What follows belongs to an exercise in optimizing a design on an open flow for small area; a production flow would make more cautious choices.
Where RTL was checked, it was by simulation tests only, not by an equivalence proof against the original.
The series may have gaps, and a smaller design here may also do less where the tests do not look.
For runs 6 to 8, only the layout was checked, not whether the RTL still works.

### flow/run.sh
#!/bin/bash
# synth_recipe.tcl (not shown) runs the flow's synth.tcl, then flattens the netlist and writes it again
# the make line also repeats each setting of config.mk as NAME=value (left out here)
make -C /OpenROAD-flow-scripts/flow DESIGN_CONFIG=/design/flow/config.mk WORK_HOME=/design/flow/orfs CLKGATE_MAP_FILE= SYNTH_SCRIPT=/design/flow/synth_recipe.tcl finish
### flow/design.v
`timescale 1ns / 1ps
module tick_clock #(
    parameter CLOCK_FREQ = 100_000_000,  
    parameter TARGET_FREQ = 9600         
)
(
    input clk, reset,
    output reg tick
);
    localparam COUNTER_MAX = CLOCK_FREQ / TARGET_FREQ - 1;
    reg [$clog2(COUNTER_MAX):0] r_counter;
    always @(posedge clk or posedge reset) begin
        if (reset) begin
            tick <= 0;
            r_counter <= 0;
        end else begin
            if (r_counter == COUNTER_MAX) begin
                r_counter <= 0;
                tick <= 1;
            end else begin
                r_counter <= r_counter + 1;
                tick <= 0;
            end
        end
    end
endmodule
module UART_rx (
    input clk,
    input baud_rate_tick,
    input reset,
    input RX,
    output [7:0] o_rx_data,
    output o_rx_done,
    output o_rx_done_stop_watch,
    output o_rx_busy
);
    reg [1:0] state, next_state;
    reg [7:0] r_rx_data, r_rx_data_next;
    reg [4:0] trigger_counter, trigger_counter_next;
    reg [2:0] bit_counter, bit_counter_next;
    reg r_rx_done, r_rx_done_next;
    reg r_rx_busy, r_rx_busy_next;
    localparam IDLE = 2'b00, START = 2'b01, RECEIVE = 2'b10, STOP = 2'b11;
    assign o_rx_data = r_rx_data;
    assign o_rx_done = r_rx_done;
    assign o_rx_busy = r_rx_busy;
    assign o_rx_done_stop_watch = r_rx_done;
    always @(posedge clk, posedge reset) begin
        if (reset) begin
            state <= IDLE;
            trigger_counter <= 0;
            bit_counter     <= 0;
            r_rx_data       <= 0;
            r_rx_done       <= 0;
            r_rx_busy       <= 0;
        end else begin
            state           <= next_state;
            trigger_counter <= trigger_counter_next;
            bit_counter     <= bit_counter_next;
            r_rx_data       <= r_rx_data_next;
            r_rx_done       <= r_rx_done_next;
            r_rx_busy       <= r_rx_busy_next;
        end
    end
    always @(*) begin
        next_state = state;
        trigger_counter_next = trigger_counter;
        bit_counter_next     = bit_counter;
        case (state)
            IDLE: begin
                if(baud_rate_tick)begin
                    if (!RX) begin
                        next_state           = START;
                        trigger_counter_next = 0;
                        bit_counter_next     = 0;
                    end else begin
                        next_state = IDLE;
                    end
                end
            end
            START: begin
                if (baud_rate_tick) begin
                    if (trigger_counter == (16 - 1)) begin
                        next_state           = RECEIVE;
                        trigger_counter_next = 0;
                        bit_counter_next     = 0;
                    end else begin
                        next_state = START;
                        trigger_counter_next = trigger_counter + 1;
                    end
                end
            end
            RECEIVE: begin
                if (baud_rate_tick) begin
                    if (trigger_counter == (16 - 1)) begin
                        trigger_counter_next = 0;
                        if (bit_counter == (8 - 1)) begin
                            next_state           = STOP;
                            trigger_counter_next = 0;
                            bit_counter_next     = 0;
                        end else begin
                            next_state = RECEIVE;
                            bit_counter_next = bit_counter + 1;
                        end
                    end else begin
                        trigger_counter_next = trigger_counter + 1;
                    end
                end
            end
            STOP: begin
                if (baud_rate_tick) begin
                    if (trigger_counter == (16 - 1)) begin
                        next_state           = IDLE;
                        trigger_counter_next = 0;
                        bit_counter_next     = 0;
                    end else begin
                        next_state = STOP;
                        trigger_counter_next = trigger_counter + 1;
                    end
                end
            end
            default: next_state = IDLE;
        endcase
    end
    always @(*) begin
        r_rx_done_next = r_rx_done;
        r_rx_busy_next = r_rx_busy;
        r_rx_data_next = r_rx_data;
        case (state)
            IDLE: begin
                r_rx_busy_next = 1'b0;
                r_rx_done_next = 1'b0;
            end
            START: begin
                r_rx_busy_next = 1'b1;
                r_rx_done_next = 1'b0;
            end
            RECEIVE: begin
                if (trigger_counter == (8 - 1)) begin
                    r_rx_data_next[bit_counter] = RX;
                end   
                r_rx_busy_next = 1'b1;
                r_rx_done_next = 1'b0;
            end
            STOP: begin
                r_rx_busy_next = 1'b0;
                r_rx_done_next = 1'b1;
            end
        endcase
    end
endmodule
`timescale 1ns/1ps
module UART_tx (
    input clk,
    input baud_rate_tick,
    input reset,
    input start,
    input [7:0] i_tx_data,
    output o_tx_data,
    output tx_done,
    output tx_busy
);
    reg [1:0] state, next_state;
    reg r_tx_data, r_tx_data_next;
    reg [4:0] trigger_counter, trigger_counter_next;
    reg [2:0] bit_counter, bit_counter_next;
    reg r_tx_busy, r_tx_busy_next;
    reg r_tx_done, r_tx_done_next;
    localparam IDLE = 2'b00, START = 2'b01, SEND = 2'b10, STOP = 2'b11;
    assign o_tx_data = r_tx_data;
    assign tx_busy   = r_tx_busy;
    assign tx_done   = r_tx_done;
    always @(posedge clk, posedge reset) begin
        if (reset) begin
            state           <= IDLE;
            trigger_counter <= 0;
            bit_counter     <= 0;
            r_tx_data       <= 1;
            r_tx_done       <= 0;
            r_tx_busy       <= 0;
        end else begin
            state           <= next_state;
            trigger_counter <= trigger_counter_next;
            bit_counter     <= bit_counter_next;
            r_tx_data       <= r_tx_data_next;
            r_tx_done       <= r_tx_done_next;
            r_tx_busy       <= r_tx_busy_next;
        end
    end
    always @(*) begin
        next_state           = state;
        trigger_counter_next = trigger_counter;
        bit_counter_next     = bit_counter;
        r_tx_data_next       = r_tx_data;     
        r_tx_done_next       = r_tx_done;     
        r_tx_busy_next       = r_tx_busy;     
        case (state)
            IDLE: begin
                if (start) begin
                    next_state           = START;
                    trigger_counter_next = 0;
                    bit_counter_next     = 0;
                end else begin
                    next_state           = IDLE;
            end
            end
            START: begin
                if (baud_rate_tick) begin
                    if (trigger_counter == (16 - 1)) begin
                        next_state           = SEND;
                        trigger_counter_next = 0;
                        bit_counter_next     = 0;
                    end else begin
                        next_state = START;
                        trigger_counter_next = trigger_counter + 1;
                    end
                end 
            end
            SEND: begin
                if (baud_rate_tick) begin
                    if (trigger_counter == (16 - 1)) begin
                        trigger_counter_next = 0;
                        if (bit_counter == (8 - 1)) begin
                            next_state           = STOP;
                            trigger_counter_next = 0;
                            bit_counter_next     = 0;
                        end else begin
                            next_state           = SEND;
                            bit_counter_next     = bit_counter + 1;
                        end
                    end else begin
                        trigger_counter_next = trigger_counter + 1;
                    end
                end
            end
            STOP: begin
                if (baud_rate_tick) begin
                    if (trigger_counter == (16 - 1)) begin
                        next_state           = IDLE;
                        trigger_counter_next = 0;
                    end else begin
                        next_state = STOP;
                        trigger_counter_next = trigger_counter + 1;
                    end
                end
            end
            default: next_state = IDLE;
        endcase
        case (state)
            IDLE: begin
                r_tx_data_next = 1'b1;
                r_tx_busy_next = 1'b0; 
                r_tx_done_next = 1'b0;
            end
            START: begin
                r_tx_data_next = 1'b0;
                r_tx_busy_next = 1'b1;
                r_tx_done_next = 1'b0;
            end
            SEND: begin
                r_tx_data_next = i_tx_data[bit_counter];
                r_tx_busy_next = 1'b1;
                r_tx_done_next = 1'b0;
            end
            STOP: begin
                r_tx_data_next = 1'b1;
                r_tx_busy_next = 1'b0;
                r_tx_done_next = 1'b1;
            end
            default: begin
                r_tx_data_next = 1'b0;
                r_tx_busy_next = 1'b0;
                r_tx_done_next = 1'b0;
            end
        endcase
    end
endmodule
`timescale 1ns / 1ps
module top_uart(
    input clk, reset, 
    input RX,
    output TX, tx_busy,
    output [7:0] RX_8BIT,
    output rx_done_stop_watch
    );
wire baud_rate_tick, w_tx_start;
wire w_tx_done, w_tx_busy;
wire [7:0] w_rx_data;
assign RX_8BIT = w_rx_data;
assign tx_busy = w_tx_busy;
UART_tx U_TRANSMITTER(
    .clk(clk), 
    .baud_rate_tick(baud_rate_tick), 
    .reset(reset), 
    .start(w_tx_start),
    .i_tx_data(w_rx_data),
    .o_tx_data(TX),
    .tx_done(w_tx_done),
    .tx_busy(w_tx_busy) 
    );
UART_rx U_RECEIVER(
    .clk(clk),
    .baud_rate_tick(baud_rate_tick),
    .reset(reset),
    .RX(RX),
    .o_rx_data(w_rx_data),
    .o_rx_done(w_tx_start),
    .o_rx_done_stop_watch(rx_done_stop_watch),
    .o_rx_busy(w_rx_busy)
);
tick_clock #(
    .CLOCK_FREQ(64),   
    .TARGET_FREQ(16)
)   U_9600_16_BAUD_RATE_TICK
(
    .clk(clk), .reset(reset),
    .tick(baud_rate_tick)
);
endmodule
`timescale 1ns / 1ps
module uart_stop_watch_control (
    input  clk,
    reset,
    RX,
    output TX,
    run_stop_flag,
    clear_flag,
    mode_flag,
    tx_busy
);
    localparam CLOCK_HM = 3'b000;
    localparam CLOCK_SMS = 3'b001;
    localparam RUN = 3'b011;
    localparam STOP = 3'b010;
    localparam CLEAR = 3'b100;
    wire [7:0] RX_8BIT;
    wire rx_done_stop_watch; 
    reg [2:0] state, next_state;
    reg r_mode, r_run_stop, r_clear;
    reg done_flag;
    reg prev_flag;
    top_uart U_UART_MODULE (
        .clk(clk),
        .reset(reset),
        .RX(RX),
        .TX(TX),
        .tx_busy(tx_busy),
        .RX_8BIT(RX_8BIT),
        .rx_done_stop_watch(rx_done_stop_watch)
    );
    always@(posedge clk, posedge reset)begin
        if(reset)begin
            done_flag <= 0;
            prev_flag <= 0;
        end
        else begin
            if(rx_done_stop_watch)begin
                prev_flag <= 1;
            end else begin
                if(prev_flag == 1)begin
                    done_flag <= 1;
                    prev_flag <= 0;
                end else begin
                    done_flag <= 0;
                    prev_flag <= 0;
                end
            end
        end
    end
    always @(posedge clk, posedge reset) begin
        if (reset) begin
            state <= CLOCK_HM;
        end else begin
            state <= next_state;
        end
    end
    always @(*) begin
        next_state = state;
        if(done_flag)begin
            case (state)
                CLOCK_HM:
                if (RX_8BIT == 8'h72) begin
                    next_state = CLOCK_SMS;
                end else if (RX_8BIT == 8'h6d) begin
                    next_state = STOP;
                end else begin
                    next_state = state;
                end
                CLOCK_SMS:
                if (RX_8BIT == 8'h72) begin
                    next_state = CLOCK_HM;
                end else begin
                    next_state = state;
                end
                RUN:
                if (RX_8BIT == 8'h72) begin
                    next_state = STOP;
                end else begin
                    next_state = state;
                end
                STOP:
                if (RX_8BIT == 8'h6d) begin
                    next_state = CLOCK_HM;
                end else if (RX_8BIT == 8'h63) begin
                    next_state = CLEAR;
                end else if (RX_8BIT == 8'h72) begin
                    next_state = RUN;
                end else begin
                    next_state = state;
                end
                CLEAR: next_state = STOP;
                default: next_state = CLOCK_HM;
            endcase
        end
    end
    always @(*) begin
        case (state)
            CLOCK_HM: begin
                r_mode = 0;
                r_run_stop = 0;
                r_clear = 0;
            end
            CLOCK_SMS: begin
                r_mode = 0;
                r_run_stop = 1;
                r_clear = 0;
            end
            RUN: begin
                r_mode = 1;
                r_run_stop = 1;
                r_clear = 0;
            end
            STOP: begin
                r_mode = 1;
                r_run_stop = 0;
                r_clear = 0;
            end
            CLEAR: begin
                r_mode = 1;
                r_run_stop = 0;
                r_clear = 1;
            end
            default: begin
                r_mode = 0;
                r_run_stop = 0;
                r_clear = 0;
            end
        endcase
    end
    assign mode_flag = r_mode;
    assign run_stop_flag = r_run_stop;
    assign clear_flag = r_clear;
endmodule
`timescale 1ns / 1ps
module debounce (
    input  clk,
    reset,
    i_btn,
    output o_btn
);
    reg [3:0] r_debounce;
    reg r_d_ff;
    reg w_debounce_clk;
    reg [$clog2(5) - 1 : 0] counter;   
    wire w_debounce;
    always @(posedge clk, posedge reset) begin
        if (reset) begin
            counter <= 0;
            w_debounce_clk <= 0;
        end else if (counter == 5) begin
            counter <= 0;
            w_debounce_clk <= 1;
        end else begin
            counter <= counter + 1;
            w_debounce_clk <= 0;
        end
    end
    always @(posedge clk, posedge reset) begin   
        if (reset) begin
            r_debounce <= 0;
        end else if (w_debounce_clk) begin
            r_debounce <= {i_btn, r_debounce[3:1]};
        end
    end
    assign w_debounce = &r_debounce;
    always @(posedge clk, posedge reset) begin
        if (reset) begin
            r_d_ff <= 0;
        end else begin
            r_d_ff <= w_debounce;
        end
    end
    assign o_btn = w_debounce & ~r_d_ff;
endmodule
`timescale 1ns / 1ps
module button_control (
    input  clk,
    reset,
    btn_run_stop,
    btn_clear,
    btn_mode,
    output run_stop_flag,
    clear_flag,
    mode_flag
);
    localparam CLOCK_HM = 3'b000;
    localparam CLOCK_SMS = 3'b001;
    localparam RUN = 3'b011;
    localparam STOP = 3'b010;
    localparam CLEAR = 3'b100;
    reg [2:0] state, next_state;
    reg r_mode, r_run_stop, r_clear;
    wire debounced_run_stop, debounced_clear, debounced_mode;
    debounce DEBOUNCE_BUTTON_MODE (
        .clk  (clk),
        .reset(reset),
        .i_btn(btn_mode),
        .o_btn(debounced_mode)
    );
    debounce DEBOUNCE_BUTTON_RUN_STOP (
        .clk  (clk),
        .reset(reset),
        .i_btn(btn_run_stop),
        .o_btn(debounced_run_stop)
    );
    debounce DEBOUNCE_BUTTON_CLEAR (
        .clk  (clk),
        .reset(reset),
        .i_btn(btn_clear),
        .o_btn(debounced_clear)
    );
    always @(posedge clk, posedge reset) begin
        if (reset) begin
            state <= CLOCK_HM;
        end else begin
            state <= next_state;
        end
    end
    always @(*) begin
        case (state)
            CLOCK_HM:
            if (debounced_run_stop) begin
                next_state = CLOCK_SMS;
            end else if (debounced_mode) begin
                next_state = STOP;
            end else begin
                next_state = state;
            end
            CLOCK_SMS:
            if (debounced_run_stop) begin
                next_state = CLOCK_HM;
            end else begin
                next_state = state;
            end
            RUN:
            if (debounced_run_stop) begin
                next_state = STOP;
            end else begin
                next_state = state;
            end
            STOP:
            if(debounced_mode) begin
                next_state = CLOCK_HM;
            end
            else if (debounced_clear) begin
                next_state = CLEAR;
            end else if (debounced_run_stop) begin
                next_state = RUN;
            end else begin
                next_state = state;
            end
            CLEAR: next_state = STOP;
            default: next_state = state;
        endcase
    end
    always @(*) begin
        case (state)
            CLOCK_HM: begin
                r_mode = 0;
                r_run_stop = 0;
                r_clear = 0;
            end
            CLOCK_SMS: begin
                r_mode = 0;
                r_run_stop = 1;
                r_clear = 0;
            end
            RUN: begin
                r_mode = 1;
                r_run_stop = 1;
                r_clear = 0;
            end
            STOP: begin
                r_mode = 1;
                r_run_stop = 0;
                r_clear = 0;
            end
            CLEAR: begin
                r_mode = 1;
                r_run_stop = 0;
                r_clear = 1;
            end
            default: begin
                r_mode = 0;
                r_run_stop = 0;
                r_clear = 0;
            end
        endcase
    end
    assign mode_flag = r_mode;
    assign run_stop_flag = r_run_stop;
    assign clear_flag = r_clear;
endmodule
`timescale 1ns / 1ps
module counter_6000_stop_watch (
    input                       clk,
    input                       i_tick,
    input                       reset,
    input                       clear_flag,
    input                       mode_flag,
    output [$clog2(6_000)-1:0] o_bcd
);
    reg [$clog2(6_000)-1:0] count, count_next;
    always @(posedge clk, posedge reset) begin
        if (reset) begin
            count <= 0;
        end else begin
            count <= count_next;
        end
    end
    always @(*) begin
        count_next = count;
        if (clear_flag && mode_flag) begin
            count_next = 0;
        end else if (i_tick == 1'b1) begin
            if (count == 6_000) begin
                count_next = 0;
            end else begin
                count_next = count + 1;
            end
        end
    end
    assign o_bcd = count;
endmodule
module tick_10ms_stop_watch (
    input clk,
    input reset,
    input run_stop_flag,
    input mode_flag,
    output reg tick_100hz
);
    reg [$clog2(
10   
)-1:0] r_counter;   
    always @(posedge clk, posedge reset) begin
        if (reset) begin
            r_counter  <= 0;
            tick_100hz <= 0;
        end else if (run_stop_flag && mode_flag) begin
            if (r_counter == 10) begin
                r_counter  <= 0;
                tick_100hz <= 1'b1;
            end else begin
                r_counter  <= r_counter + 1;
                tick_100hz <= 1'b0;
            end
        end else begin
            r_counter <= r_counter;
            tick_100hz <= 1'b0;   
        end
    end
endmodule
`timescale 1ns / 1ps
module counter_6000_clock (
    input                       clk,
    input                       i_tick,
    input                       reset,
    output [$clog2(6_000)-1:0] o_bcd
);
    reg [$clog2(6_000)-1:0] count, count_next;
    always @(posedge clk, posedge reset) begin
        if (reset) begin
            count <= 0;
        end else begin
            count <= count_next;
        end
    end
    always @(*) begin
        count_next = count;
        if (i_tick) begin
            if (count == 6_000) begin
                count_next = 0;
            end else begin
                count_next = count + 1;
            end
        end
    end
    assign o_bcd = count;
endmodule
module tick_10ms_clock (
    input clk,
    input reset,
    output reg tick_100hz
);
    reg [$clog2(
10   
)-1:0] r_counter;   
    always @(posedge clk, posedge reset) begin
        if (reset) begin
            r_counter  <= 0;
            tick_100hz <= 0;
        end else begin
            if (r_counter == 10) begin
                r_counter  <= 0;
                tick_100hz <= 1'b1;
            end else begin
                r_counter  <= r_counter + 1;
                tick_100hz <= 1'b0;
            end
        end
    end
endmodule
module counter_minute_count_clock (
    input clk,
    input i_tick,
    input reset,
    output [$clog2(60)-1:0] o_bcd
);
    reg [$clog2(60)-1:0] count, count_next;
    reg [$clog2(1_000)-1:0] minute_counter, minute_counter_next;
    always @(posedge clk, posedge reset) begin
        if (reset) begin
            count <= 0;
            minute_counter <= 0;
        end else begin
            count <= count_next;
            minute_counter <= minute_counter_next;
        end
    end
    always @(*) begin
        count_next = count;
        minute_counter_next = minute_counter;
        if (i_tick) begin
            if (count == 59) begin
                count_next = 0;
                minute_counter_next = minute_counter + 1;
                if(minute_counter == 1_000) begin
                    minute_counter_next = 0;
                end
            end else begin
                count_next = count + 1;
            end
        end
    end
    assign o_bcd = minute_counter;
endmodule
module tick_1Hz_clock (
    input clk,
    input reset,
    output reg tick_1hz
);
    reg [$clog2(
30   
)-1:0] r_counter;   
    always @(posedge clk, posedge reset) begin
        if (reset) begin
            r_counter  <= 0;
            tick_1hz <= 0;
        end else begin
            if (r_counter == 30) begin
                r_counter  <= 0;
                tick_1hz <= 1'b1;
            end else begin
                r_counter  <= r_counter + 1;
                tick_1hz <= 1'b0;
            end
        end
    end
endmodule
`timescale 1ns / 1ps
module fnd_controller (
    input         clk,
    input         reset,
    input  [13:0] seg_data,
    output [ 3:0] fnd_com,
    output [ 7:0] fnd_font
);
    wire [3:0] w_digit_1, w_digit_10, w_digit_100, w_digit_1000;
    wire [1:0] w_sel;
    wire [3:0] w_bcd_data;
    wire w_tic_1Khz;
    tick_gen U_Tick_Gen (
        .clk(clk),
        .reset(reset),
        .tic_1Khz(w_tic_1Khz)
    );
    counter_4 U_Counter_4 (
        .clk  (clk),
        .en   (w_tic_1Khz),
        .reset(reset),
        .o_sel(w_sel)
    );
    decoder_2x4 U_Decoder_2x4 (
        .btn(w_sel),
        .fnd_com(fnd_com)
    );
    watch_splitter U_Digit_Splitter (
        .seg_data(seg_data),
        .digit_sec_10ms(w_digit_1),
        .digit_sec_100ms(w_digit_10),
        .digit_sec_1s(w_digit_100),
        .digit_sec_10s(w_digit_1000)
    );
    mux_4x1 U_Mux_4x1 (
        .digit_sel(w_sel),
        .digit_1(w_digit_1),
        .digit_10(w_digit_10),
        .digit_100(w_digit_100),
        .digit_1000(w_digit_1000),
        .bcd_data(w_bcd_data)
    );
    bcd_decoder U_Bcd_Decoder (
        .bcd_data(w_bcd_data),
        .sel(w_sel),
        .fnd_font(fnd_font)
    );
endmodule
module tick_gen (
    input clk,
    input reset,
    output reg tic_1Khz
);
    reg [$clog2(5)-1:0] r_tick_counter;   
    always @(posedge clk, posedge reset) begin
        if (reset) begin
            r_tick_counter <= 0;
            tic_1Khz <= 1'b0;
        end else begin
            if (r_tick_counter == 5) begin
                r_tick_counter <= 0;
                tic_1Khz <= 1'b1;
            end else begin
                r_tick_counter <= r_tick_counter + 1;
                tic_1Khz <= 1'b0;
            end
        end
    end
endmodule
module counter_4 (
    input        clk,
    input        en,
    input        reset,
    output [1:0] o_sel
);
    reg [1:0] r_counter;
    assign o_sel = r_counter;
    always @(posedge clk, posedge reset) begin
        if (reset) begin   
            r_counter <= 2'b00;
        end else if (en) begin
            r_counter <= r_counter + 1;
        end
    end
endmodule
module watch_splitter (
    input [$clog2(10_000) - 1 : 0] seg_data,
    output [3:0] digit_sec_10ms,
    digit_sec_100ms,
    digit_sec_1s,
    digit_sec_10s
);
    assign digit_sec_10ms = seg_data % 10;
    assign digit_sec_100ms = (seg_data / 10) % 10;
    assign digit_sec_1s = (seg_data / 100) % 10;
    assign digit_sec_10s = (seg_data / 1000) % 6;
endmodule
module mux_4x1 (
    input      [1:0] digit_sel,
    input      [3:0] digit_1,
    input      [3:0] digit_10,
    input      [3:0] digit_100,
    input      [3:0] digit_1000,
    output reg [3:0] bcd_data
);
    always @(*) begin
        case (digit_sel)
            2'b00:   bcd_data = digit_1;
            2'b01:   bcd_data = digit_10;
            2'b10:   bcd_data = digit_100;
            2'b11:   bcd_data = digit_1000;
            default: bcd_data = digit_1;
        endcase
    end
endmodule
module bcd_decoder (
    input [3:0] bcd_data,
    input [1:0] sel,
    output reg [7:0] fnd_font
);
    always @(*) begin
        case (sel)
            2'b00:
            case (bcd_data)
                4'h0: fnd_font = 8'hc0;
                4'h1: fnd_font = 8'hf9;
                4'h2: fnd_font = 8'ha4;
                4'h3: fnd_font = 8'hb0;
                4'h4: fnd_font = 8'h99;
                4'h5: fnd_font = 8'h92;
                4'h6: fnd_font = 8'h82;
                4'h7: fnd_font = 8'hf8;
                4'h8: fnd_font = 8'h80;
                4'h9: fnd_font = 8'h90;
                4'ha: fnd_font = 8'h88;
                4'hb: fnd_font = 8'h83;
                4'hc: fnd_font = 8'hc6;
                4'hd: fnd_font = 8'ha1;
                4'he: fnd_font = 8'h86;
                4'hf: fnd_font = 8'h8e;
                default: fnd_font = 8'hc0;
            endcase
            2'b01:
            case (bcd_data)
                4'h0: fnd_font = 8'hc0;
                4'h1: fnd_font = 8'hf9;
                4'h2: fnd_font = 8'ha4;
                4'h3: fnd_font = 8'hb0;
                4'h4: fnd_font = 8'h99;
                4'h5: fnd_font = 8'h92;
                4'h6: fnd_font = 8'h82;
                4'h7: fnd_font = 8'hf8;
                4'h8: fnd_font = 8'h80;
                4'h9: fnd_font = 8'h90;
                4'ha: fnd_font = 8'h88;
                4'hb: fnd_font = 8'h83;
                4'hc: fnd_font = 8'hc6;
                4'hd: fnd_font = 8'ha1;
                4'he: fnd_font = 8'h86;
                4'hf: fnd_font = 8'h8e;
                default: fnd_font = 8'hc0;
            endcase
            2'b10:
            case (bcd_data)
                4'h0: fnd_font = 8'hc0 - 8'h80;
                4'h1: fnd_font = 8'hf9 - 8'h80;
                4'h2: fnd_font = 8'ha4 - 8'h80;
                4'h3: fnd_font = 8'hb0 - 8'h80;
                4'h4: fnd_font = 8'h99 - 8'h80;
                4'h5: fnd_font = 8'h92 - 8'h80;
                4'h6: fnd_font = 8'h82 - 8'h80;
                4'h7: fnd_font = 8'hf8 - 8'h80;
                4'h8: fnd_font = 8'h80 - 8'h80;
                4'h9: fnd_font = 8'h90 - 8'h80;
                4'ha: fnd_font = 8'h88 - 8'h80;
                4'hb: fnd_font = 8'h83 - 8'h80;
                4'hc: fnd_font = 8'hc6 - 8'h80;
                4'hd: fnd_font = 8'ha1 - 8'h80;
                4'he: fnd_font = 8'h86 - 8'h80;
                4'hf: fnd_font = 8'h8e - 8'h80;
                default: fnd_font = 8'hc0 - 8'h80;
            endcase
            2'b11:
            case (bcd_data)
                4'h0: fnd_font = 8'hc0;
                4'h1: fnd_font = 8'hf9;
                4'h2: fnd_font = 8'ha4;
                4'h3: fnd_font = 8'hb0;
                4'h4: fnd_font = 8'h99;
                4'h5: fnd_font = 8'h92;
                4'h6: fnd_font = 8'h82;
                4'h7: fnd_font = 8'hf8;
                4'h8: fnd_font = 8'h80;
                4'h9: fnd_font = 8'h90;
                4'ha: fnd_font = 8'h88;
                4'hb: fnd_font = 8'h83;
                4'hc: fnd_font = 8'hc6;
                4'hd: fnd_font = 8'ha1;
                4'he: fnd_font = 8'h86;
                4'hf: fnd_font = 8'h8e;
                default: fnd_font = 8'hc0;
            endcase
        endcase
    end
endmodule
module decoder_2x4 (
    input [1:0] btn,
    output reg [3:0] fnd_com
);
    always @(*) begin
        case (btn)
            2'b00:   fnd_com = 4'b1110;
            2'b01:   fnd_com = 4'b1101;
            2'b10:   fnd_com = 4'b1011;
            2'b11:   fnd_com = 4'b0111;
            default: fnd_com = 4'b1111;
        endcase
    end
endmodule
`timescale 1ns / 1ps
module TOP_WATCH_STOP_WATCH(
    input clk,
    input reset,
    input RX,
    input btn_run_stop, btn_clear, btn_mode,
    output TX,
    output [3:0] fnd_com,
    output [7:0] fnd_font,
    output tx_busy
);
    wire [13:0] w_seg_data_stop_watch;
    wire [13:0] w_seg_data_clock_hm;
    wire [13:0] w_seg_data_clock_sms;
    reg [13:0] w_seg_data;
    wire w_tick_100hz_STOP_WATCH;
    wire w_tick_1hz_CLOCK;
    wire w_tick_100hz_CLOCK_SMS;
    wire w_mode, w_run_stop, w_clear;
    wire w_mode_BUTTON, w_mode_UART;
    wire w_run_stop_BUTTON, w_run_stop_UART;
    wire w_clear_BUTTON, w_clear_UART;
    assign w_run_stop = (w_run_stop_BUTTON || w_run_stop_UART);
    assign w_mode = (w_mode_BUTTON || w_mode_UART);
    assign w_clear = (w_clear_BUTTON || w_clear_UART);
    uart_stop_watch_control U_UART_CONTROL(
    .clk(clk), .reset(reset), .TX(TX), .RX(RX),
    .run_stop_flag(w_run_stop_UART), .clear_flag(w_clear_UART), .mode_flag(w_mode_UART), .tx_busy(tx_busy)
    );
    button_control U_BUTTON_CONTROL (
        .clk(clk),
        .reset(reset),
        .btn_run_stop(btn_run_stop),
        .btn_clear(btn_clear),
        .btn_mode(btn_mode),
        .run_stop_flag(w_run_stop_BUTTON),
        .clear_flag(w_clear_BUTTON),
        .mode_flag(w_mode_BUTTON)
    );
    tick_10ms_stop_watch U_Clk_Div_100hz_STOP_WATCH (
        .clk(clk),
        .reset(reset),
        .mode_flag(w_mode),
        .run_stop_flag(w_run_stop),
        .tick_100hz(w_tick_100hz_STOP_WATCH)
    );
    counter_6000_stop_watch U_Counter_6000_STOP_WATCH (
        .clk(clk),
        .i_tick(w_tick_100hz_STOP_WATCH),
        .clear_flag(w_clear),
        .mode_flag(w_mode),
        .reset(reset),
        .o_bcd(w_seg_data_stop_watch)
    );
    tick_1Hz_clock U_TICK_1S_CLOCK_HM (
        .clk(clk),
        .reset(reset),
        .tick_1hz(w_tick_1hz_CLOCK)
    );
    counter_minute_count_clock U_HM (
        .clk(clk),
        .i_tick(w_tick_1hz_CLOCK),
        .reset(reset),
        .o_bcd(w_seg_data_clock_hm)
    );
    tick_10ms_clock U_TICK_10MS_CLOCK_SMS (
        .clk(clk),
        .reset(reset),
        .tick_100hz(w_tick_100hz_CLOCK_SMS)
    );
    counter_6000_clock U_Counter_6000_CLOCK_SMS (
        .clk(clk),
        .i_tick(w_tick_100hz_CLOCK_SMS),
        .reset(reset),
        .o_bcd(w_seg_data_clock_sms)
    );
    always @(*) begin
        if(w_mode)begin
        w_seg_data = w_seg_data_stop_watch;
        end else begin   
            if(w_run_stop) begin
            w_seg_data = w_seg_data_clock_sms;
            end else begin
            w_seg_data = w_seg_data_clock_hm;
            end
        end
    end
    fnd_controller U_FND_Controller (
        .clk(clk),
        .reset(reset),
        .seg_data(w_seg_data),
        .fnd_com(fnd_com),
        .fnd_font(fnd_font)
    );
endmodule
### flow/constraint.sdc
create_clock -name core_clock -period 200.0 [get_ports {clk}]
set_input_delay 40.0000 -clock core_clock [delete_from_list [all_inputs] [get_ports {clk}]]
set_output_delay 40.0000 -clock core_clock [all_outputs]
set_load 0.01 [all_outputs]
### flow/config.mk
export PLATFORM = sky130hd
export DESIGN_NAME = TOP_WATCH_STOP_WATCH
export DESIGN_NICKNAME = TOP_WATCH_STOP_WATCH
export VERILOG_FILES = /design/flow/design.v
export SDC_FILE = /design/flow/constraint.sdc
export NUM_CORES = 4
export LEC_CHECK = 0
export CAP_MARGIN = 20
export CORE_MARGIN = 2
export CORE_UTILIZATION = 40
export SLEW_MARGIN = 20
==> flow_metrics.tcl, run 1 <==
set metrics [dict create \
    dominant_cells "multi-input combinational cells" \
    synth_cells 1824 \
    grt_setup_unrepaired "false" \
    totalNegativeSetupSlack_ns 0 \
    critical_path.n_buffers_inverters 6 \
    netlist.area_leader.share_pct 22.9 \
    final.period_utilization_pct 34.9 \
    synthXorXnorAreaFrac_pct 6.15 \
    insertion_delay_to_the_later_sink_of_the_worst_skew_pair_ns 0.43 \
    detailed_place.area_sq_mm 0.0152 \
    ys_warn_count 22 \
    tapcell.inserted 461 \
    setup_slack_ns 130.14 \
    final_antenna_net_count 0 \
    yosys.area_share.adder_pct 8.87 \
    worst_path_dominant_cell_family "compound AO/OA/AOI/OAI gates" \
    post_synth_most_frequent_cells "192 x sky130_fd_sc_hd__nor2_1, 173 x sky130_fd_sc_hd__nand2_1, 133 x sky130_fd_sc_hd__dfrtp_1" \
    crit-reg2reg-launch "U_BUTTON_CONTROL.state[0]" \
    min_period_ns 69.86 \
    nMultiInputCombCells 1561 \
    bufAreaShareNonClock_pct 1.64 \
    num-nets-final 1930 \
    number_of_max_capacitance_violations_reported 0 \
    global_route.overflow_total 0 \
    synth.most_common_cell "sky130_fd_sc_hd__nor2_1" \
    grt_util_met1_pct 26.4 \
    outcome "complete, no violations" \
    basic_gate_share_of_the_synthesized_area_counting_and_or_nand_and_nor_cells_pct 25.7 \
    synthesis.area_sq_mm 0.0145 \
    worst_hold_slack_ns 0.435 \
    finalInstanceArea_sq_mm 0.0157 \
    ys_async_sr_fraction_pct 100 \
    worst-endpoint-arrival_ns 29.86 \
    worst_r2r_path_depth 8 \
    timing.critical_path.required_ns 160.00 \
    timing.critical_path.from "U_BUTTON_CONTROL.state[0]" \
    nClkBuffers 17 \
    number_of_detailed_routing_iterations_run_before_antenna_repair 6 \
    antenna_cells 0 \
    hold-path-cell-count 1 \
    ctsLongestPathBuffers 2 \
    wirelength_microns 37800 \
    share_of_cell_area_taken_by_muxes_after_synthesis_pct 6.15 \
    worst_slew_pin_slew_ns 0.963 \
    setup.worst_path.start_class "register" \
    cts_resized 0 \
    placement.io_buffers 19 \
    synth_top_family_by_area "compound AO/OA/AOI/OAI gates" \
    yosysSeqAreaShare_pct 23.1 \
]
Run 1, signal wires by layer:
The bar under the picture is 50 microns long.
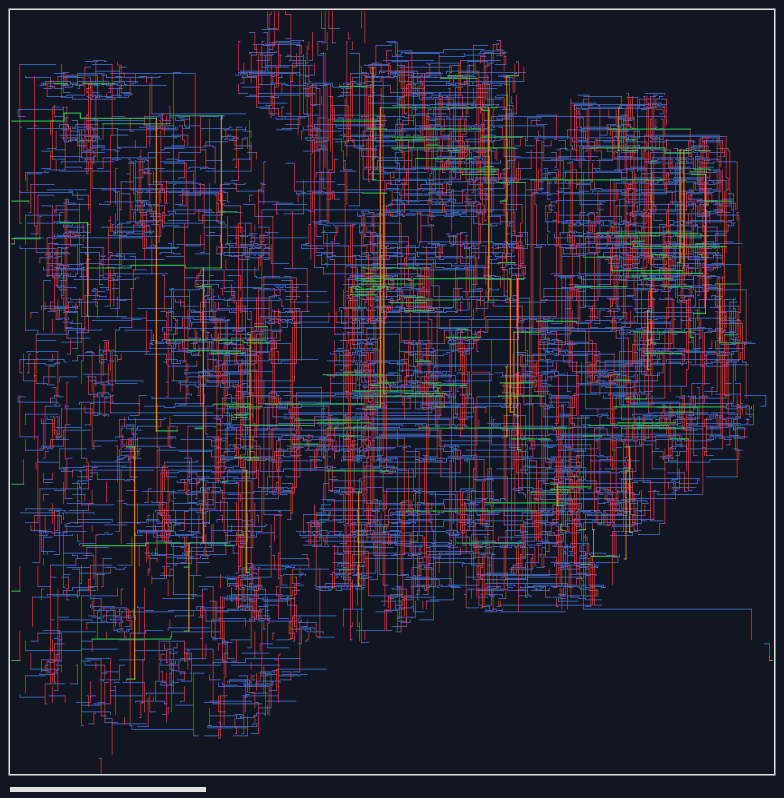
M4: shown in orange, wire length 981 microns. M2: shown in red, wire length 17,800 microns. M1: shown in blue, wire length 17,500 microns. M3: shown in green, wire length 1,550 microns.
Global Route Usage Sum: 19.8%
DR WL/cell: 16.4 microns

Run 1, top view of the die:
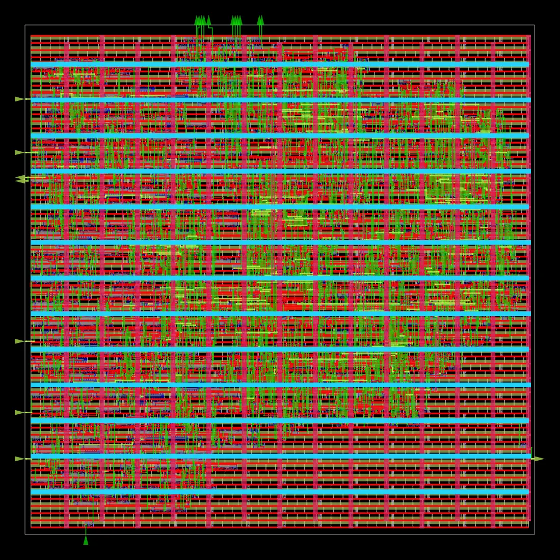
Layout Utilization: 44.1%
die height: 195 microns

Run 1, routed clock nets over the placement:
The bar under the picture is 50 microns long.
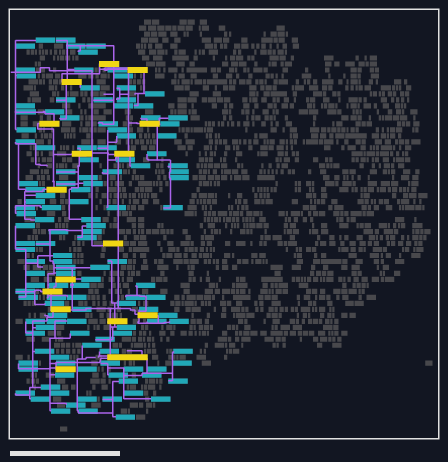
clock-net drivers: shown in yellow, count 17. clock wires: shown in purple, length 1,770 microns. flip-flops: shown in cyan, count 134.
There are 18 routed clock nets.
Worst Clk Skew: 0.00829 ns

==> run 2: a larger rewrite; changed files in full <==
==> flow/design.v <==
`timescale 1ns / 1ps
module TOP_WATCH_STOP_WATCH(
    input clk,
    input reset,
    input RX,
    input btn_run_stop, btn_clear, btn_mode,
    output TX,
    output [3:0] fnd_com,
    output [7:0] fnd_font,
    output tx_busy
);
    reg [1:0] ph4;       
    reg [1:0] ph3;       
    reg [1:0] sel;       
    reg [3:0] c11;       
    reg [4:0] c31;       
    wire t0        = (c11 == 4'd0);
    wire baud_tick = (ph4 == 2'd0) && !t0;
    wire scan_tick = !ph4[0] && (ph3 == 2'd0) && !t0;
    wire scan_next = ph4[0] && (ph3 == 2'd1);       
    wire tick_10ms = (c11 == 4'd11);
    wire tick_1s   = (c31 == 5'd31);
    always @(posedge clk, posedge reset) begin
        if (reset) begin
            ph4 <= 0;
            ph3 <= 0;
            sel <= 0;
            c11 <= 0;
            c31 <= 0;
        end else begin
            ph4 <= ph4 + 1;
            ph3 <= (ph3 == 2'd2) ? 2'd0 : ph3 + 1;
            if (scan_tick) sel <= sel + 1;
            c11 <= tick_10ms ? 4'd1 : c11 + 1;
            c31 <= tick_1s ? 5'd1 : c31 + 1;
        end
    end
    reg [2:0] db_rs, db_cl, db_md;
    function [2:0] db_next(input [2:0] s, input b);
        if (!b) db_next = 3'd0;
        else if (s >= 3'd4) db_next = 3'd5;
        else db_next = s + 1;
    endfunction
    always @(posedge clk, posedge reset) begin
        if (reset) begin
            db_rs <= 0;
            db_cl <= 0;
            db_md <= 0;
        end else if (scan_tick) begin
            db_rs <= db_next(db_rs, btn_run_stop);
            db_cl <= db_next(db_cl, btn_clear);
            db_md <= db_next(db_md, btn_mode);
        end
    end
    wire p_rs = scan_next && (db_rs == 3'd4);
    wire p_cl = scan_next && (db_cl == 3'd4);
    wire p_md = scan_next && (db_md == 3'd4);
    localparam CLOCK_HM = 3'b000, CLOCK_SMS = 3'b010, RUN = 3'b110,
               STOP = 3'b100, CLEAR = 3'b101;
    reg [2:0] bst, ust;
    always @(posedge clk, posedge reset) begin
        if (reset) bst <= CLOCK_HM;
        else case (bst)
            CLOCK_HM:  if (p_rs) bst <= CLOCK_SMS; else if (p_md) bst <= STOP;
            CLOCK_SMS: if (p_rs) bst <= CLOCK_HM;
            RUN:       if (p_rs) bst <= STOP;
            STOP:      if (p_md) bst <= CLOCK_HM; else if (p_cl) bst <= CLEAR;
                       else if (p_rs) bst <= RUN;
            default:   bst <= STOP;
        endcase
    end
    reg [3:0] rp, rt;
    reg [7:0] rx_data;
    reg [3:0] tp, tt;
    reg       tx_q, busy_q;
    wire r_idle = (rp == 4'b1001);
    wire r_stop = (rp == 4'b1000);
    wire r_recv = !rp[3];
    wire r_fresh = r_idle && (rt == 4'd0);
    wire first_q = (ph4 == 2'd1) && (rt == 4'd0);
    wire rx_done = (r_stop && !first_q) || (r_fresh && first_q);
    wire cmd     = r_fresh && (ph4 == 2'd3);
    always @(posedge clk, posedge reset) begin
        if (reset) begin
            rp <= 4'b1001;
            rt <= 4'd1;
        end else if (baud_tick) begin
            if (r_idle) begin
                if (!RX) {rp, rt} <= 8'hf0;
                else rt <= 4'd1;
            end else begin
                {rp, rt} <= {rp, rt} + 1;
            end
        end
    end
    always @(posedge clk) begin
        if (r_recv && rt == 4'd7) rx_data[rp[2:0]] <= RX;
    end
    wire t_idle = (tp == 4'b1001);
    wire t_start = (tp == 4'b1111);
    wire t_send = !tp[3];
    always @(posedge clk, posedge reset) begin
        if (reset) begin
            tp <= 4'b1001;
        end else if (t_idle) begin
            if (rx_done) tp <= 4'b1111;
        end else if (baud_tick && tt == 4'd15) begin
            tp <= tp + 1;
        end
    end
    always @(posedge clk) begin
        if (t_idle) tt <= 4'd0;
        else if (baud_tick) tt <= tt + 1;
    end
    always @(posedge clk, posedge reset) begin
        if (reset) begin
            tx_q <= 1'b1;
            busy_q <= 1'b0;
        end else begin
            tx_q <= t_send ? rx_data[tp[2:0]] : !t_start;
            busy_q <= t_send || t_start;
        end
    end
    assign TX = tx_q;
    assign tx_busy = busy_q;
    wire u_r = cmd && (rx_data == 8'h72);
    wire u_m = cmd && (rx_data == 8'h6d);
    wire u_c = cmd && (rx_data == 8'h63);
    always @(posedge clk, posedge reset) begin
        if (reset) ust <= CLOCK_HM;
        else case (ust)
            CLOCK_HM:  if (u_r) ust <= CLOCK_SMS; else if (u_m) ust <= STOP;
            CLOCK_SMS: if (u_r) ust <= CLOCK_HM;
            RUN:       if (u_r) ust <= STOP;
            STOP:      if (u_m) ust <= CLOCK_HM; else if (u_c) ust <= CLEAR;
                       else if (u_r) ust <= RUN;
            default:   if (cmd) ust <= STOP;    
        endcase
    end
    wire f_mode = bst[2] | ust[2];
    wire f_run  = bst[1] | ust[1];
    wire f_clear = bst[0] | ust[0];
    reg [3:0] sw_div;
    wire sw_run = f_run && f_mode;
    wire sw_tick = (sw_div == 4'd11);
    always @(posedge clk, posedge reset) begin
        if (reset) sw_div <= 0;
        else if (sw_run) sw_div <= sw_tick ? 4'd1 : sw_div + 1;
        else if (sw_tick) sw_div <= 0;
    end
    reg [2:0] sw3;
    reg [3:0] sw2, sw1, sw0;
    reg [2:0] ck3;
    reg [3:0] ck2, ck1, ck0;
    always @(posedge clk, posedge reset) begin
        if (reset) begin
            {sw3, sw2, sw1, sw0} <= 0;
        end else if (f_clear) begin
            {sw3, sw2, sw1, sw0} <= 0;
        end else if (sw_tick) begin
            if (sw3 == 3'd6) {sw3, sw2, sw1, sw0} <= 0;
            else if (sw0 != 4'd9) sw0 <= sw0 + 1;
            else begin
                sw0 <= 0;
                if (sw1 != 4'd9) sw1 <= sw1 + 1;
                else begin
                    sw1 <= 0;
                    if (sw2 != 4'd9) sw2 <= sw2 + 1;
                    else begin
                        sw2 <= 0;
                        sw3 <= sw3 + 1;
                    end
                end
            end
        end
    end
    always @(posedge clk, posedge reset) begin
        if (reset) begin
            {ck3, ck2, ck1, ck0} <= 0;
        end else if (tick_10ms) begin
            if (ck3 == 3'd6) {ck3, ck2, ck1, ck0} <= 0;
            else if (ck0 != 4'd9) ck0 <= ck0 + 1;
            else begin
                ck0 <= 0;
                if (ck1 != 4'd9) ck1 <= ck1 + 1;
                else begin
                    ck1 <= 0;
                    if (ck2 != 4'd9) ck2 <= ck2 + 1;
                    else begin
                        ck2 <= 0;
                        ck3 <= ck3 + 1;
                    end
                end
            end
        end
    end
    reg [5:0] sec;
    reg [3:0] mq;
    reg [2:0] mt;
    reg [3:0] mo;
    always @(posedge clk, posedge reset) begin
        if (reset) begin
            sec <= 0;
            {mq, mt, mo} <= 0;
        end else if (tick_1s) begin
            if (sec != 6'd59) sec <= sec + 1;
            else begin
                sec <= 0;
                if (mq == 4'd15 && mt == 3'd4 && mo == 4'd0) {mq, mt, mo} <= 0;
                else if (mt == 3'd6 && mo == 4'd3) begin
                    mt <= 0;
                    mo <= 0;
                    mq <= mq + 1;
                end else if (mo == 4'd9) begin
                    mo <= 0;
                    mt <= mt + 1;
                end else mo <= mo + 1;
            end
        end
    end
    reg [3:0] digit;
    always @(*) begin
        if (f_mode) begin
            case (sel)
                2'd0: digit = sw0;
                2'd1: digit = sw1;
                2'd2: digit = sw2;
                default: digit = (sw3 == 3'd6) ? 4'd0 : {1'b0, sw3};
            endcase
        end else if (f_run) begin
            case (sel)
                2'd0: digit = ck0;
                2'd1: digit = ck1;
                2'd2: digit = ck2;
                default: digit = (ck3 == 3'd6) ? 4'd0 : {1'b0, ck3};
            endcase
        end else begin
            case (sel)
                2'd0: digit = mo;
                2'd1: digit = {1'b0, mt};
                default: digit = 4'd0;
            endcase
        end
    end
    reg [6:0] seg;
    always @(*) begin
        if (digit[3]) seg = digit[0] ? 7'h10 : 7'h00;
        else case (digit[2:0])
            3'd0: seg = 7'h40;
            3'd1: seg = 7'h79;
            3'd2: seg = 7'h24;
            3'd3: seg = 7'h30;
            3'd4: seg = 7'h19;
            3'd5: seg = 7'h12;
            3'd6: seg = 7'h02;
            default: seg = 7'h78;
        endcase
    end
    assign fnd_font = {sel != 2'd2, seg};
    assign fnd_com = ~(4'b0001 << sel);
endmodule
Run 2, routed clock nets over the placement:
The bar under the picture is 50 microns long.
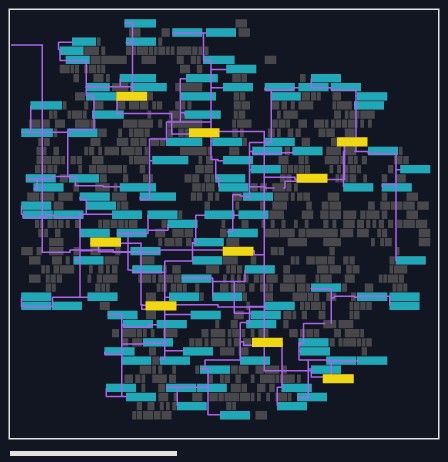
clock wires: shown in purple, length 1,450 microns. clock-net drivers: shown in yellow, count 9. flip-flops: shown in cyan, count 107.
There are 10 routed clock nets.
insertion delay to the later sink of the worst-skew pair: 0.36 ns
Worst Clk Skew: 0.00929 ns

Run 2, power grid:
The bar under the picture is 50 microns long. Pins as bars on the die edge. Tap cells in gray.
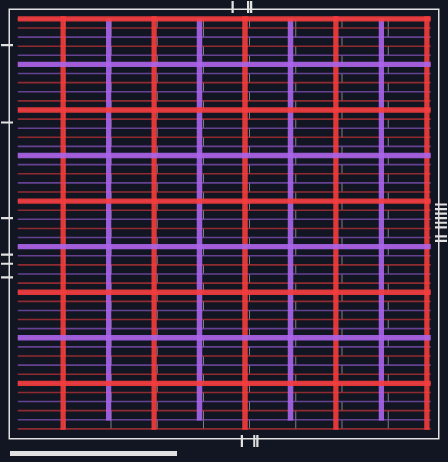
VDD: shown in purple. VSS: shown in red.
20 signal pins sit on the boundary. 46 met1 rails follow the rows. The core has 45 rows.
standard cell core area: 0.0151 sq mm
die extent in x: 128 microns

==> run 2 against run 1 <==
  * First-iteration DRC count fell by 60%
  * Still clean
  * Register-to-register slack better by 0.07 ns
  * Global-route usage shrank 3.5 points
  * Hold slack gained 0.013 ns
  * Non-clock buffer count shrank 8
  * Fmax grew 62%
==> flow_metrics.tcl, run 2 <==
set metrics [dict create \
    outcome "complete, no violations" \
    worst_path_dominant_cell_family "compound AO/OA/AOI/OAI gates" \
    worst-endpoint-arrival_ns 3.15 \
    timing.critical_path.required_ns 160.00 \
    final_antenna_net_count 0 \
    ys_async_sr_fraction_pct 88.8 \
    worst_slew_pin_slew_ns 0.879 \
    grt_setup_unrepaired "false" \
    gr-usage-all-layers_pct 16.3 \
    synthesis.area_sq_mm 0.00613 \
    nMultiInputCombCells 487 \
    ctsLongestPathBuffers 2 \
    setup.worst_path.start_class "register" \
    setup_slack_ns 156.85 \
    number_of_detailed_routing_iterations_run_before_antenna_repair 6 \
    global_route.overflow_total 0 \
    critical_path.n_buffers_inverters 2 \
    worst_r2r_path_depth 7 \
    dominant_cells "multi-input combinational cells" \
    finalInstanceArea_sq_mm 0.00681 \
    tapcell.inserted 188 \
    wl_per_cell_microns 14.4 \
    worst_hold_slack_ns 0.448 \
    yosysSeqAreaShare_pct 44.1 \
    wirelength_microns 12400 \
    synth_cells 647 \
    detailed_place.area_sq_mm 0.00649 \
    synth_top_family_by_area "simple AND/OR/NAND/NOR gates" \
    hold-path-cell-count 1 \
    totalNegativeSetupSlack_ns 0 \
    ys_warn_count 1 \
    cts_resized 0 \
    timing.critical_path.from "sel[0]" \
    layout_utilization_pct 45.1 \
    crit-reg2reg-launch "c31[0]" \
]
Run 2, port wiring:
The bar under the picture is 50 microns long.
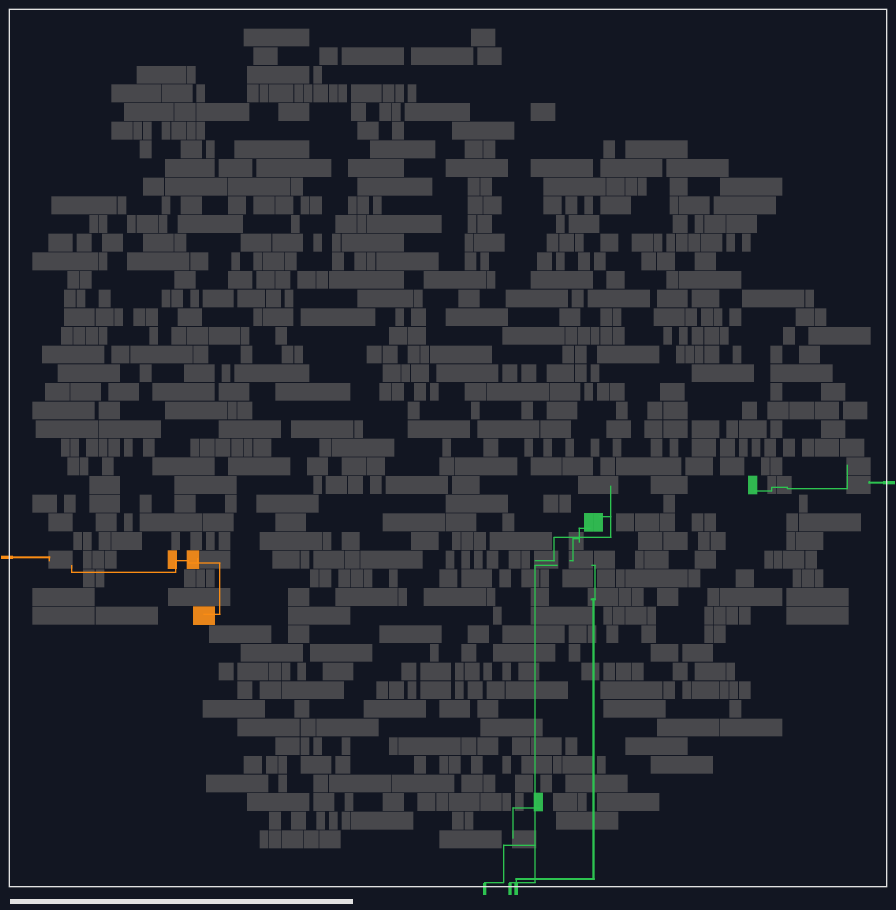
`fnd_com`: shown in green, bits 4, direction output, end cells 4, buffers 4, wire 185 microns. `btn_clear`: shown in orange, bits 1, direction input, end cells 3, buffers 1, wire 40.9 microns.
number of placed I/O pins: 20
port bufs: 19

==> run 3: a larger rewrite; changed files in full <==
==> flow/design.v <==
`timescale 1ns / 1ps
module TOP_WATCH_STOP_WATCH(
    input clk,
    input reset,
    input RX,
    input btn_run_stop, btn_clear, btn_mode,
    output TX,
    output [3:0] fnd_com,
    output [7:0] fnd_font,
    output tx_busy
);
    wire t0, baud_tick, ph1, ph3, scan_tick, scan_next, tick_10ms, tick_min;
    wire [1:0] sel;
    time_base U_TIME (
        .clk(clk), .reset(reset), .t0(t0), .baud_tick(baud_tick), .ph1(ph1), .ph3(ph3),
        .scan_tick(scan_tick), .scan_next(scan_next), .sel(sel)
    );
    div11 U_DIV11 (.clk(clk), .reset(reset), .t0(t0), .tick(tick_10ms));
    div1860 U_DIV1860 (.clk(clk), .reset(reset), .t0(t0), .tick(tick_min));
    wire p_rs, p_cl, p_md;
    debounce U_DB_RS (.clk(clk), .reset(reset), .en(scan_tick), .show(scan_next), .i_btn(btn_run_stop), .o_btn(p_rs));
    debounce U_DB_CL (.clk(clk), .reset(reset), .en(scan_tick), .show(scan_next), .i_btn(btn_clear), .o_btn(p_cl));
    debounce U_DB_MD (.clk(clk), .reset(reset), .en(scan_tick), .show(scan_next), .i_btn(btn_mode), .o_btn(p_md));
    wire [2:0] bst, ust;
    mode_fsm U_BTN_FSM (.clk(clk), .reset(reset), .ev(1'b1), .r(p_rs), .m(p_md), .c(p_cl), .st(bst));
    wire cmd;
    wire [7:0] rx_data;
    wire rx_done;
    uart_rx_lite U_RX (.clk(clk), .reset(reset), .baud_tick(baud_tick), .ph1(ph1), .ph3(ph3),
        .RX(RX), .data(rx_data), .done(rx_done), .cmd(cmd));
    uart_tx_lite U_TX (.clk(clk), .reset(reset), .baud_tick(baud_tick), .start(rx_done),
        .data(rx_data), .TX(TX), .busy(tx_busy));
    wire u_r = (rx_data == 8'h72);
    wire u_m = (rx_data == 8'h6d);
    wire u_c = (rx_data == 8'h63);
    mode_fsm U_UART_FSM (.clk(clk), .reset(reset), .ev(cmd), .r(cmd & u_r), .m(cmd & u_m), .c(cmd & u_c), .st(ust));
    wire f_mode = bst[2] | ust[2];
    wire f_run  = bst[1] | ust[1];
    wire f_clear = bst[0] | ust[0];
    wire sw_tick;
    sw_div U_SW_DIV (.clk(clk), .reset(reset), .run(f_run & f_mode), .tick(sw_tick));
    wire [14:0] sw_v, ck_v;
    bcd6000 U_SW (.clk(clk), .reset(reset), .clr(f_clear), .inc(sw_tick), .v(sw_v));
    bcd6000 U_CK (.clk(clk), .reset(reset), .clr(1'b0), .inc(tick_10ms), .v(ck_v));
    wire [6:0] mn_v;
    minutes U_MIN (.clk(clk), .reset(reset), .inc(tick_min), .v(mn_v));
    display U_DISP (.sel(sel), .f_mode(f_mode), .f_run(f_run), .sw(sw_v), .ck(ck_v), .mn(mn_v),
        .fnd_com(fnd_com), .fnd_font(fnd_font));
endmodule
module time_base (
    input clk, input reset,
    output t0, output baud_tick, output ph1, output ph3,
    output scan_tick, output scan_next, output reg [1:0] sel
);
    reg [1:0] j4, m3;
    assign t0 = m3[1] & m3[0];
    wire even = ~(j4[1] ^ j4[0]);
    assign baud_tick = ~j4[1] & ~j4[0] & ~t0;
    assign ph1 = ~j4[1] & j4[0];
    assign ph3 = j4[1] & ~j4[0];
    assign scan_tick = ~m3[1] & m3[0] & even;
    assign scan_next = m3[1] & ~m3[0] & ~even;
    always @(posedge clk, posedge reset) begin
        if (reset) begin
            j4 <= 2'b00;
            m3 <= 2'b11;
            sel <= 2'b00;
        end else begin
            j4 <= {j4[0], ~j4[1]};
            m3 <= {m3[0], ~(m3[1] | m3[0])};
            if (scan_tick) sel <= {sel[0], ~sel[1]};
        end
    end
endmodule
module div11 (input clk, input reset, input t0, output tick);
    reg [3:0] s;
    wire at = (s == 4'b1001);
    assign tick = at & ~t0;
    always @(posedge clk, posedge reset) begin
        if (reset) s <= 4'b1001;
        else s <= {s[2:0], s[3] ^ s[0] ^ at};
    end
endmodule
module div1860 (input clk, input reset, input t0, output tick);
    localparam [10:0] S = 11'b01101101010;
    reg [10:0] s;
    wire at = (s == S);
    assign tick = at & ~t0;
    always @(posedge clk, posedge reset) begin
        if (reset) s <= S;
        else s <= {s[9:0], s[10] ^ s[1] ^ at};
    end
endmodule
module sw_div (input clk, input reset, input run, output tick);
    reg [3:0] s;
    assign tick = (s == 4'b1001);
    always @(posedge clk, posedge reset) begin
        if (reset) s <= 4'b0001;
        else if (run) s <= {s[2:0], s[3] ^ s[0] ^ tick};
        else if (tick) s[3] <= 1'b0;
    end
endmodule
module debounce (input clk, input reset, input en, input show, input i_btn, output o_btn);
    reg [2:0] s;
    assign o_btn = show & s[1] & ~s[0];
    always @(posedge clk, posedge reset) begin
        if (reset) s <= 3'b000;
        else if (en) s <= i_btn ? {s[1] | s[2], s[0], ~s[2]} : 3'b000;
    end
endmodule
module mode_fsm (input clk, input reset, input ev, input r, input m, input c, output reg [2:0] st);
    localparam CLOCK_HM = 3'b000, CLOCK_SMS = 3'b010, RUN = 3'b110,
               STOP = 3'b100, CLEAR = 3'b101;
    always @(posedge clk, posedge reset) begin
        if (reset) st <= CLOCK_HM;
        else case (st)
            CLOCK_HM:  if (r) st <= CLOCK_SMS; else if (m) st <= STOP;
            CLOCK_SMS: if (r) st <= CLOCK_HM;
            RUN:       if (r) st <= STOP;
            STOP:      if (m) st <= CLOCK_HM; else if (c) st <= CLEAR; else if (r) st <= RUN;
            default:   if (ev) st <= STOP;
        endcase
    end
endmodule
module uart_rx_lite (
    input clk, input reset, input baud_tick, input ph1, input ph3, input RX,
    output reg [7:0] data, output done, output cmd
);
    reg [3:0] p, t;
    wire idle = p[3] & ~p[2] & p[0];
    wire fresh = idle & ~p[1];
    wire stop = p[3] & ~p[2] & ~p[1] & ~p[0];
    wire tz = (t == 4'd0);
    assign done = (stop & ~(ph1 & tz)) | (fresh & ph1);
    assign cmd = fresh & ph3;
    always @(posedge clk, posedge reset) begin
        if (reset) p <= 4'b1011;
        else if (baud_tick) begin
            if (idle) begin
                if (!RX) p <= 4'b1111;
                else p[1] <= 1'b1;
            end else if (t == 4'd15) p <= p + 1;
        end
    end
    always @(posedge clk) begin
        if (baud_tick) begin
            if (idle) t <= 4'd0;
            else t <= t + 1;
        end
    end
    always @(posedge clk) begin
        if (~p[3] && t == 4'd7) data[p[2:0]] <= RX;
    end
endmodule
module uart_tx_lite (
    input clk, input reset, input baud_tick, input start, input [7:0] data,
    output reg TX, output reg busy
);
    reg [3:0] p, t;
    wire idle = p[3] & ~p[1] & p[0];
    wire st = p[3] & p[1];
    wire send = ~p[3];
    always @(posedge clk, posedge reset) begin
        if (reset) p <= 4'b1001;
        else if (idle) begin
            if (start) p <= 4'b1111;
        end else if (baud_tick && t == 4'd15) p <= p + 1;
    end
    always @(posedge clk) begin
        if (idle) t <= 4'd0;
        else if (baud_tick) t <= t + 1;
    end
    always @(posedge clk, posedge reset) begin
        if (reset) begin
            TX <= 1'b1;
            busy <= 1'b0;
        end else begin
            TX <= send ? data[p[2:0]] : ~st;
            busy <= send | st;
        end
    end
endmodule
module bcd6000 (input clk, input reset, input clr, input inc, output [14:0] v);
    reg [2:0] d3;
    reg [3:0] d2, d1, d0;
    assign v = {d3, d2, d1, d0};
    wire wrap = d3[2] & d3[1];           
    wire c0 = inc & ~wrap;
    wire c1 = c0 & d0[3] & d0[0];        
    wire c2 = c1 & d1[3] & d1[0];
    wire c3 = c2 & d2[3] & d2[0];
    function [3:0] dnext(input [3:0] d, input e);
        dnext = {d[3] ^ (e & d[0] & (d[3] | (d[2] & d[1]))),
                 d[2] ^ (e & d[0] & d[1]),
                 d[1] ^ (e & d[0] & ~d[3]),
                 d[0] ^ e};
    endfunction
    always @(posedge clk, posedge reset) begin
        if (reset) {d3, d2, d1, d0} <= 0;
        else if (clr | (inc & wrap)) {d3, d2, d1, d0} <= 0;
        else begin
            d0 <= dnext(d0, c0);
            d1 <= dnext(d1, c1);
            d2 <= dnext(d2, c2);
            d3 <= {d3[2] ^ (c3 & d3[1] & d3[0]), d3[1] ^ (c3 & d3[0]), d3[0] ^ c3};
        end
    end
endmodule
module minutes (input clk, input reset, input inc, output [6:0] v);
    reg [3:0] q;
    reg [2:0] tens;
    reg [3:0] ones;
    assign v = {tens, ones};
    wire w63 = tens[2] & tens[1] & ones[1] & ones[0];
    wire w1000 = q[3] & q[2] & q[1] & q[0] & tens[2] & ~tens[1] & ~tens[0] & ~ones[3] & ~ones[2] & ~ones[1] & ~ones[0];
    wire e1 = inc & ones[3] & ones[0];
    wire eq = inc & w63;
    always @(posedge clk, posedge reset) begin
        if (reset) {q, tens, ones} <= 0;
        else if (inc & w1000) {q, tens, ones} <= 0;
        else begin
            if (eq) {tens, ones} <= 0;
            else begin
                ones <= {ones[3] ^ (inc & ones[0] & (ones[3] | (ones[2] & ones[1]))),
                         ones[2] ^ (inc & ones[0] & ones[1]),
                         ones[1] ^ (inc & ones[0] & ~ones[3]),
                         ones[0] ^ inc};
                tens <= {tens[2] ^ (e1 & tens[1] & tens[0]), tens[1] ^ (e1 & tens[0]), tens[0] ^ e1};
            end
            q <= q ^ {eq & q[2] & q[1] & q[0], eq & q[1] & q[0], eq & q[0], eq};
        end
    end
endmodule
module display (
    input [1:0] sel, input f_mode, input f_run,
    input [14:0] sw, input [14:0] ck, input [6:0] mn,
    output [3:0] fnd_com, output [7:0] fnd_font
);
    wire [14:0] src = f_mode ? sw : ck;
    reg [3:0] digit;
    always @(*) begin
        if (f_mode | f_run) begin
            case (sel)
                2'b00: digit = src[3:0];
                2'b01: digit = src[7:4];
                2'b11: digit = src[11:8];
                default: digit = (src[14:12] == 3'd6) ? 4'd0 : {1'b0, src[14:12]};
            endcase
        end else begin
            case (sel)
                2'b00: digit = mn[3:0];
                2'b01: digit = {1'b0, mn[6:4]};
                default: digit = 4'd0;
            endcase
        end
    end
    reg [6:0] seg;
    always @(*) begin
        if (digit[3]) seg = digit[0] ? 7'h10 : 7'h00;
        else case (digit[2:0])
            3'd0: seg = 7'h40;
            3'd1: seg = 7'h79;
            3'd2: seg = 7'h24;
            3'd3: seg = 7'h30;
            3'd4: seg = 7'h19;
            3'd5: seg = 7'h12;
            3'd6: seg = 7'h02;
            default: seg = 7'h78;
        endcase
    end
    assign fnd_font = {sel != 2'b11, seg};
    assign fnd_com = {sel != 2'b10, sel != 2'b11, sel != 2'b01, sel != 2'b00};
endmodule
Run 3, port wiring:
The bar under the picture is 20 microns long.
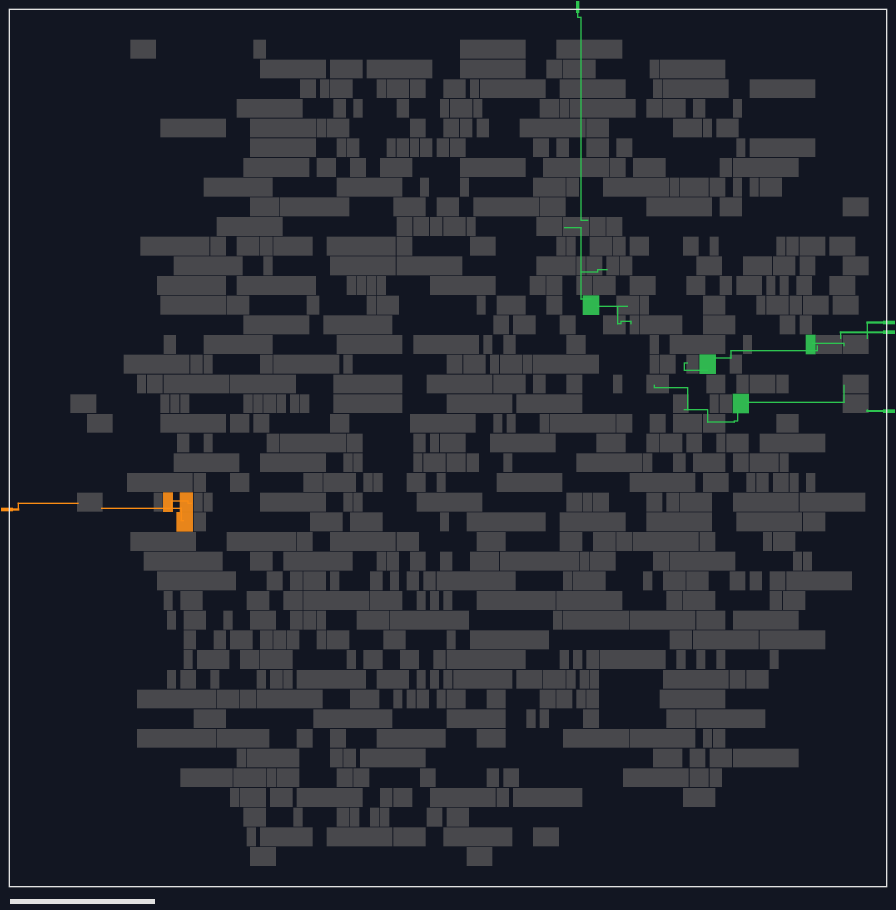
`btn_clear`: shown in orange, bits 1, direction input, end cells 3, buffers 1, wire 26.7 microns. `fnd_com`: shown in green, bits 4, direction output, end cells 4, buffers 4, wire 130 microns.

Run 3, sequential cells colored by instance or generate block:
Other sequential cells in the stronger gray, the rest of the logic in the fainter gray.
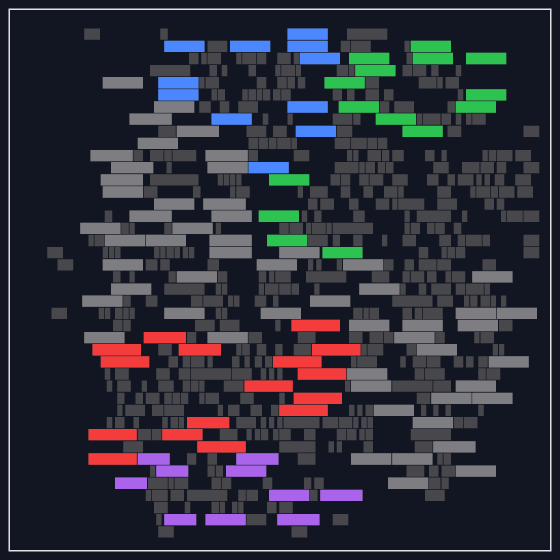
`U_CK`: shown in green, flops 15. `U_TX`: shown in purple, flops 10, where bottom middle. `U_RX`: shown in red, flops 16. `U_MIN`: shown in blue, flops 11, where top middle.
overall die area: 0.0146 sq mm
Layout Utilization: 46.0%
Layout Cells excl Fill: 729

==> run 3 against run 2 <==
  * Still clean on timing, DRC and antenna
  * Non-clock buffer count unchanged
  * Cell count decreased by 15%
  * Routed wire length decreased by 15%
  * Global-route usage decreased by 0.77 points
  * Sequential share of layout area increased by 5.1 points
  * Critical path depth decreased by 2
  * Clock skew increased by 0.0021 ns
  * Register-to-register slack got worse by 0.09 ns
  * Die area decreased by 10%
  * Hold slack got worse by 0.089 ns
  * Largest cell class is now registers
  * Highest routed layer unchanged
==> flow_metrics.tcl, run 3 <==
set metrics [dict create \
    final_antenna_net_count 0 \
    worst_r2r_path_depth 7 \
    dominant_cells "registers" \
    setup_slack_ns 156.80 \
    final.period_utilization_pct 21.6 \
    insertion_delay_to_the_later_sink_of_the_worst_skew_pair_ns 0.36 \
    grt_setup_unrepaired "false" \
    die_w_microns 121 \
    num-nets-final 576 \
    nMultiInputCombCells 397 \
    critical_path.n_buffers_inverters 1 \
    yosysSeqAreaShare_pct 50.0 \
    timing.critical_path.depth 7 \
    ys_async_sr_fraction_pct 85.0 \
    worst-endpoint-arrival_ns 3.21 \
    synth_cells 532 \
    setup.worst_path.start_class "register" \
    nClkBuffers 10 \
    synth_top_family_by_area "simple AND/OR/NAND/NOR gates" \
    worst_path_dominant_cell_family "flip-flops" \
    antenna_found_initial 0 \
    detailed_place.area_sq_mm 0.00580 \
    share_of_cell_area_taken_by_muxes_after_synthesis_pct 4.39 \
    number_of_detailed_routing_iterations_run_before_antenna_repair 4 \
    global_route.overflow_total 0 \
    gr-usage-all-layers_pct 15.5 \
    finalInstanceArea_sq_mm 0.00611 \
    netlist.area_leader.share_pct 33.8 \
    multi_input_comb_area_sq_mm 0.00259 \
    yosys.area_share.adder_pct 5.23 \
    bufAreaShareNonClock_pct 3.23 \
    ys_warn_count 11 \
    worst_slew_pin_slew_ns 0.951 \
    worst_hold_slack_ns 0.359 \
    core_area_sq_mm 0.0133 \
    io_pins 20 \
    tapcell.inserted 176 \
    placement.io_buffers 19 \
    worst_clk_skew_ns 0.0114 \
    synth.most_common_cell "sky130_fd_sc_hd__dfrtp_1" \
    post_synth_most_frequent_cells "74 x sky130_fd_sc_hd__dfrtp_1, 69 x sky130_fd_sc_hd__nor2_1, 56 x sky130_fd_sc_hd__nand2_1" \
    wl_per_cell_microns 14.4 \
    outcome "complete, no violations" \
    basic_gate_share_of_the_synthesized_area_counting_and_or_nand_and_nor_cells_pct 22.8 \
    number_of_max_capacitance_violations_reported 0 \
    grt_util_met1_pct 20.8 \
    timing.critical_path.required_ns 160.00 \
    timing.critical_path.from "U_TIME.sel[0]" \
    synth_top_flop_cell "sky130_fd_sc_hd__dfrtp_1" \
    antenna_cells 0 \
    cts_resized 0 \
    ctsLongestPathBuffers 2 \
]
Run 3, top view of the die:
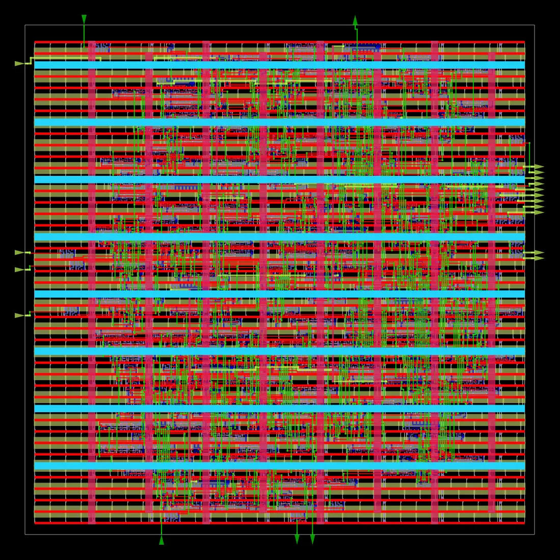
drt total wl: 10,500 microns
die height: 121 microns

==> run 3 -> run 4 <==
==> flow/flow/run.sh (new file) <==
#!/bin/bash
# Standard ORFS layout with two changes: synthesis maps the logic with an
# area-oriented ABC script (registers are mapped before ABC, as in the standard
# synthesis, so they are the same), and ports are buffered with buf_1.
set -euo pipefail
W=$(pwd)
F=$W/flow
export MY_ABC_SCRIPT=$F/area.abc
bash "$W/standard.sh" "SYNTH_SCRIPT=$F/synth.tcl" "ADDER_MAP_FILE=" \
  "BUFFER_PORTS_ARGS=-buffer_cell sky130_fd_sc_hd__buf_1" finish > "$W/flow_make.log" 2>&1
==> flow/flow/area.abc (new file) <==
strash; &get -n; &deepsyn -T 30; &put; dch; amap
==> flow/flow/synth.tcl (new file) <==
proc synth {args} { yosys synth -nofsm -noshare {*}$args }
proc abc {args} {
  set i [lsearch -exact $args -script]
  if {$i >= 0 && [info exists ::env(MY_ABC_SCRIPT)] && $::env(MY_ABC_SCRIPT) ne ""} {
    set args [lreplace $args [expr {$i + 1}] [expr {$i + 1}] $::env(MY_ABC_SCRIPT)]
  }
  yosys abc {*}$args
}
source $::env(SCRIPTS_DIR)/synth.tcl
# left out here: clear keep_hierarchy, flatten, clean up, hide names made inside functions, write 1_2_yosys.v
==> flow/standard.sh (new file) <==
#!/bin/bash
# synth_recipe.tcl (not shown) runs the flow's synth.tcl, then flattens the netlist and writes it again
# the make line also repeats each setting of config.mk as NAME=value (left out here)
make -C /OpenROAD-flow-scripts/flow DESIGN_CONFIG=/design/flow/config.mk WORK_HOME=/design/flow/orfs CLKGATE_MAP_FILE= SYNTH_SCRIPT=/design/flow/synth_recipe.tcl "${@:-finish}"
removed: flow/run.sh
Run 4, signal wires by layer:
The bar under the picture is 20 microns long.
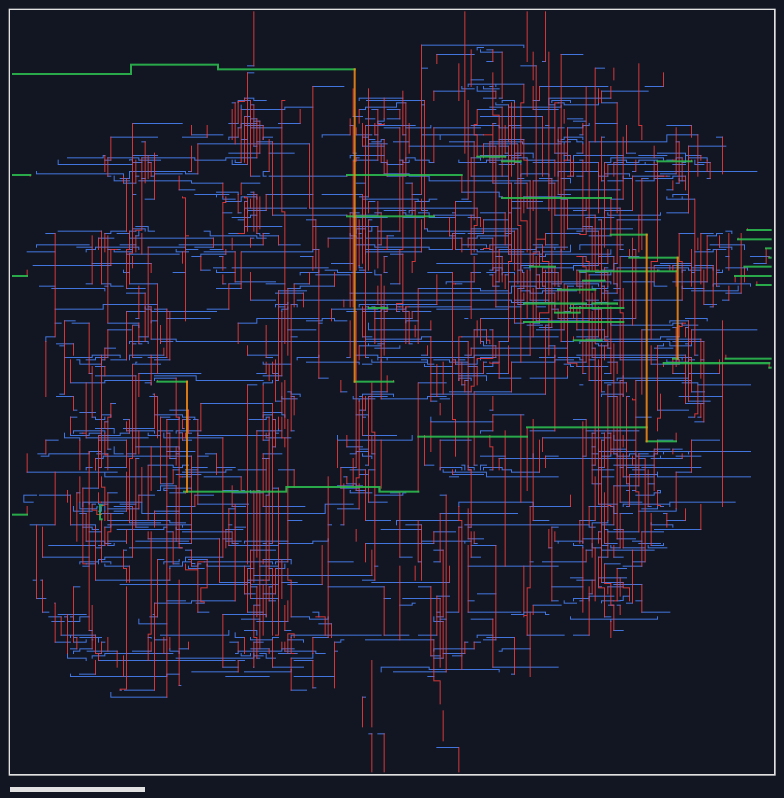
M2: shown in red, wire length 4,650 microns. M1: shown in blue, wire length 4,480 microns. M3: shown in green, wire length 333 microns. M4: shown in orange, wire length 108 microns.
total vias in the final route: 3,713
drt total wl: 9570 microns

Run 4, routed clock nets over the placement:
The bar under the picture is 20 microns long.
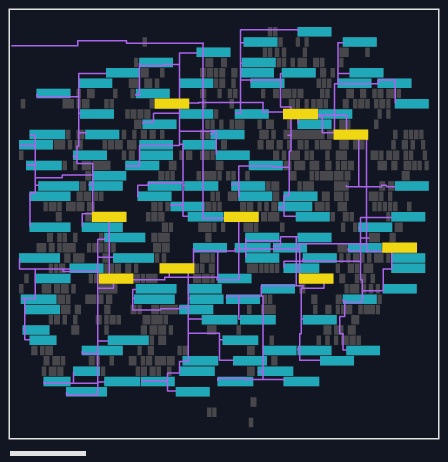
flip-flops: shown in cyan, count 107. clock-net drivers: shown in yellow, count 9. clock wires: shown in purple, length 1,340 microns.
There are 10 routed clock nets.
insertion delay to the later sink of the worst-skew pair: 0.35 ns

==> run 4 against run 3 <==
  * Highest routed layer unchanged
  * Final area shrank 12%
  * Critical path depth grew 5
  * Die area shrank 13%
  * Register-to-register slack lost 0.53 ns
  * Sequential cell count is the same
  * Area after synthesis shrank 13%
==> flow_metrics.tcl, run 4 <==
set metrics [dict create \
    setup_slack_ns 156.95 \
    grt_util_met1_pct 21.5 \
    detailed_place.area_sq_mm 0.00504 \
    gr-usage-all-layers_pct 16.2 \
    synthesis.area_sq_mm 0.00477 \
    crit-reg2reg-launch "U_DIV1860.s[1]" \
    basic_gate_share_of_the_synthesized_area_counting_and_or_nand_and_nor_cells_pct 21.9 \
    outcome "complete, no violations" \
    worst_path_dominant_cell_family "simple AND/OR/NAND/NOR gates" \
    worst_slew_pin_slew_ns 0.866 \
    die_w_microns 113 \
    io_pins 20 \
    setup.worst_path.start_class "register" \
    yosys.area_share.adder_pct 0 \
    antenna_found_initial 0 \
    synth_cells 520 \
    bufAreaShareNonClock_pct 1.89 \
    timing.critical_path.required_ns 160.00 \
    ctsLongestPathBuffers 2 \
    cts_resized 0 \
    synth_top_flop_cell "sky130_fd_sc_hd__dfrtp_1" \
    core_area_sq_mm 0.0115 \
    layout_utilization_pct 46.6 \
    number_of_detailed_routing_iterations_run_before_antenna_repair 15 \
    num-nets-final 559 \
    wl_per_cell_microns 13.7 \
    final.period_utilization_pct 21.5 \
    dominant_cells "registers" \
    yosysSeqAreaShare_pct 57.4 \
    share_of_cell_area_taken_by_muxes_after_synthesis_pct 0 \
    grt_setup_unrepaired "false" \
    post_synth_most_frequent_cells "113 x sky130_fd_sc_hd__nor2_1, 74 x sky130_fd_sc_hd__dfrtp_1, 71 x sky130_fd_sc_hd__clkinv_1" \
    tapcell.inserted 143 \
]
Run 4, port wiring:
The bar under the picture is 20 microns long.
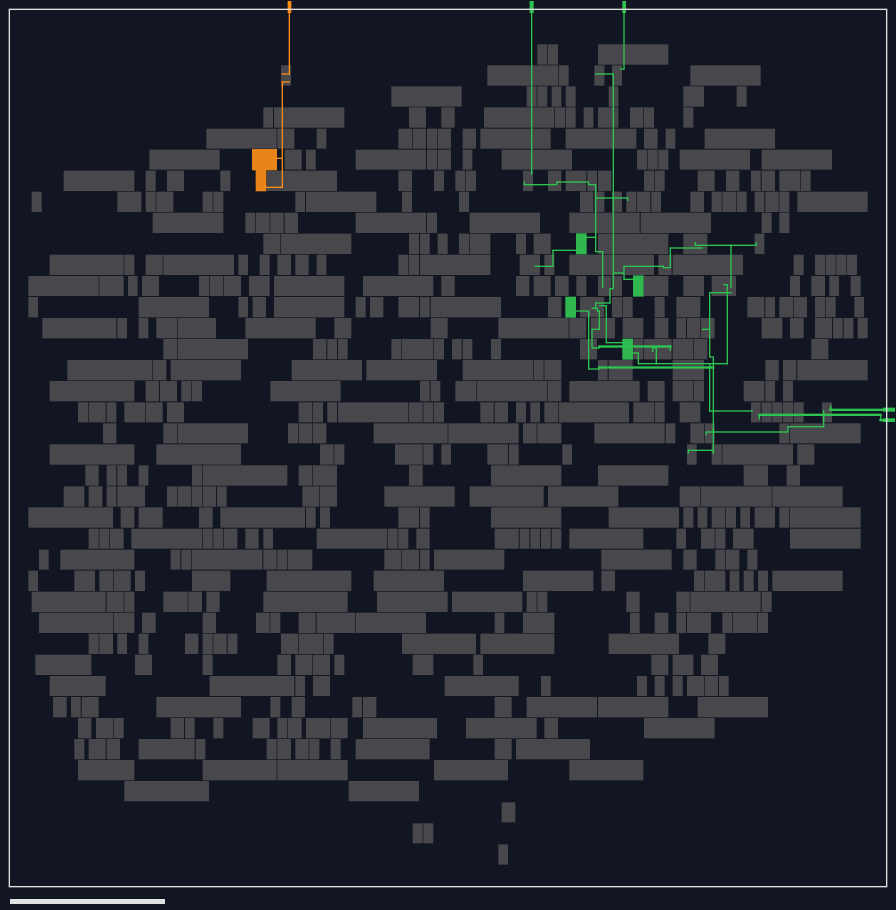
`btn_clear`: shown in orange, bits 1, direction input, end cells 2, buffers 1, wire 27.4 microns. `fnd_com`: shown in green, bits 4, direction output, end cells 4, buffers 4, wire 297 microns.

==> run 4 -> run 5 <==
--- a/flow/config.mk
+++ b/flow/config.mk
@@ -8,4 +8,5 @@
 export CAP_MARGIN = 20
 export CORE_MARGIN = 2
 export CORE_UTILIZATION = 40
+export CTS_BUF_LIST = sky130_fd_sc_hd__clkbuf_8
 export SLEW_MARGIN = 20
Run 5, routed clock nets over the placement:
The bar under the picture is 20 microns long.
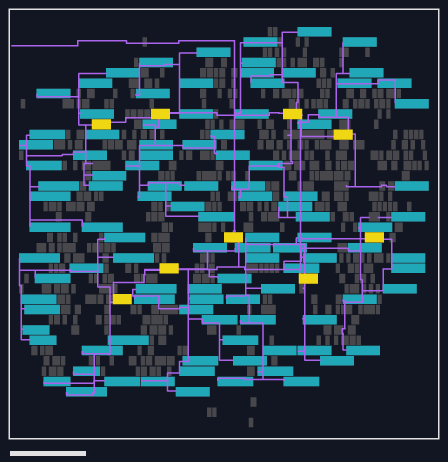
clock wires: shown in purple, length 1,330 microns. clock-net drivers: shown in yellow, count 9. flip-flops: shown in cyan, count 107.
There are 10 routed clock nets. Position of the flops: widely spread.
insertion delay to the later sink of the worst-skew pair: 0.37 ns
Worst Clk Skew: 0.00672 ns

Run 5, sequential cells colored by instance or generate block:
Other sequential cells in the stronger gray, the rest of the logic in the fainter gray.
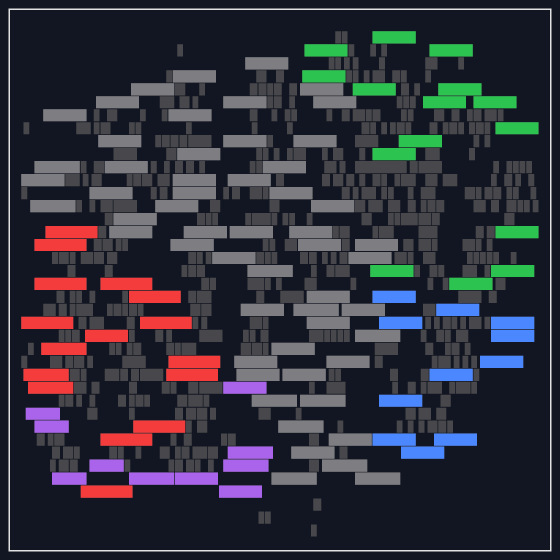
`U_MIN`: shown in blue, flops 11. `U_TX`: shown in purple, flops 10. `U_CK`: shown in green, flops 15, where top right. `U_RX`: shown in red, flops 16.
Another 55 sequential cells are not colored.
Layout Utilization: 45.7%
overall die area: 0.0128 sq mm
Layout Cells excl Fill: 701

==> run 5 against run 4 <==
  * Still clean
  * Routed wire length down 0.10%
  * Cell count is the same
  * Fmax is essentially flat
  * Final area decreased by 1.9%
  * Register-to-register slack got worse by 0.02 ns
  * Largest cell class unchanged
==> flow_metrics.tcl, run 5 <==
set metrics [dict create \
    outcome "complete, no violations" \
    grt_util_met1_pct 21.2 \
    detailed_place.area_sq_mm 0.00504 \
    yosys.area_share.adder_pct 0 \
    bufAreaShareNonClock_pct 1.92 \
    worst_path_dominant_cell_family "simple AND/OR/NAND/NOR gates" \
    yosysSeqAreaShare_pct 57.4 \
    number_of_detailed_routing_iterations_run_before_antenna_repair 16 \
    wirelength_microns 9560 \
    die_w_microns 113 \
    worst_hold_slack_ns 0.372 \
    netlist.area_leader.share_pct 38.8 \
    timing.critical_path.depth 12 \
    wl_per_cell_microns 13.6 \
    timing.critical_path.from "U_BTN_FSM.st[2]" \
    setup_slack_ns 156.93 \
    nMultiInputCombCells 341 \
    gr-usage-all-layers_pct 16.2 \
    totalNegativeSetupSlack_ns 0 \
    ctsLongestPathBuffers 2 \
    worst_slew_pin_slew_ns 0.873 \
    die_h_microns 113 \
    route.vias.total 3690 \
    final.period_utilization_pct 21.5 \
    basic_gate_share_of_the_synthesized_area_counting_and_or_nand_and_nor_cells_pct 21.9 \
    hold-path-cell-count 0 \
    dominant_cells "registers" \
    min_period_ns 43.07 \
    global_route.overflow_total 0 \
    ys_async_sr_fraction_pct 85.0 \
    synth_cells 520 \
    core_area_sq_mm 0.0115 \
    critical_path.n_buffers_inverters 2 \
]
Run 5, port wiring:
The bar under the picture is 20 microns long.
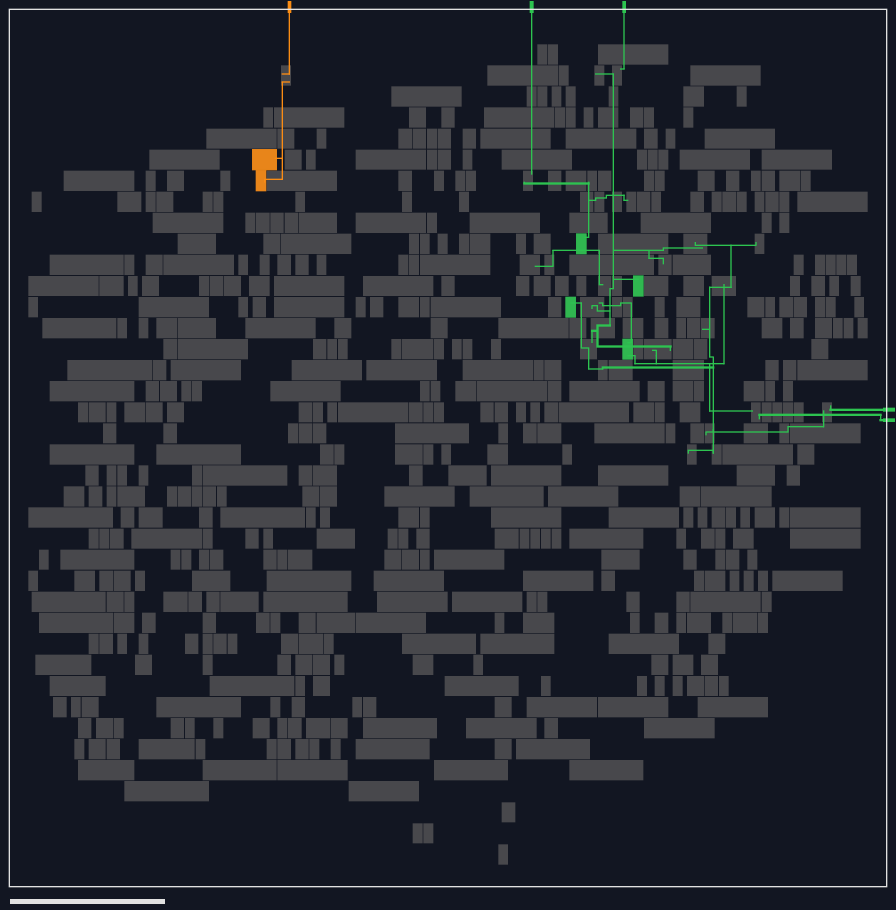
`btn_clear`: shown in orange, bits 1, direction input, end cells 2, buffers 1, wire 26.0 microns. `fnd_com`: shown in green, bits 4, direction output, end cells 4, buffers 4, wire 301 microns.

--- run 6 (changed files replaced; the others as in run 5) ---
removed: flow/flow/area.abc
==> flow/design.v <==
`timescale 1ns / 1ps
module TOP_WATCH_STOP_WATCH(
    input clk,
    input reset,
    input RX,
    input btn_run_stop, btn_clear, btn_mode,
    output TX,
    output [3:0] fnd_com,
    output [7:0] fnd_font,
    output tx_busy
);
    wire t0, baud_tick, ph1, ph3, scan_tick, scan_next, tick_10ms, tick_min;
    wire [1:0] sel;
    time_base U_TIME (
        .clk(clk), .reset(reset), .t0(t0), .baud_tick(baud_tick), .ph1(ph1), .ph3(ph3),
        .scan_tick(scan_tick), .scan_next(scan_next), .sel(sel)
    );
    div11 U_DIV11 (.clk(clk), .reset(reset), .t0(t0), .tick(tick_10ms));
    div1860 U_DIV1860 (.clk(clk), .reset(reset), .t0(t0), .tick(tick_min));
    wire p_rs, p_cl, p_md;
    debounce U_DB_RS (.clk(clk), .reset(reset), .en(scan_tick), .show(scan_next), .i_btn(btn_run_stop), .o_btn(p_rs));
    debounce U_DB_CL (.clk(clk), .reset(reset), .en(scan_tick), .show(scan_next), .i_btn(btn_clear), .o_btn(p_cl));
    debounce U_DB_MD (.clk(clk), .reset(reset), .en(scan_tick), .show(scan_next), .i_btn(btn_mode), .o_btn(p_md));
    wire [2:0] bst, ust;
    mode_fsm U_BTN_FSM (.clk(clk), .reset(reset), .ev(1'b1), .r(p_rs), .m(p_md), .c(p_cl), .st(bst));
    wire cmd;
    wire [7:0] rx_data;
    wire rx_done;
    uart_rx_lite U_RX (.clk(clk), .reset(reset), .baud_tick(baud_tick), .ph1(ph1), .ph3(ph3),
        .RX(RX), .data(rx_data), .done(rx_done), .cmd(cmd));
    uart_tx_lite U_TX (.clk(clk), .reset(reset), .baud_tick(baud_tick), .start(rx_done),
        .data(rx_data), .TX(TX), .busy(tx_busy));
    wire u_r = (rx_data == 8'h72);
    wire u_m = (rx_data == 8'h6d);
    wire u_c = (rx_data == 8'h63);
    mode_fsm U_UART_FSM (.clk(clk), .reset(reset), .ev(cmd), .r(cmd & u_r), .m(cmd & u_m), .c(cmd & u_c), .st(ust));
    wire f_mode = bst[2] | ust[2];
    wire f_run  = bst[1] | ust[1];
    wire f_clear = bst[0] | ust[0];
    wire sw_tick;
    sw_div U_SW_DIV (.clk(clk), .reset(reset), .run(f_run & f_mode), .tick(sw_tick));
    wire [14:0] sw_v, ck_v;
    bcd6000 U_SW (.clk(clk), .reset(reset), .clr(f_clear), .inc(sw_tick), .v(sw_v));
    bcd6000 U_CK (.clk(clk), .reset(reset), .clr(1'b0), .inc(tick_10ms), .v(ck_v));
    wire [6:0] mn_v;
    minutes U_MIN (.clk(clk), .reset(reset), .inc(tick_min), .v(mn_v));
    display U_DISP (.sel(sel), .f_mode(f_mode), .f_run(f_run), .sw(sw_v), .ck(ck_v), .mn(mn_v),
        .fnd_com(fnd_com), .fnd_font(fnd_font));
endmodule
module time_base (
    input clk, input reset,
    output t0, output baud_tick, output ph1, output ph3,
    output scan_tick, output scan_next, output reg [1:0] sel
);
    reg [1:0] j4, m3;
    assign t0 = m3[1] & m3[0];
    wire even = ~(j4[1] ^ j4[0]);
    assign baud_tick = ~j4[1] & ~j4[0] & ~t0;
    assign ph1 = ~j4[1] & j4[0];
    assign ph3 = j4[1] & ~j4[0];
    assign scan_tick = ~m3[1] & m3[0] & even;
    assign scan_next = m3[1] & ~m3[0] & ~even;
    always @(posedge clk) begin
        if (reset) begin
            j4 <= 2'b00;
            m3 <= 2'b11;
        end else begin
            j4 <= {j4[0], ~j4[1]};
            m3 <= {m3[0], ~(m3[1] | m3[0])};
        end
    end
    always @(posedge clk, posedge reset) begin
        if (reset) sel <= 2'b00;
        else if (scan_tick) sel <= {sel[0], ~sel[1]};
    end
endmodule
module div11 (input clk, input reset, input t0, output tick);
    reg [3:0] s;
    wire at = (s == 4'b1001);
    assign tick = at & ~t0;
    always @(posedge clk) begin
        if (reset) s <= 4'b1001;
        else s <= {s[2:0], s[3] ^ s[0] ^ at};
    end
endmodule
module div1860 (input clk, input reset, input t0, output tick);
    localparam [10:0] S = 11'b01101101010;
    reg [10:0] s;
    wire at = (s == S);
    assign tick = at & ~t0;
    always @(posedge clk) begin
        if (reset) s <= S;
        else s <= {s[9:0], s[10] ^ s[1] ^ at};
    end
endmodule
module sw_div (input clk, input reset, input run, output tick);
    reg [3:0] s;
    assign tick = (s == 4'b1001);
    always @(posedge clk) begin
        if (reset) s <= 4'b0001;
        else if (run) s <= {s[2:0], s[3] ^ s[0] ^ tick};
        else if (tick) s[3] <= 1'b0;
    end
endmodule
module debounce (input clk, input reset, input en, input show, input i_btn, output o_btn);
    reg [2:0] s;
    assign o_btn = show & s[1] & ~s[0];
    always @(posedge clk) begin
        if (reset) s <= 3'b000;
        else if (en) s <= i_btn ? {s[1] | s[2], s[0], ~s[2]} : 3'b000;
    end
endmodule
module mode_fsm (input clk, input reset, input ev, input r, input m, input c, output reg [2:0] st);
    localparam CLOCK_HM = 3'b000, CLOCK_SMS = 3'b010, RUN = 3'b110,
               STOP = 3'b100, CLEAR = 3'b101;
    always @(posedge clk, posedge reset) begin
        if (reset) st <= CLOCK_HM;
        else case (st)
            CLOCK_HM:  if (r) st <= CLOCK_SMS; else if (m) st <= STOP;
            CLOCK_SMS: if (r) st <= CLOCK_HM;
            RUN:       if (r) st <= STOP;
            STOP:      if (m) st <= CLOCK_HM; else if (c) st <= CLEAR; else if (r) st <= RUN;
            default:   if (ev) st <= STOP;
        endcase
    end
endmodule
module uart_rx_lite (
    input clk, input reset, input baud_tick, input ph1, input ph3, input RX,
    output reg [7:0] data, output done, output cmd
);
    reg [3:0] p, t;
    wire idle = p[3] & ~p[2] & p[0];
    wire fresh = idle & ~p[1];
    wire stop = p[3] & ~p[2] & ~p[1] & ~p[0];
    wire tz = (t == 4'd0);
    assign done = (stop & ~(ph1 & tz)) | (fresh & ph1);
    assign cmd = fresh & ph3;
    always @(posedge clk) begin
        if (reset) p <= 4'b1011;
        else if (baud_tick) begin
            if (idle) begin
                if (!RX) p <= 4'b1111;
                else p[1] <= 1'b1;
            end else if (t == 4'd15) p <= p + 1;
        end
    end
    always @(posedge clk) begin
        if (baud_tick) begin
            if (idle) t <= 4'd0;
            else t <= t + 1;
        end
    end
    always @(posedge clk) begin
        if (~p[3] && t == 4'd7) data[p[2:0]] <= RX;
    end
endmodule
module uart_tx_lite (
    input clk, input reset, input baud_tick, input start, input [7:0] data,
    output reg TX, output reg busy
);
    reg [3:0] p, t;
    wire idle = p[3] & ~p[1] & p[0];
    wire st = p[3] & p[1];
    wire send = ~p[3];
    always @(posedge clk) begin
        if (reset) p <= 4'b1001;
        else if (idle) begin
            if (start) p <= 4'b1111;
        end else if (baud_tick && t == 4'd15) p <= p + 1;
    end
    always @(posedge clk) begin
        if (idle) t <= 4'd0;
        else if (baud_tick) t <= t + 1;
    end
    always @(posedge clk, posedge reset) begin
        if (reset) begin
            TX <= 1'b1;
            busy <= 1'b0;
        end else begin
            TX <= send ? data[p[2:0]] : ~st;
            busy <= send | st;
        end
    end
endmodule
module bcd6000 (input clk, input reset, input clr, input inc, output [14:0] v);
    reg [2:0] d3;
    reg [3:0] d2, d1, d0;
    assign v = {d3, d2, d1, d0};
    wire wrap = d3[2] & d3[1];           
    wire c0 = inc & ~wrap;
    wire c1 = c0 & d0[3] & d0[0];        
    wire c2 = c1 & d1[3] & d1[0];
    wire c3 = c2 & d2[3] & d2[0];
    function [3:0] dnext(input [3:0] d, input e);
        dnext = {d[3] ^ (e & d[0] & (d[3] | (d[2] & d[1]))),
                 d[2] ^ (e & d[0] & d[1]),
                 d[1] ^ (e & d[0] & ~d[3]),
                 d[0] ^ e};
    endfunction
    always @(posedge clk) begin
        if (reset) {d3, d2, d1, d0} <= 0;
        else if (clr | (inc & wrap)) {d3, d2, d1, d0} <= 0;
        else begin
            d0 <= dnext(d0, c0);
            d1 <= dnext(d1, c1);
            d2 <= dnext(d2, c2);
            d3 <= {d3[2] ^ (c3 & d3[1] & d3[0]), d3[1] ^ (c3 & d3[0]), d3[0] ^ c3};
        end
    end
endmodule
module minutes (input clk, input reset, input inc, output [6:0] v);
    reg [3:0] q;
    reg [2:0] tens;
    reg [3:0] ones;
    assign v = {tens, ones};
    wire w63 = tens[2] & tens[1] & ones[1] & ones[0];
    wire w1000 = q[3] & q[2] & q[1] & q[0] & tens[2];    
    wire e1 = inc & ones[3] & ones[0];
    wire eq = inc & w63;
    always @(posedge clk) begin
        if (reset | (inc & w1000)) q <= 0;
        else q <= q ^ {eq & q[2] & q[1] & q[0], eq & q[1] & q[0], eq & q[0], eq};
    end
    always @(posedge clk, posedge reset) begin
        if (reset) {tens, ones} <= 0;
        else if (inc & w1000) {tens, ones} <= 0;
        else begin
            if (eq) {tens, ones} <= 0;
            else begin
                ones <= {ones[3] ^ (inc & ones[0] & (ones[3] | (ones[2] & ones[1]))),
                         ones[2] ^ (inc & ones[0] & ones[1]),
                         ones[1] ^ (inc & ones[0] & ~ones[3]),
                         ones[0] ^ inc};
                tens <= {tens[2] ^ (e1 & tens[1] & tens[0]), tens[1] ^ (e1 & tens[0]), tens[0] ^ e1};
            end
        end
    end
endmodule
module display (
    input [1:0] sel, input f_mode, input f_run,
    input [14:0] sw, input [14:0] ck, input [6:0] mn,
    output [3:0] fnd_com, output [7:0] fnd_font
);
    wire k0 = ~sel[1] & ~sel[0];
    wire k1 = ~sel[1] & sel[0];
    wire k2 = sel[1] & sel[0];
    wire k3 = sel[1] & ~sel[0];
    reg [3:0] dsw, dck, dmn;
    always @(*) begin
        case (sel)
            2'b00: begin dsw = sw[3:0]; dck = ck[3:0]; dmn = mn[3:0]; end
            2'b01: begin dsw = sw[7:4]; dck = ck[7:4]; dmn = {1'b0, mn[6:4]}; end
            2'b11: begin dsw = sw[11:8]; dck = ck[11:8]; dmn = 4'd0; end
            default: begin dsw = {1'b0, sw[14:12]}; dck = {1'b0, ck[14:12]}; dmn = 4'd0; end
        endcase
    end
    wire [3:0] d = f_mode ? dsw : f_run ? dck : dmn;
    wire [3:0] digit = {d[3], d[2] & ~(k3 & d[1]), d[1] & ~(k3 & d[2]), d[0]};
    wire [3:0] d_ = digit;
    wire [6:0] seg;
    assign seg[0] = (~d_[3] & ~d_[2] & ~d_[1] & d_[0]) | (d_[2] & ~d_[1] & ~d_[0]);
    assign seg[1] = (d_[2] & ~d_[1] & d_[0]) | (d_[2] & d_[1] & ~d_[0]);
    assign seg[2] = (~d_[2] & d_[1] & ~d_[0]);
    assign seg[3] = (~d_[3] & ~d_[2] & ~d_[1] & d_[0]) | (d_[2] & ~d_[1] & ~d_[0]) | (d_[2] & d_[1] & d_[0]);
    assign seg[4] = (d_[2] & ~d_[1]) | d_[0];
    assign seg[5] = (~d_[3] & ~d_[2] & d_[0]) | (~d_[2] & d_[1]) | (d_[1] & d_[0]);
    assign seg[6] = (~d_[3] & ~d_[2] & ~d_[1]) | (d_[2] & d_[1] & d_[0]);
    assign fnd_font = {~k2, seg};
    assign fnd_com = {~k3, ~k2, ~k1, ~k0};
endmodule
==> flow/flow/run.sh <==
#!/bin/bash
# Standard ORFS layout with two changes: synthesis maps the logic with several
# area-oriented ABC scripts and keeps the smallest result (registers are mapped
# before ABC runs, as in the standard synthesis, so they are the same), and
# ports are buffered with buf_1. make's full output goes to flow_make.log; each
# ORFS step also keeps its own log under orfs/logs.
set -euo pipefail
W=$(pwd)
F=$W/flow
export MY_ABC_SCRIPTS="$F/ds1.abc $F/ds2.abc $F/ds3.abc $F/ds4.abc $F/ds5.abc $F/ds6.abc"
bash "$W/standard.sh" "SYNTH_SCRIPT=$F/synth.tcl" "ADDER_MAP_FILE=" \
  "BUFFER_PORTS_ARGS=-buffer_cell sky130_fd_sc_hd__buf_1" finish > "$W/flow_make.log" 2>&1
==> flow/flow/ds1.abc <==
strash; &get -n; &deepsyn -S 1 -T 15; &put; dch; amap
==> flow/flow/ds2.abc <==
strash; &get -n; &deepsyn -S 2 -T 15; &put; dch; amap
==> flow/flow/ds3.abc <==
strash; &get -n; &deepsyn -S 3 -T 15; &put; dch; amap
==> flow/flow/ds4.abc <==
strash; &get -n; &deepsyn -S 4 -T 15; &put; dch; amap
==> flow/flow/ds5.abc <==
strash; &get -n; &deepsyn -S 5 -T 15; &put; dch; amap
==> flow/flow/ds6.abc <==
strash; &get -n; &deepsyn -S 6 -T 15; &put; dch; amap
==> flow/flow/synth.tcl <==
proc synth {args} { yosys synth -nofsm -noshare {*}$args }
# Map the logic with each ABC script in MY_ABC_SCRIPTS and keep the smallest
# result. Registers are mapped before ABC runs, so every try has the same ones.
proc abc {args} {
  set i [lsearch -exact $args -script]
  if {$i < 0 || ![info exists ::env(MY_ABC_SCRIPTS)] || $::env(MY_ABC_SCRIPTS) eq ""} {
    yosys abc {*}$args
    return
  }
  design -save pre_abc
  set best_area -1
  set n 0
  foreach scr $::env(MY_ABC_SCRIPTS) {
    incr n
    design -load pre_abc
    yosys abc {*}[lreplace $args [expr {$i + 1}] [expr {$i + 1}] $scr]
    set f [file join $::env(OBJECTS_DIR) abc_try_$n.txt]
    tee -q -o $f stat {*}$::lib_args
    set fh [open $f r]
    set txt [read $fh]
    close $fh
    if {[regexp {Chip area for module '[^']*': ([0-9.]+)} $txt -> area]} {
      puts "ABC try $n ($scr): area $area"
      if {$best_area < 0 || $area < $best_area} {
        set best_area $area
        design -save best_abc
      }
    }
  }
  design -load best_abc
  puts "ABC best area $best_area"
}
source $::env(SCRIPTS_DIR)/synth.tcl
# left out here: clear keep_hierarchy, flatten, clean up, hide names made inside functions, write 1_2_yosys.v
==> flow/config.mk <==
export PLATFORM = sky130hd
export DESIGN_NAME = TOP_WATCH_STOP_WATCH
export DESIGN_NICKNAME = TOP_WATCH_STOP_WATCH
export VERILOG_FILES = /design/flow/design.v
export SDC_FILE = /design/flow/constraint.sdc
export NUM_CORES = 4
export LEC_CHECK = 0
export CAP_MARGIN = 20
export CORE_MARGIN = 2
export CORE_UTILIZATION = 65
export CTS_BUF_LIST = sky130_fd_sc_hd__clkbuf_8
export CTS_CLUSTER_DIAMETER = 60
export CTS_CLUSTER_SIZE = 24
export SLEW_MARGIN = 20
Run 6, routed clock nets over the placement:
The bar under the picture is 20 microns long.
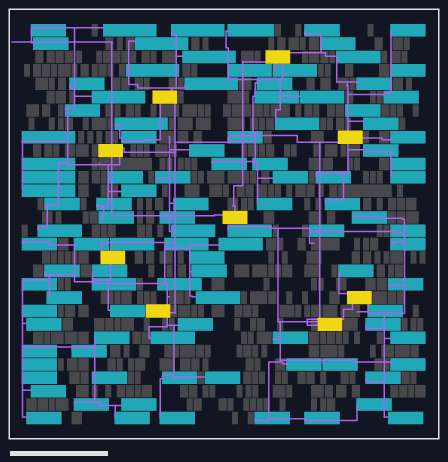
flip-flops: shown in cyan, count 107. clock-net drivers: shown in yellow, count 9. clock wires: shown in purple, length 1,190 microns.
Position of the flops: widely spread.
Worst Clk Skew: 0.00673 ns

Run 6, top view of the die:
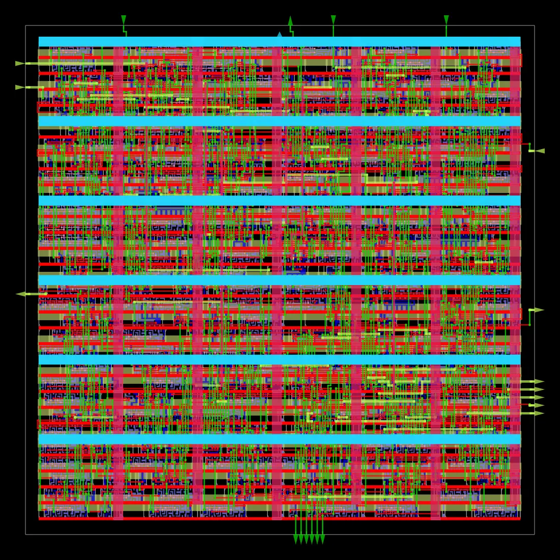
overall die area: 0.00758 sq mm
drt total wl: 9720 microns

==> run 6 against run 5 <==
  * Fmax is 1.1% lower
  * Clock-buffer cell count is 3 lower
  * Final area is 6.6% lower
  * Register-to-register slack worse by 0.19 ns
  * Via count is 4.6% higher
  * Critical path depth is 1 higher
==> flow_metrics.tcl, run 6 <==
set metrics [dict create \
    hold-path-cell-count 2 \
    insertion_delay_to_the_later_sink_of_the_worst_skew_pair_ns 0.39 \
    bufAreaShareNonClock_pct 2.06 \
    setup_slack_ns 156.46 \
    clock_sink_count 107 \
    outcome "complete, no violations" \
    finalInstanceArea_sq_mm 0.00492 \
    basic_gate_share_of_the_synthesized_area_counting_and_or_nand_and_nor_cells_pct 25.4 \
    antenna_found_initial 0 \
    synthXorXnorAreaFrac_pct 0 \
    ys_warn_count 11 \
    antenna_cells 0 \
    worst_slew_pin_slew_ns 1.08 \
    io_pins 20 \
    min_period_ns 43.54 \
    tapcell.inserted 80 \
    worst_path_dominant_cell_family "simple AND/OR/NAND/NOR gates" \
    num-nets-final 576 \
    grt_setup_unrepaired "false" \
    number_of_detailed_routing_iterations_run_before_antenna_repair 5 \
    ctsLongestPathBuffers 2 \
    dominant_cells "registers" \
    synth_top_family_by_area "simple AND/OR/NAND/NOR gates" \
    worst-endpoint-arrival_ns 3.54 \
    gr-usage-all-layers_pct 27.6 \
    timing.critical_path.required_ns 160.00 \
    global_route.overflow_total 0 \
    synth_cells 537 \
    number_of_max_capacitance_violations_reported 0 \
    synthesis.area_sq_mm 0.00449 \
    area_growth_pct 9.68 \
    setup.worst_path.start_class "register" \
    placement.io_buffers 19 \
    worst_hold_slack_ns 0.439 \
    totalNegativeSetupSlack_ns 0 \
    nClkBuffers 9 \
    synth.most_common_cell "sky130_fd_sc_hd__nor2_1" \
    route.vias.total 3859 \
    ys_async_sr_fraction_pct 15.9 \
    die_h_microns 87.1 \
    crit-reg2reg-launch "U_DIV1860.s[5]" \
    nMultiInputCombCells 360 \
    detailed_place.area_sq_mm 0.00468 \
    yosysSeqAreaShare_pct 52.3 \
    multi_input_comb_area_sq_mm 0.00187 \
    timing.critical_path.from "U_BTN_FSM.st[2]" \
    cts_resized 0 \
    final.period_utilization_pct 21.8 \
]
Run 6, sequential cells colored by instance or generate block:
Other sequential cells in the stronger gray, the rest of the logic in the fainter gray.
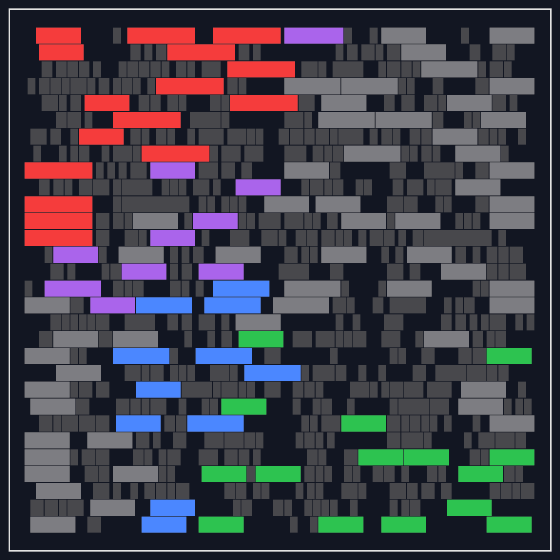
`U_TX`: shown in purple, flops 10. `U_CK`: shown in green, flops 15. `U_RX`: shown in red, flops 16, where top left. `U_MIN`: shown in blue, flops 11.
Another 55 sequential cells are not colored.
Layout Cells excl Fill: 655
Layout Utilization: 73.2%

==> run 6 -> run 7 <==
--- a/flow/config.mk
+++ b/flow/config.mk
@@ -7,8 +7,6 @@
 export LEC_CHECK = 0
 export CAP_MARGIN = 20
 export CORE_MARGIN = 2
-export CORE_UTILIZATION = 65
+export CORE_UTILIZATION = 40
 export CTS_BUF_LIST = sky130_fd_sc_hd__clkbuf_8
-export CTS_CLUSTER_DIAMETER = 60
-export CTS_CLUSTER_SIZE = 24
 export SLEW_MARGIN = 20
Run 7, port wiring:
The bar under the picture is 20 microns long.
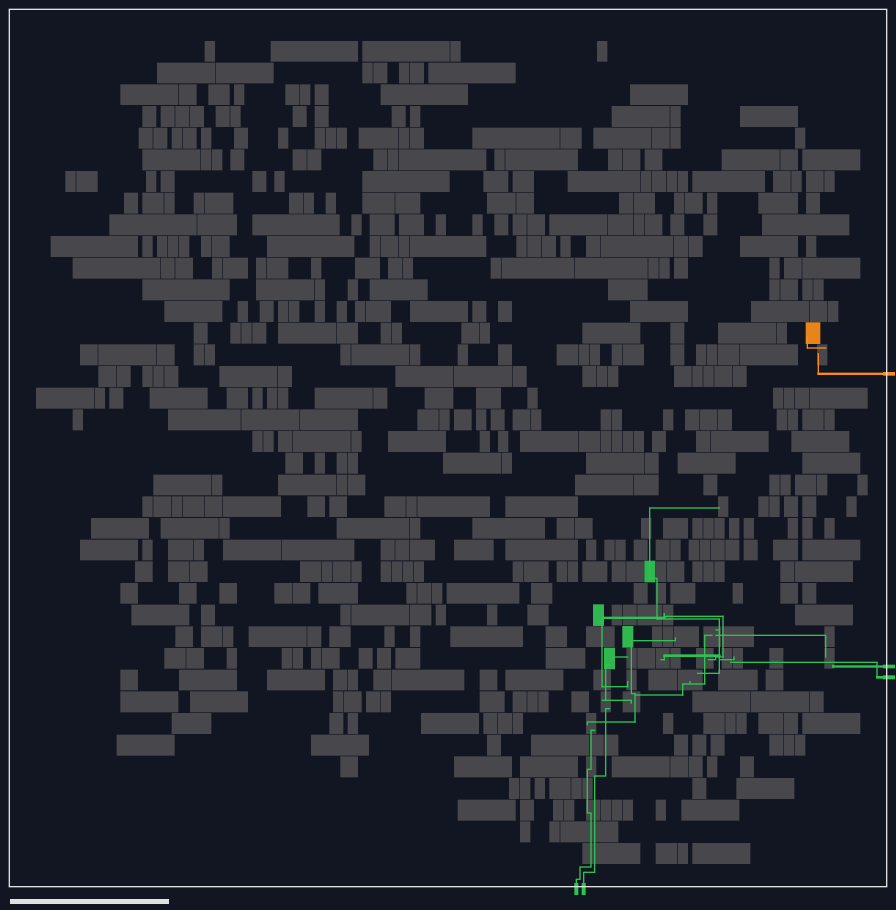
`btn_clear`: shown in orange, bits 1, direction input, end cells 1, buffers 1, wire 14.3 microns. `fnd_com`: shown in green, bits 4, direction output, end cells 4, buffers 4, wire 230 microns.

Run 7, top view of the die:
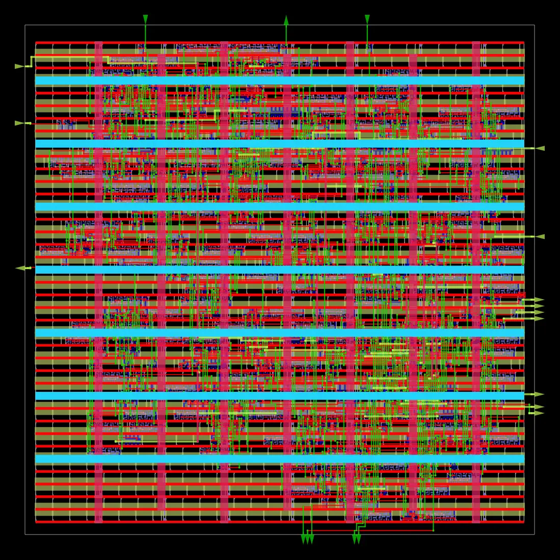
Layout Utilization: 45.8%
Layout Cells excl Fill: 715
drt total wl: 9900 microns

==> run 7 against run 6 <==
  * Die area grew 59%
  * Non-clock buffer count unchanged
  * Synthesized cell count did not move
  * Still clean
  * Sequential share of layout area fell by 0.61 points
  * Routed wire length rose by 1.9%
  * Critical path depth grew 1
==> flow_metrics.tcl, run 7 <==
set metrics [dict create \
    synth_top_family_by_area "simple AND/OR/NAND/NOR gates" \
    worst-endpoint-arrival_ns 3.44 \
    ctsLongestPathBuffers 2 \
    io_pins 20 \
    die_area_sq_mm 0.0121 \
    synthXorXnorAreaFrac_pct 0 \
    outcome "complete, no violations" \
    nMultiInputCombCells 360 \
    worst_path_dominant_cell_family "simple AND/OR/NAND/NOR gates" \
    bufAreaShareNonClock_pct 2.03 \
    hold-path-cell-count 2 \
    ys_async_sr_fraction_pct 15.9 \
    setup_slack_ns 156.56 \
    basic_gate_share_of_the_synthesized_area_counting_and_or_nand_and_nor_cells_pct 25.4 \
    gr-usage-all-layers_pct 17.5 \
    nClkBuffers 9 \
    finalInstanceArea_sq_mm 0.00498 \
    min_period_ns 43.44 \
    post_synth_most_frequent_cells "109 x sky130_fd_sc_hd__nor2_1, 78 x sky130_fd_sc_hd__dfxtp_1, 69 x sky130_fd_sc_hd__clkinv_1" \
    synth.most_common_cell "sky130_fd_sc_hd__nor2_1" \
    route.vias.total 3778 \
    timing.critical_path.depth 14 \
    worst_r2r_path_depth 12 \
    yosys.area_share.adder_pct 0 \
    crit-reg2reg-launch "U_DIV1860.s[5]" \
    critical_path.n_buffers_inverters 4 \
    number_of_max_capacitance_violations_reported 0 \
]
Run 7, routed clock nets over the placement:
The bar under the picture is 20 microns long.
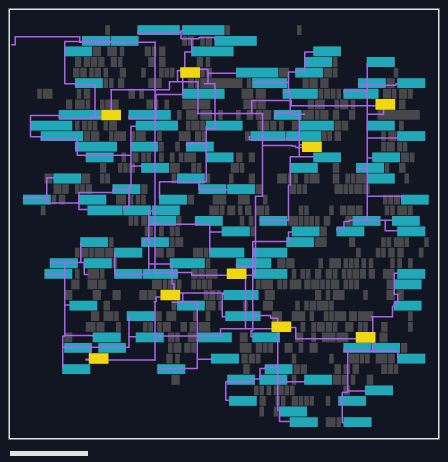
clock wires: shown in purple, length 1,320 microns. clock-net drivers: shown in yellow, count 9. flip-flops: shown in cyan, count 107.
Position of the flops: widely spread. There are 10 routed clock nets.
Worst Clk Skew: 0.0156 ns
insertion delay to the later sink of the worst-skew pair: 0.40 ns

==> run 7 -> run 8 <==
==> flow/flow/run.sh (replaced) <==
#!/bin/bash
# Standard ORFS layout with three changes: synthesis maps the logic with several
# area-oriented ABC scripts and keeps the smallest result (registers are mapped
# before ABC runs, as in the standard synthesis, so they are the same); ports
# are buffered with buf_1; and clock tree synthesis uses clkbuf_8 without
# dummy loads. make's full output goes to flow_make.log; each
# ORFS step also keeps its own log under orfs/logs.
set -euo pipefail
W=$(pwd)
F=$W/flow
export MY_ABC_SCRIPTS="$F/ds1.abc $F/ds2.abc $F/ds3.abc $F/ds4.abc $F/ds5.abc $F/ds6.abc"
bash "$W/standard.sh" "SYNTH_SCRIPT=$F/synth.tcl" "ADDER_MAP_FILE=" \
  "BUFFER_PORTS_ARGS=-buffer_cell sky130_fd_sc_hd__buf_1" \
  "CTS_ARGS=-sink_clustering_enable -repair_clock_nets -buf_list sky130_fd_sc_hd__clkbuf_8 -dont_use_dummy_load" \
  finish > "$W/flow_make.log" 2>&1
--- a/flow/config.mk
+++ b/flow/config.mk
@@ -8,5 +8,4 @@
 export CAP_MARGIN = 20
 export CORE_MARGIN = 2
 export CORE_UTILIZATION = 40
-export CTS_BUF_LIST = sky130_fd_sc_hd__clkbuf_8
 export SLEW_MARGIN = 20
Run 8, signal wires by layer:
The bar under the picture is 20 microns long.
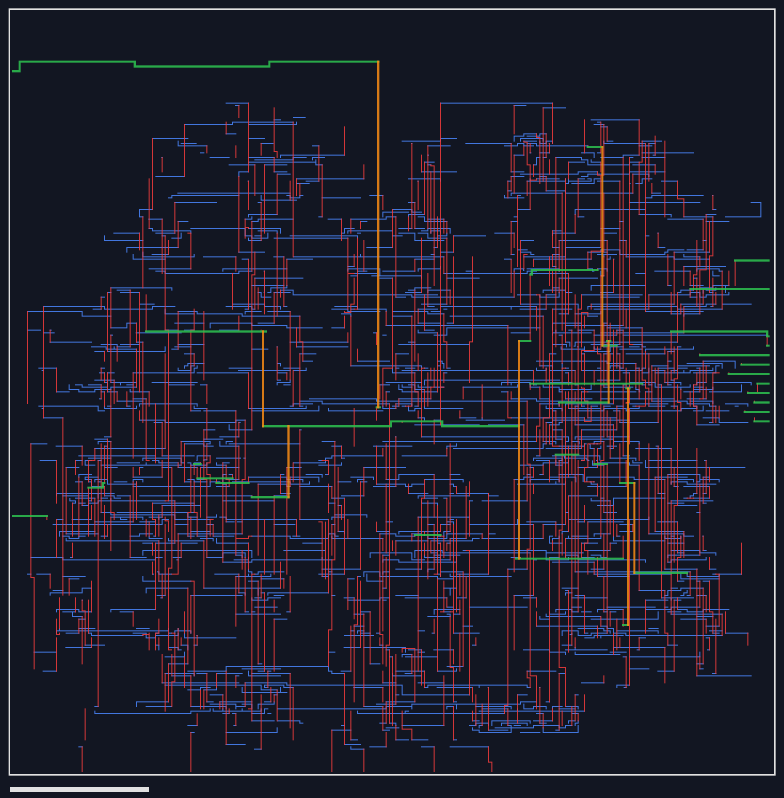
M3: shown in green, wire length 271 microns. M2: shown in red, wire length 4,280 microns. M4: shown in orange, wire length 189 microns. M1: shown in blue, wire length 4,610 microns.
drt total wl: 9340 microns
total vias in the final route: 3,731
Global Route Usage Sum: 16.9%
DR WL/cell: 13.3 microns

Run 8, routed clock nets over the placement:
The bar under the picture is 20 microns long.
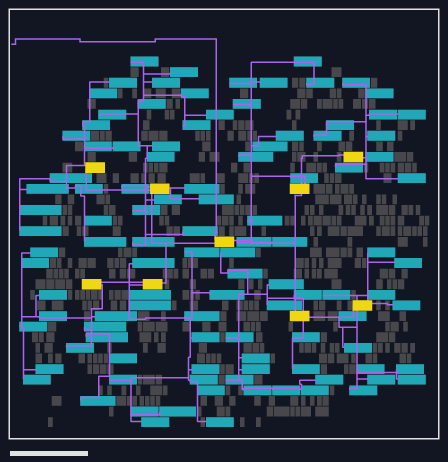
clock wires: shown in purple, length 1,220 microns. clock-net drivers: shown in yellow, count 9. flip-flops: shown in cyan, count 107.
Position of the flops: widely spread.
insertion delay to the later sink of the worst-skew pair: 0.37 ns
Worst Clk Skew: 0.0292 ns

==> run 8 against run 7 <==
  * Fmax is 0.43% lower
  * Largest cell class unchanged
  * Core utilization is 1.1 points lower
==> flow_metrics.tcl, run 8 <==
set metrics [dict create \
    number_of_max_capacitance_violations_reported 0 \
    worst-endpoint-arrival_ns 3.62 \
    num-nets-final 573 \
    clockRootBuffer "sky130_fd_sc_hd__clkbuf_8" \
    share_of_cell_area_taken_by_muxes_after_synthesis_pct 0 \
    netlist.area_leader.share_pct 34.9 \
    bufAreaShareNonClock_pct 1.93 \
    timing.critical_path.required_ns 160.00 \
    outcome "complete, no violations" \
    setup_slack_ns 156.38 \
    timing.critical_path.depth 11 \
    antenna_cells 0 \
    tapcell.inserted 140 \
    yosysSeqAreaShare_pct 52.5 \
    worst_path_dominant_cell_family "compound AO/OA/AOI/OAI gates" \
    nMultiInputCombCells 358 \
    nClkBuffers 9 \
    ys_async_sr_fraction_pct 15.9 \
    synthesis.area_sq_mm 0.00448 \
    finalInstanceArea_sq_mm 0.00486 \
    antenna_found_initial 0 \
    crit-reg2reg-launch "U_DIV1860.s[1]" \
    multi_input_comb_area_sq_mm 0.00186 \
    totalNegativeSetupSlack_ns 0 \
    die_h_microns 110 \
    worst_slew_pin_slew_ns 1.01 \
    cts_resized 0 \
    synth.most_common_cell "sky130_fd_sc_hd__nor2_1" \
    yosys.area_share.adder_pct 0 \
    post_synth_most_frequent_cells "100 x sky130_fd_sc_hd__nor2_1, 78 x sky130_fd_sc_hd__dfxtp_1, 69 x sky130_fd_sc_hd__clkinv_1" \
    min_period_ns 43.62 \
    hold-path-cell-count 2 \
    ys_warn_count 11 \
    number_of_detailed_routing_iterations_run_before_antenna_repair 6 \
    final.period_utilization_pct 21.8 \
    global_route.overflow_total 0 \
    synthXorXnorAreaFrac_pct 0 \
    critical_path.n_buffers_inverters 3 \
    detailed_place.area_sq_mm 0.00474 \
    timing.critical_path.from "U_TIME.sel[1]" \
    core_area_sq_mm 0.0109 \
    dominant_cells "registers" \
    ctsLongestPathBuffers 2 \
    worst_hold_slack_ns 0.420 \
    io_pins 20 \
    synth_top_flop_cell "sky130_fd_sc_hd__dfxtp_1" \
    grt_setup_unrepaired "false" \
    basic_gate_share_of_the_synthesized_area_counting_and_or_nand_and_nor_cells_pct 24.5 \
    critPathCapture "fnd_font[5]" \
    area_growth_pct 8.61 \
    final_antenna_net_count 0 \
    grt_util_met1_pct 21.3 \
]
Run 8, top view of the die:
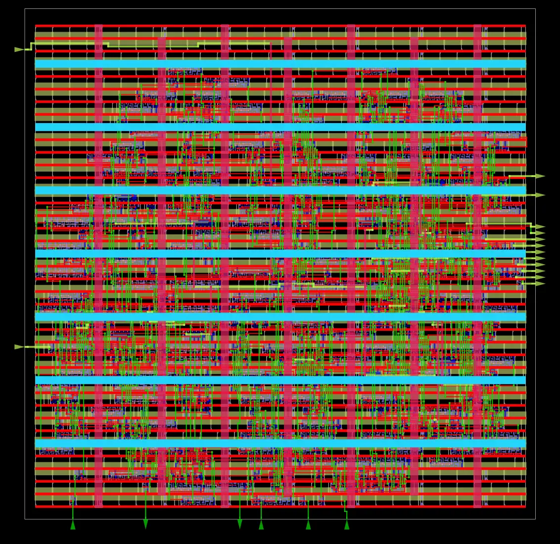
Layout Cells excl Fill: 705
number of placement rows: 38
Layout Utilization: 44.6%
overall die area: 0.0121 sq mm


## Gallery

Port wiring.
(a)
The bar under the picture is 50 microns long.
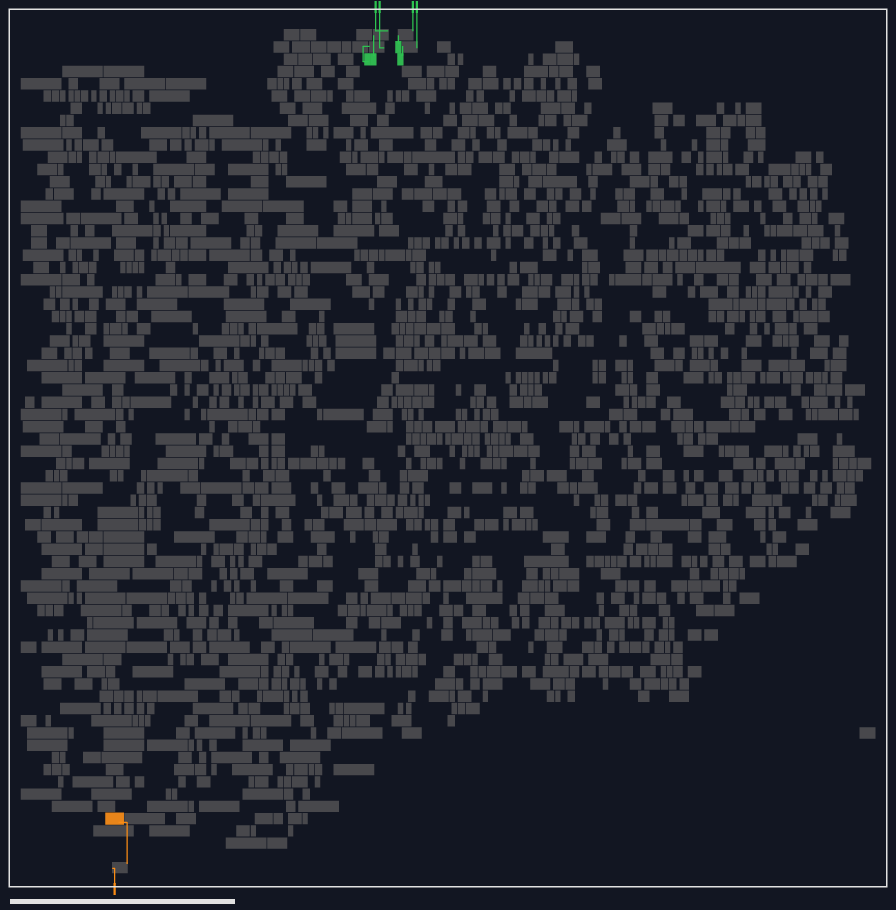
(b)
The bar under the picture is 20 microns long.
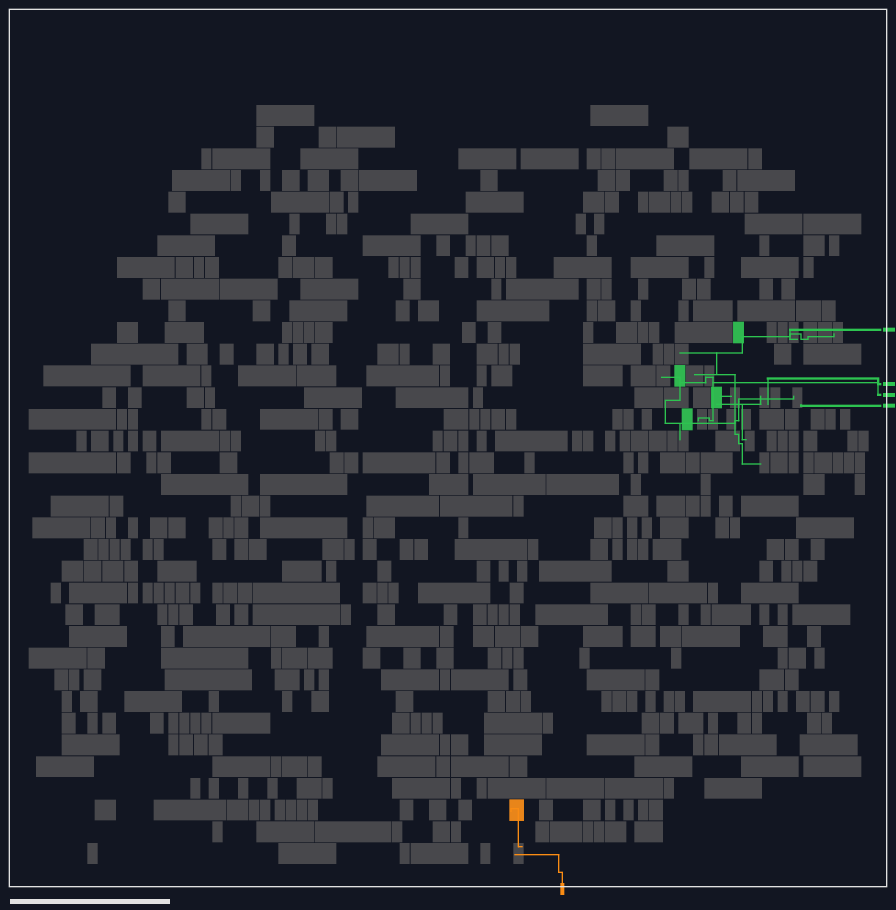
(c)
The bar under the picture is 20 microns long.
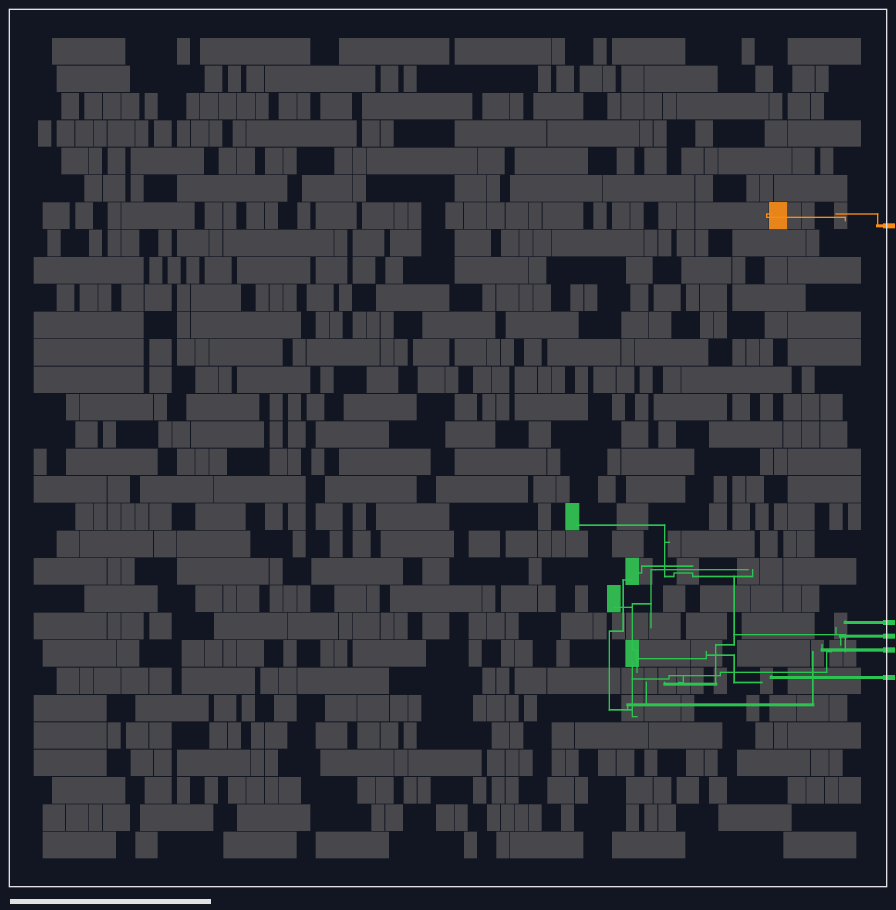
| from | picture |
|---|---|
| run 6 | (c) |
| run 1 | (a) |
| run 8 | (b) |
- largest die: (a)
- smallest die: (c)


==> layout pictures side by side <==
Signal wires by layer.
picture 1
The bar under the picture is 50 microns long.
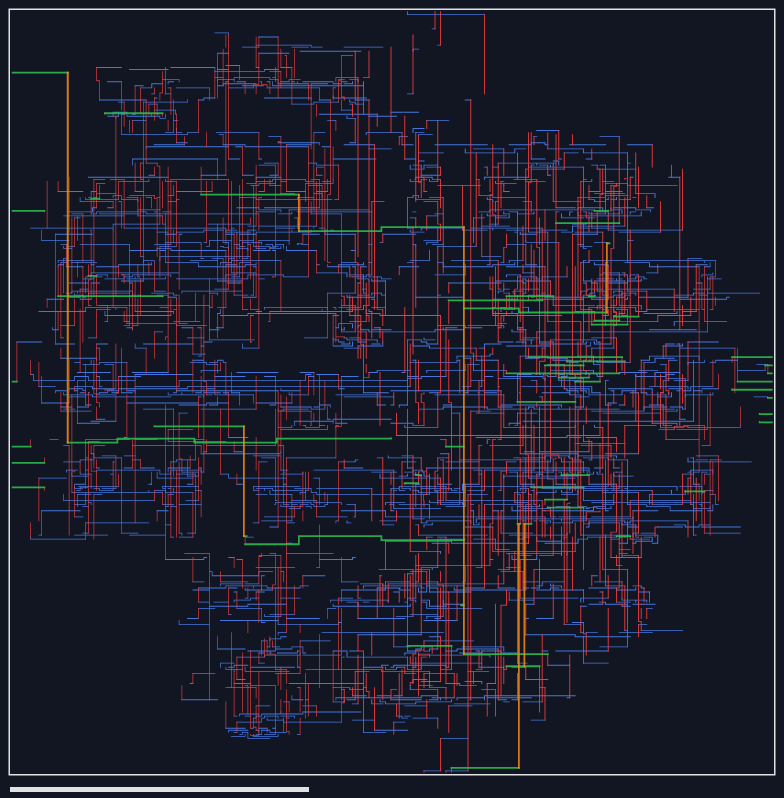
picture 2
The bar under the picture is 20 microns long.
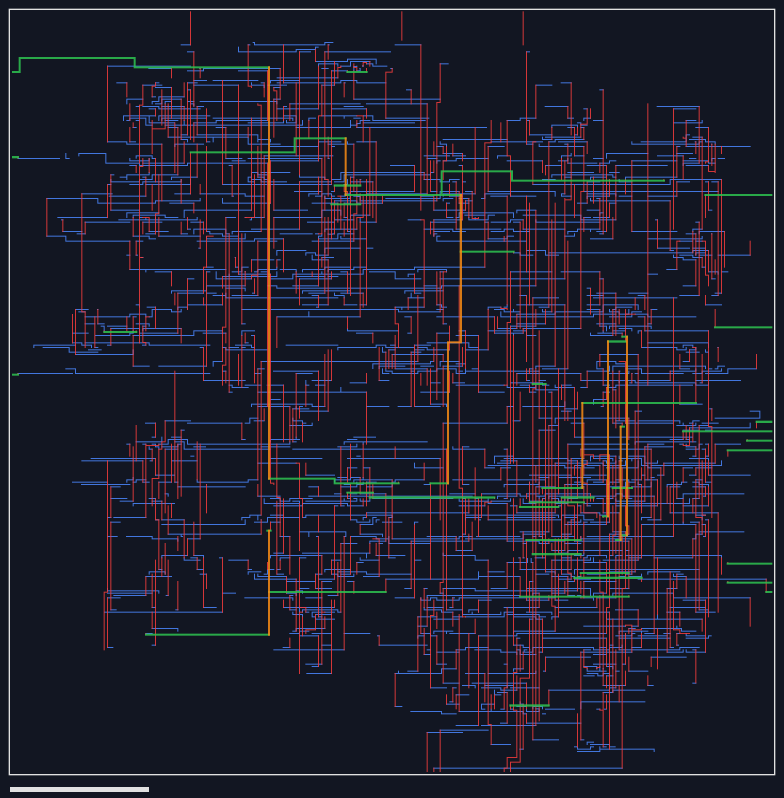
picture 3
The bar under the picture is 20 microns long.
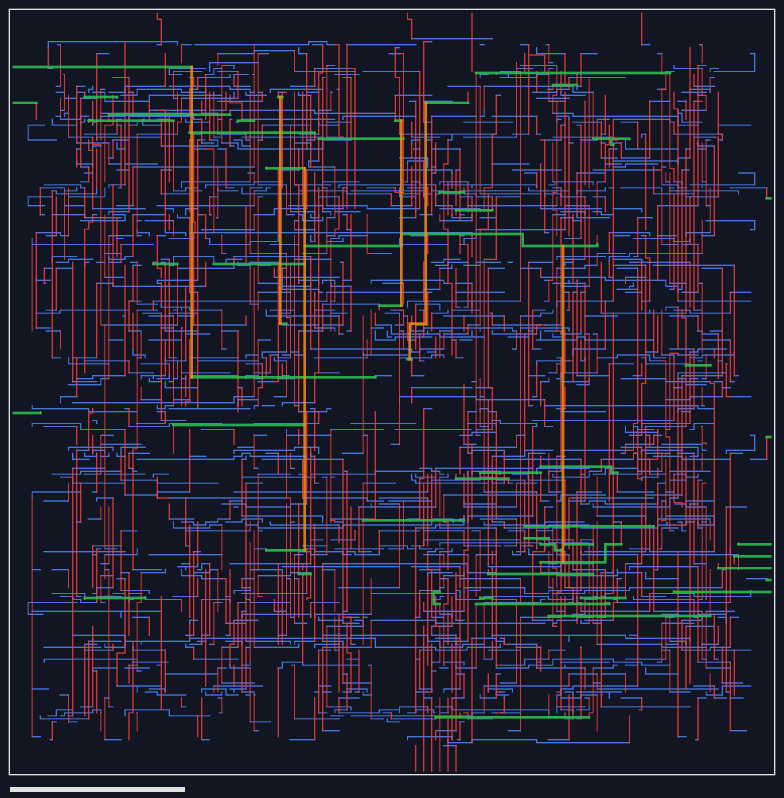
picture 4
The bar under the picture is 20 microns long.
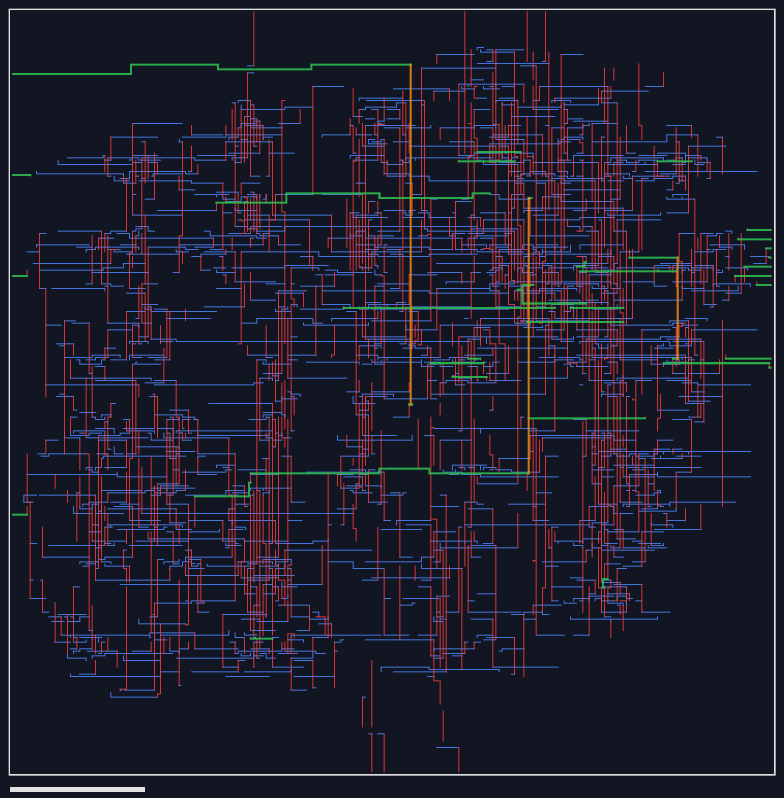
Run 2 is picture 1.
Run 5 is picture 4.
Run 7 is picture 2.
Run 6 is picture 3.
Of these, smallest die: picture 3

[port drivers added, routing unchanged]
The flow's constraints put no driver on any port. The routed layouts listed below were extracted and timed again, unchanged, in two steps. Step 1, drivers: a clkbuf_16 drives clk and a buf_2 each remaining input, both assumed. Step 2, shift: input delay + t, output delay - t, t = (earliest + latest rising clock arrival at the registers) / 2. This alone moves slack from input paths to output paths. Three values: ideal ports, drivers, drivers and shift; two values: the first two.
run	shift t [ns]	slack for setup (ns)	slew at the worst register clock pin (ns)	worst slew at a driven data input, ns
run 1	0.465	130.139 / 130.095 / 130.560	0.06 / 0.06	0.03
run 2	0.401	156.851 / 156.807 / 157.208	0.08 / 0.08	0.03
run 3	0.395	156.795 / 156.752 / 157.146	0.08 / 0.08	0.03
run 4	0.383	156.947 / 156.909 / 157.291	0.07 / 0.07	0.03
run 5	0.404	156.929 / 156.893 / 157.297	0.10 / 0.10	0.03
run 6	0.415	156.458 / 156.427 / 156.842	0.11 / 0.11	0.03
run 7	0.426	156.563 / 156.525 / 156.951	0.11 / 0.11	0.03
run 8	0.384	156.378 / 156.346 / 156.729	0.10 / 0.10	0.03
After both steps setup and hold are still met in every run listed.
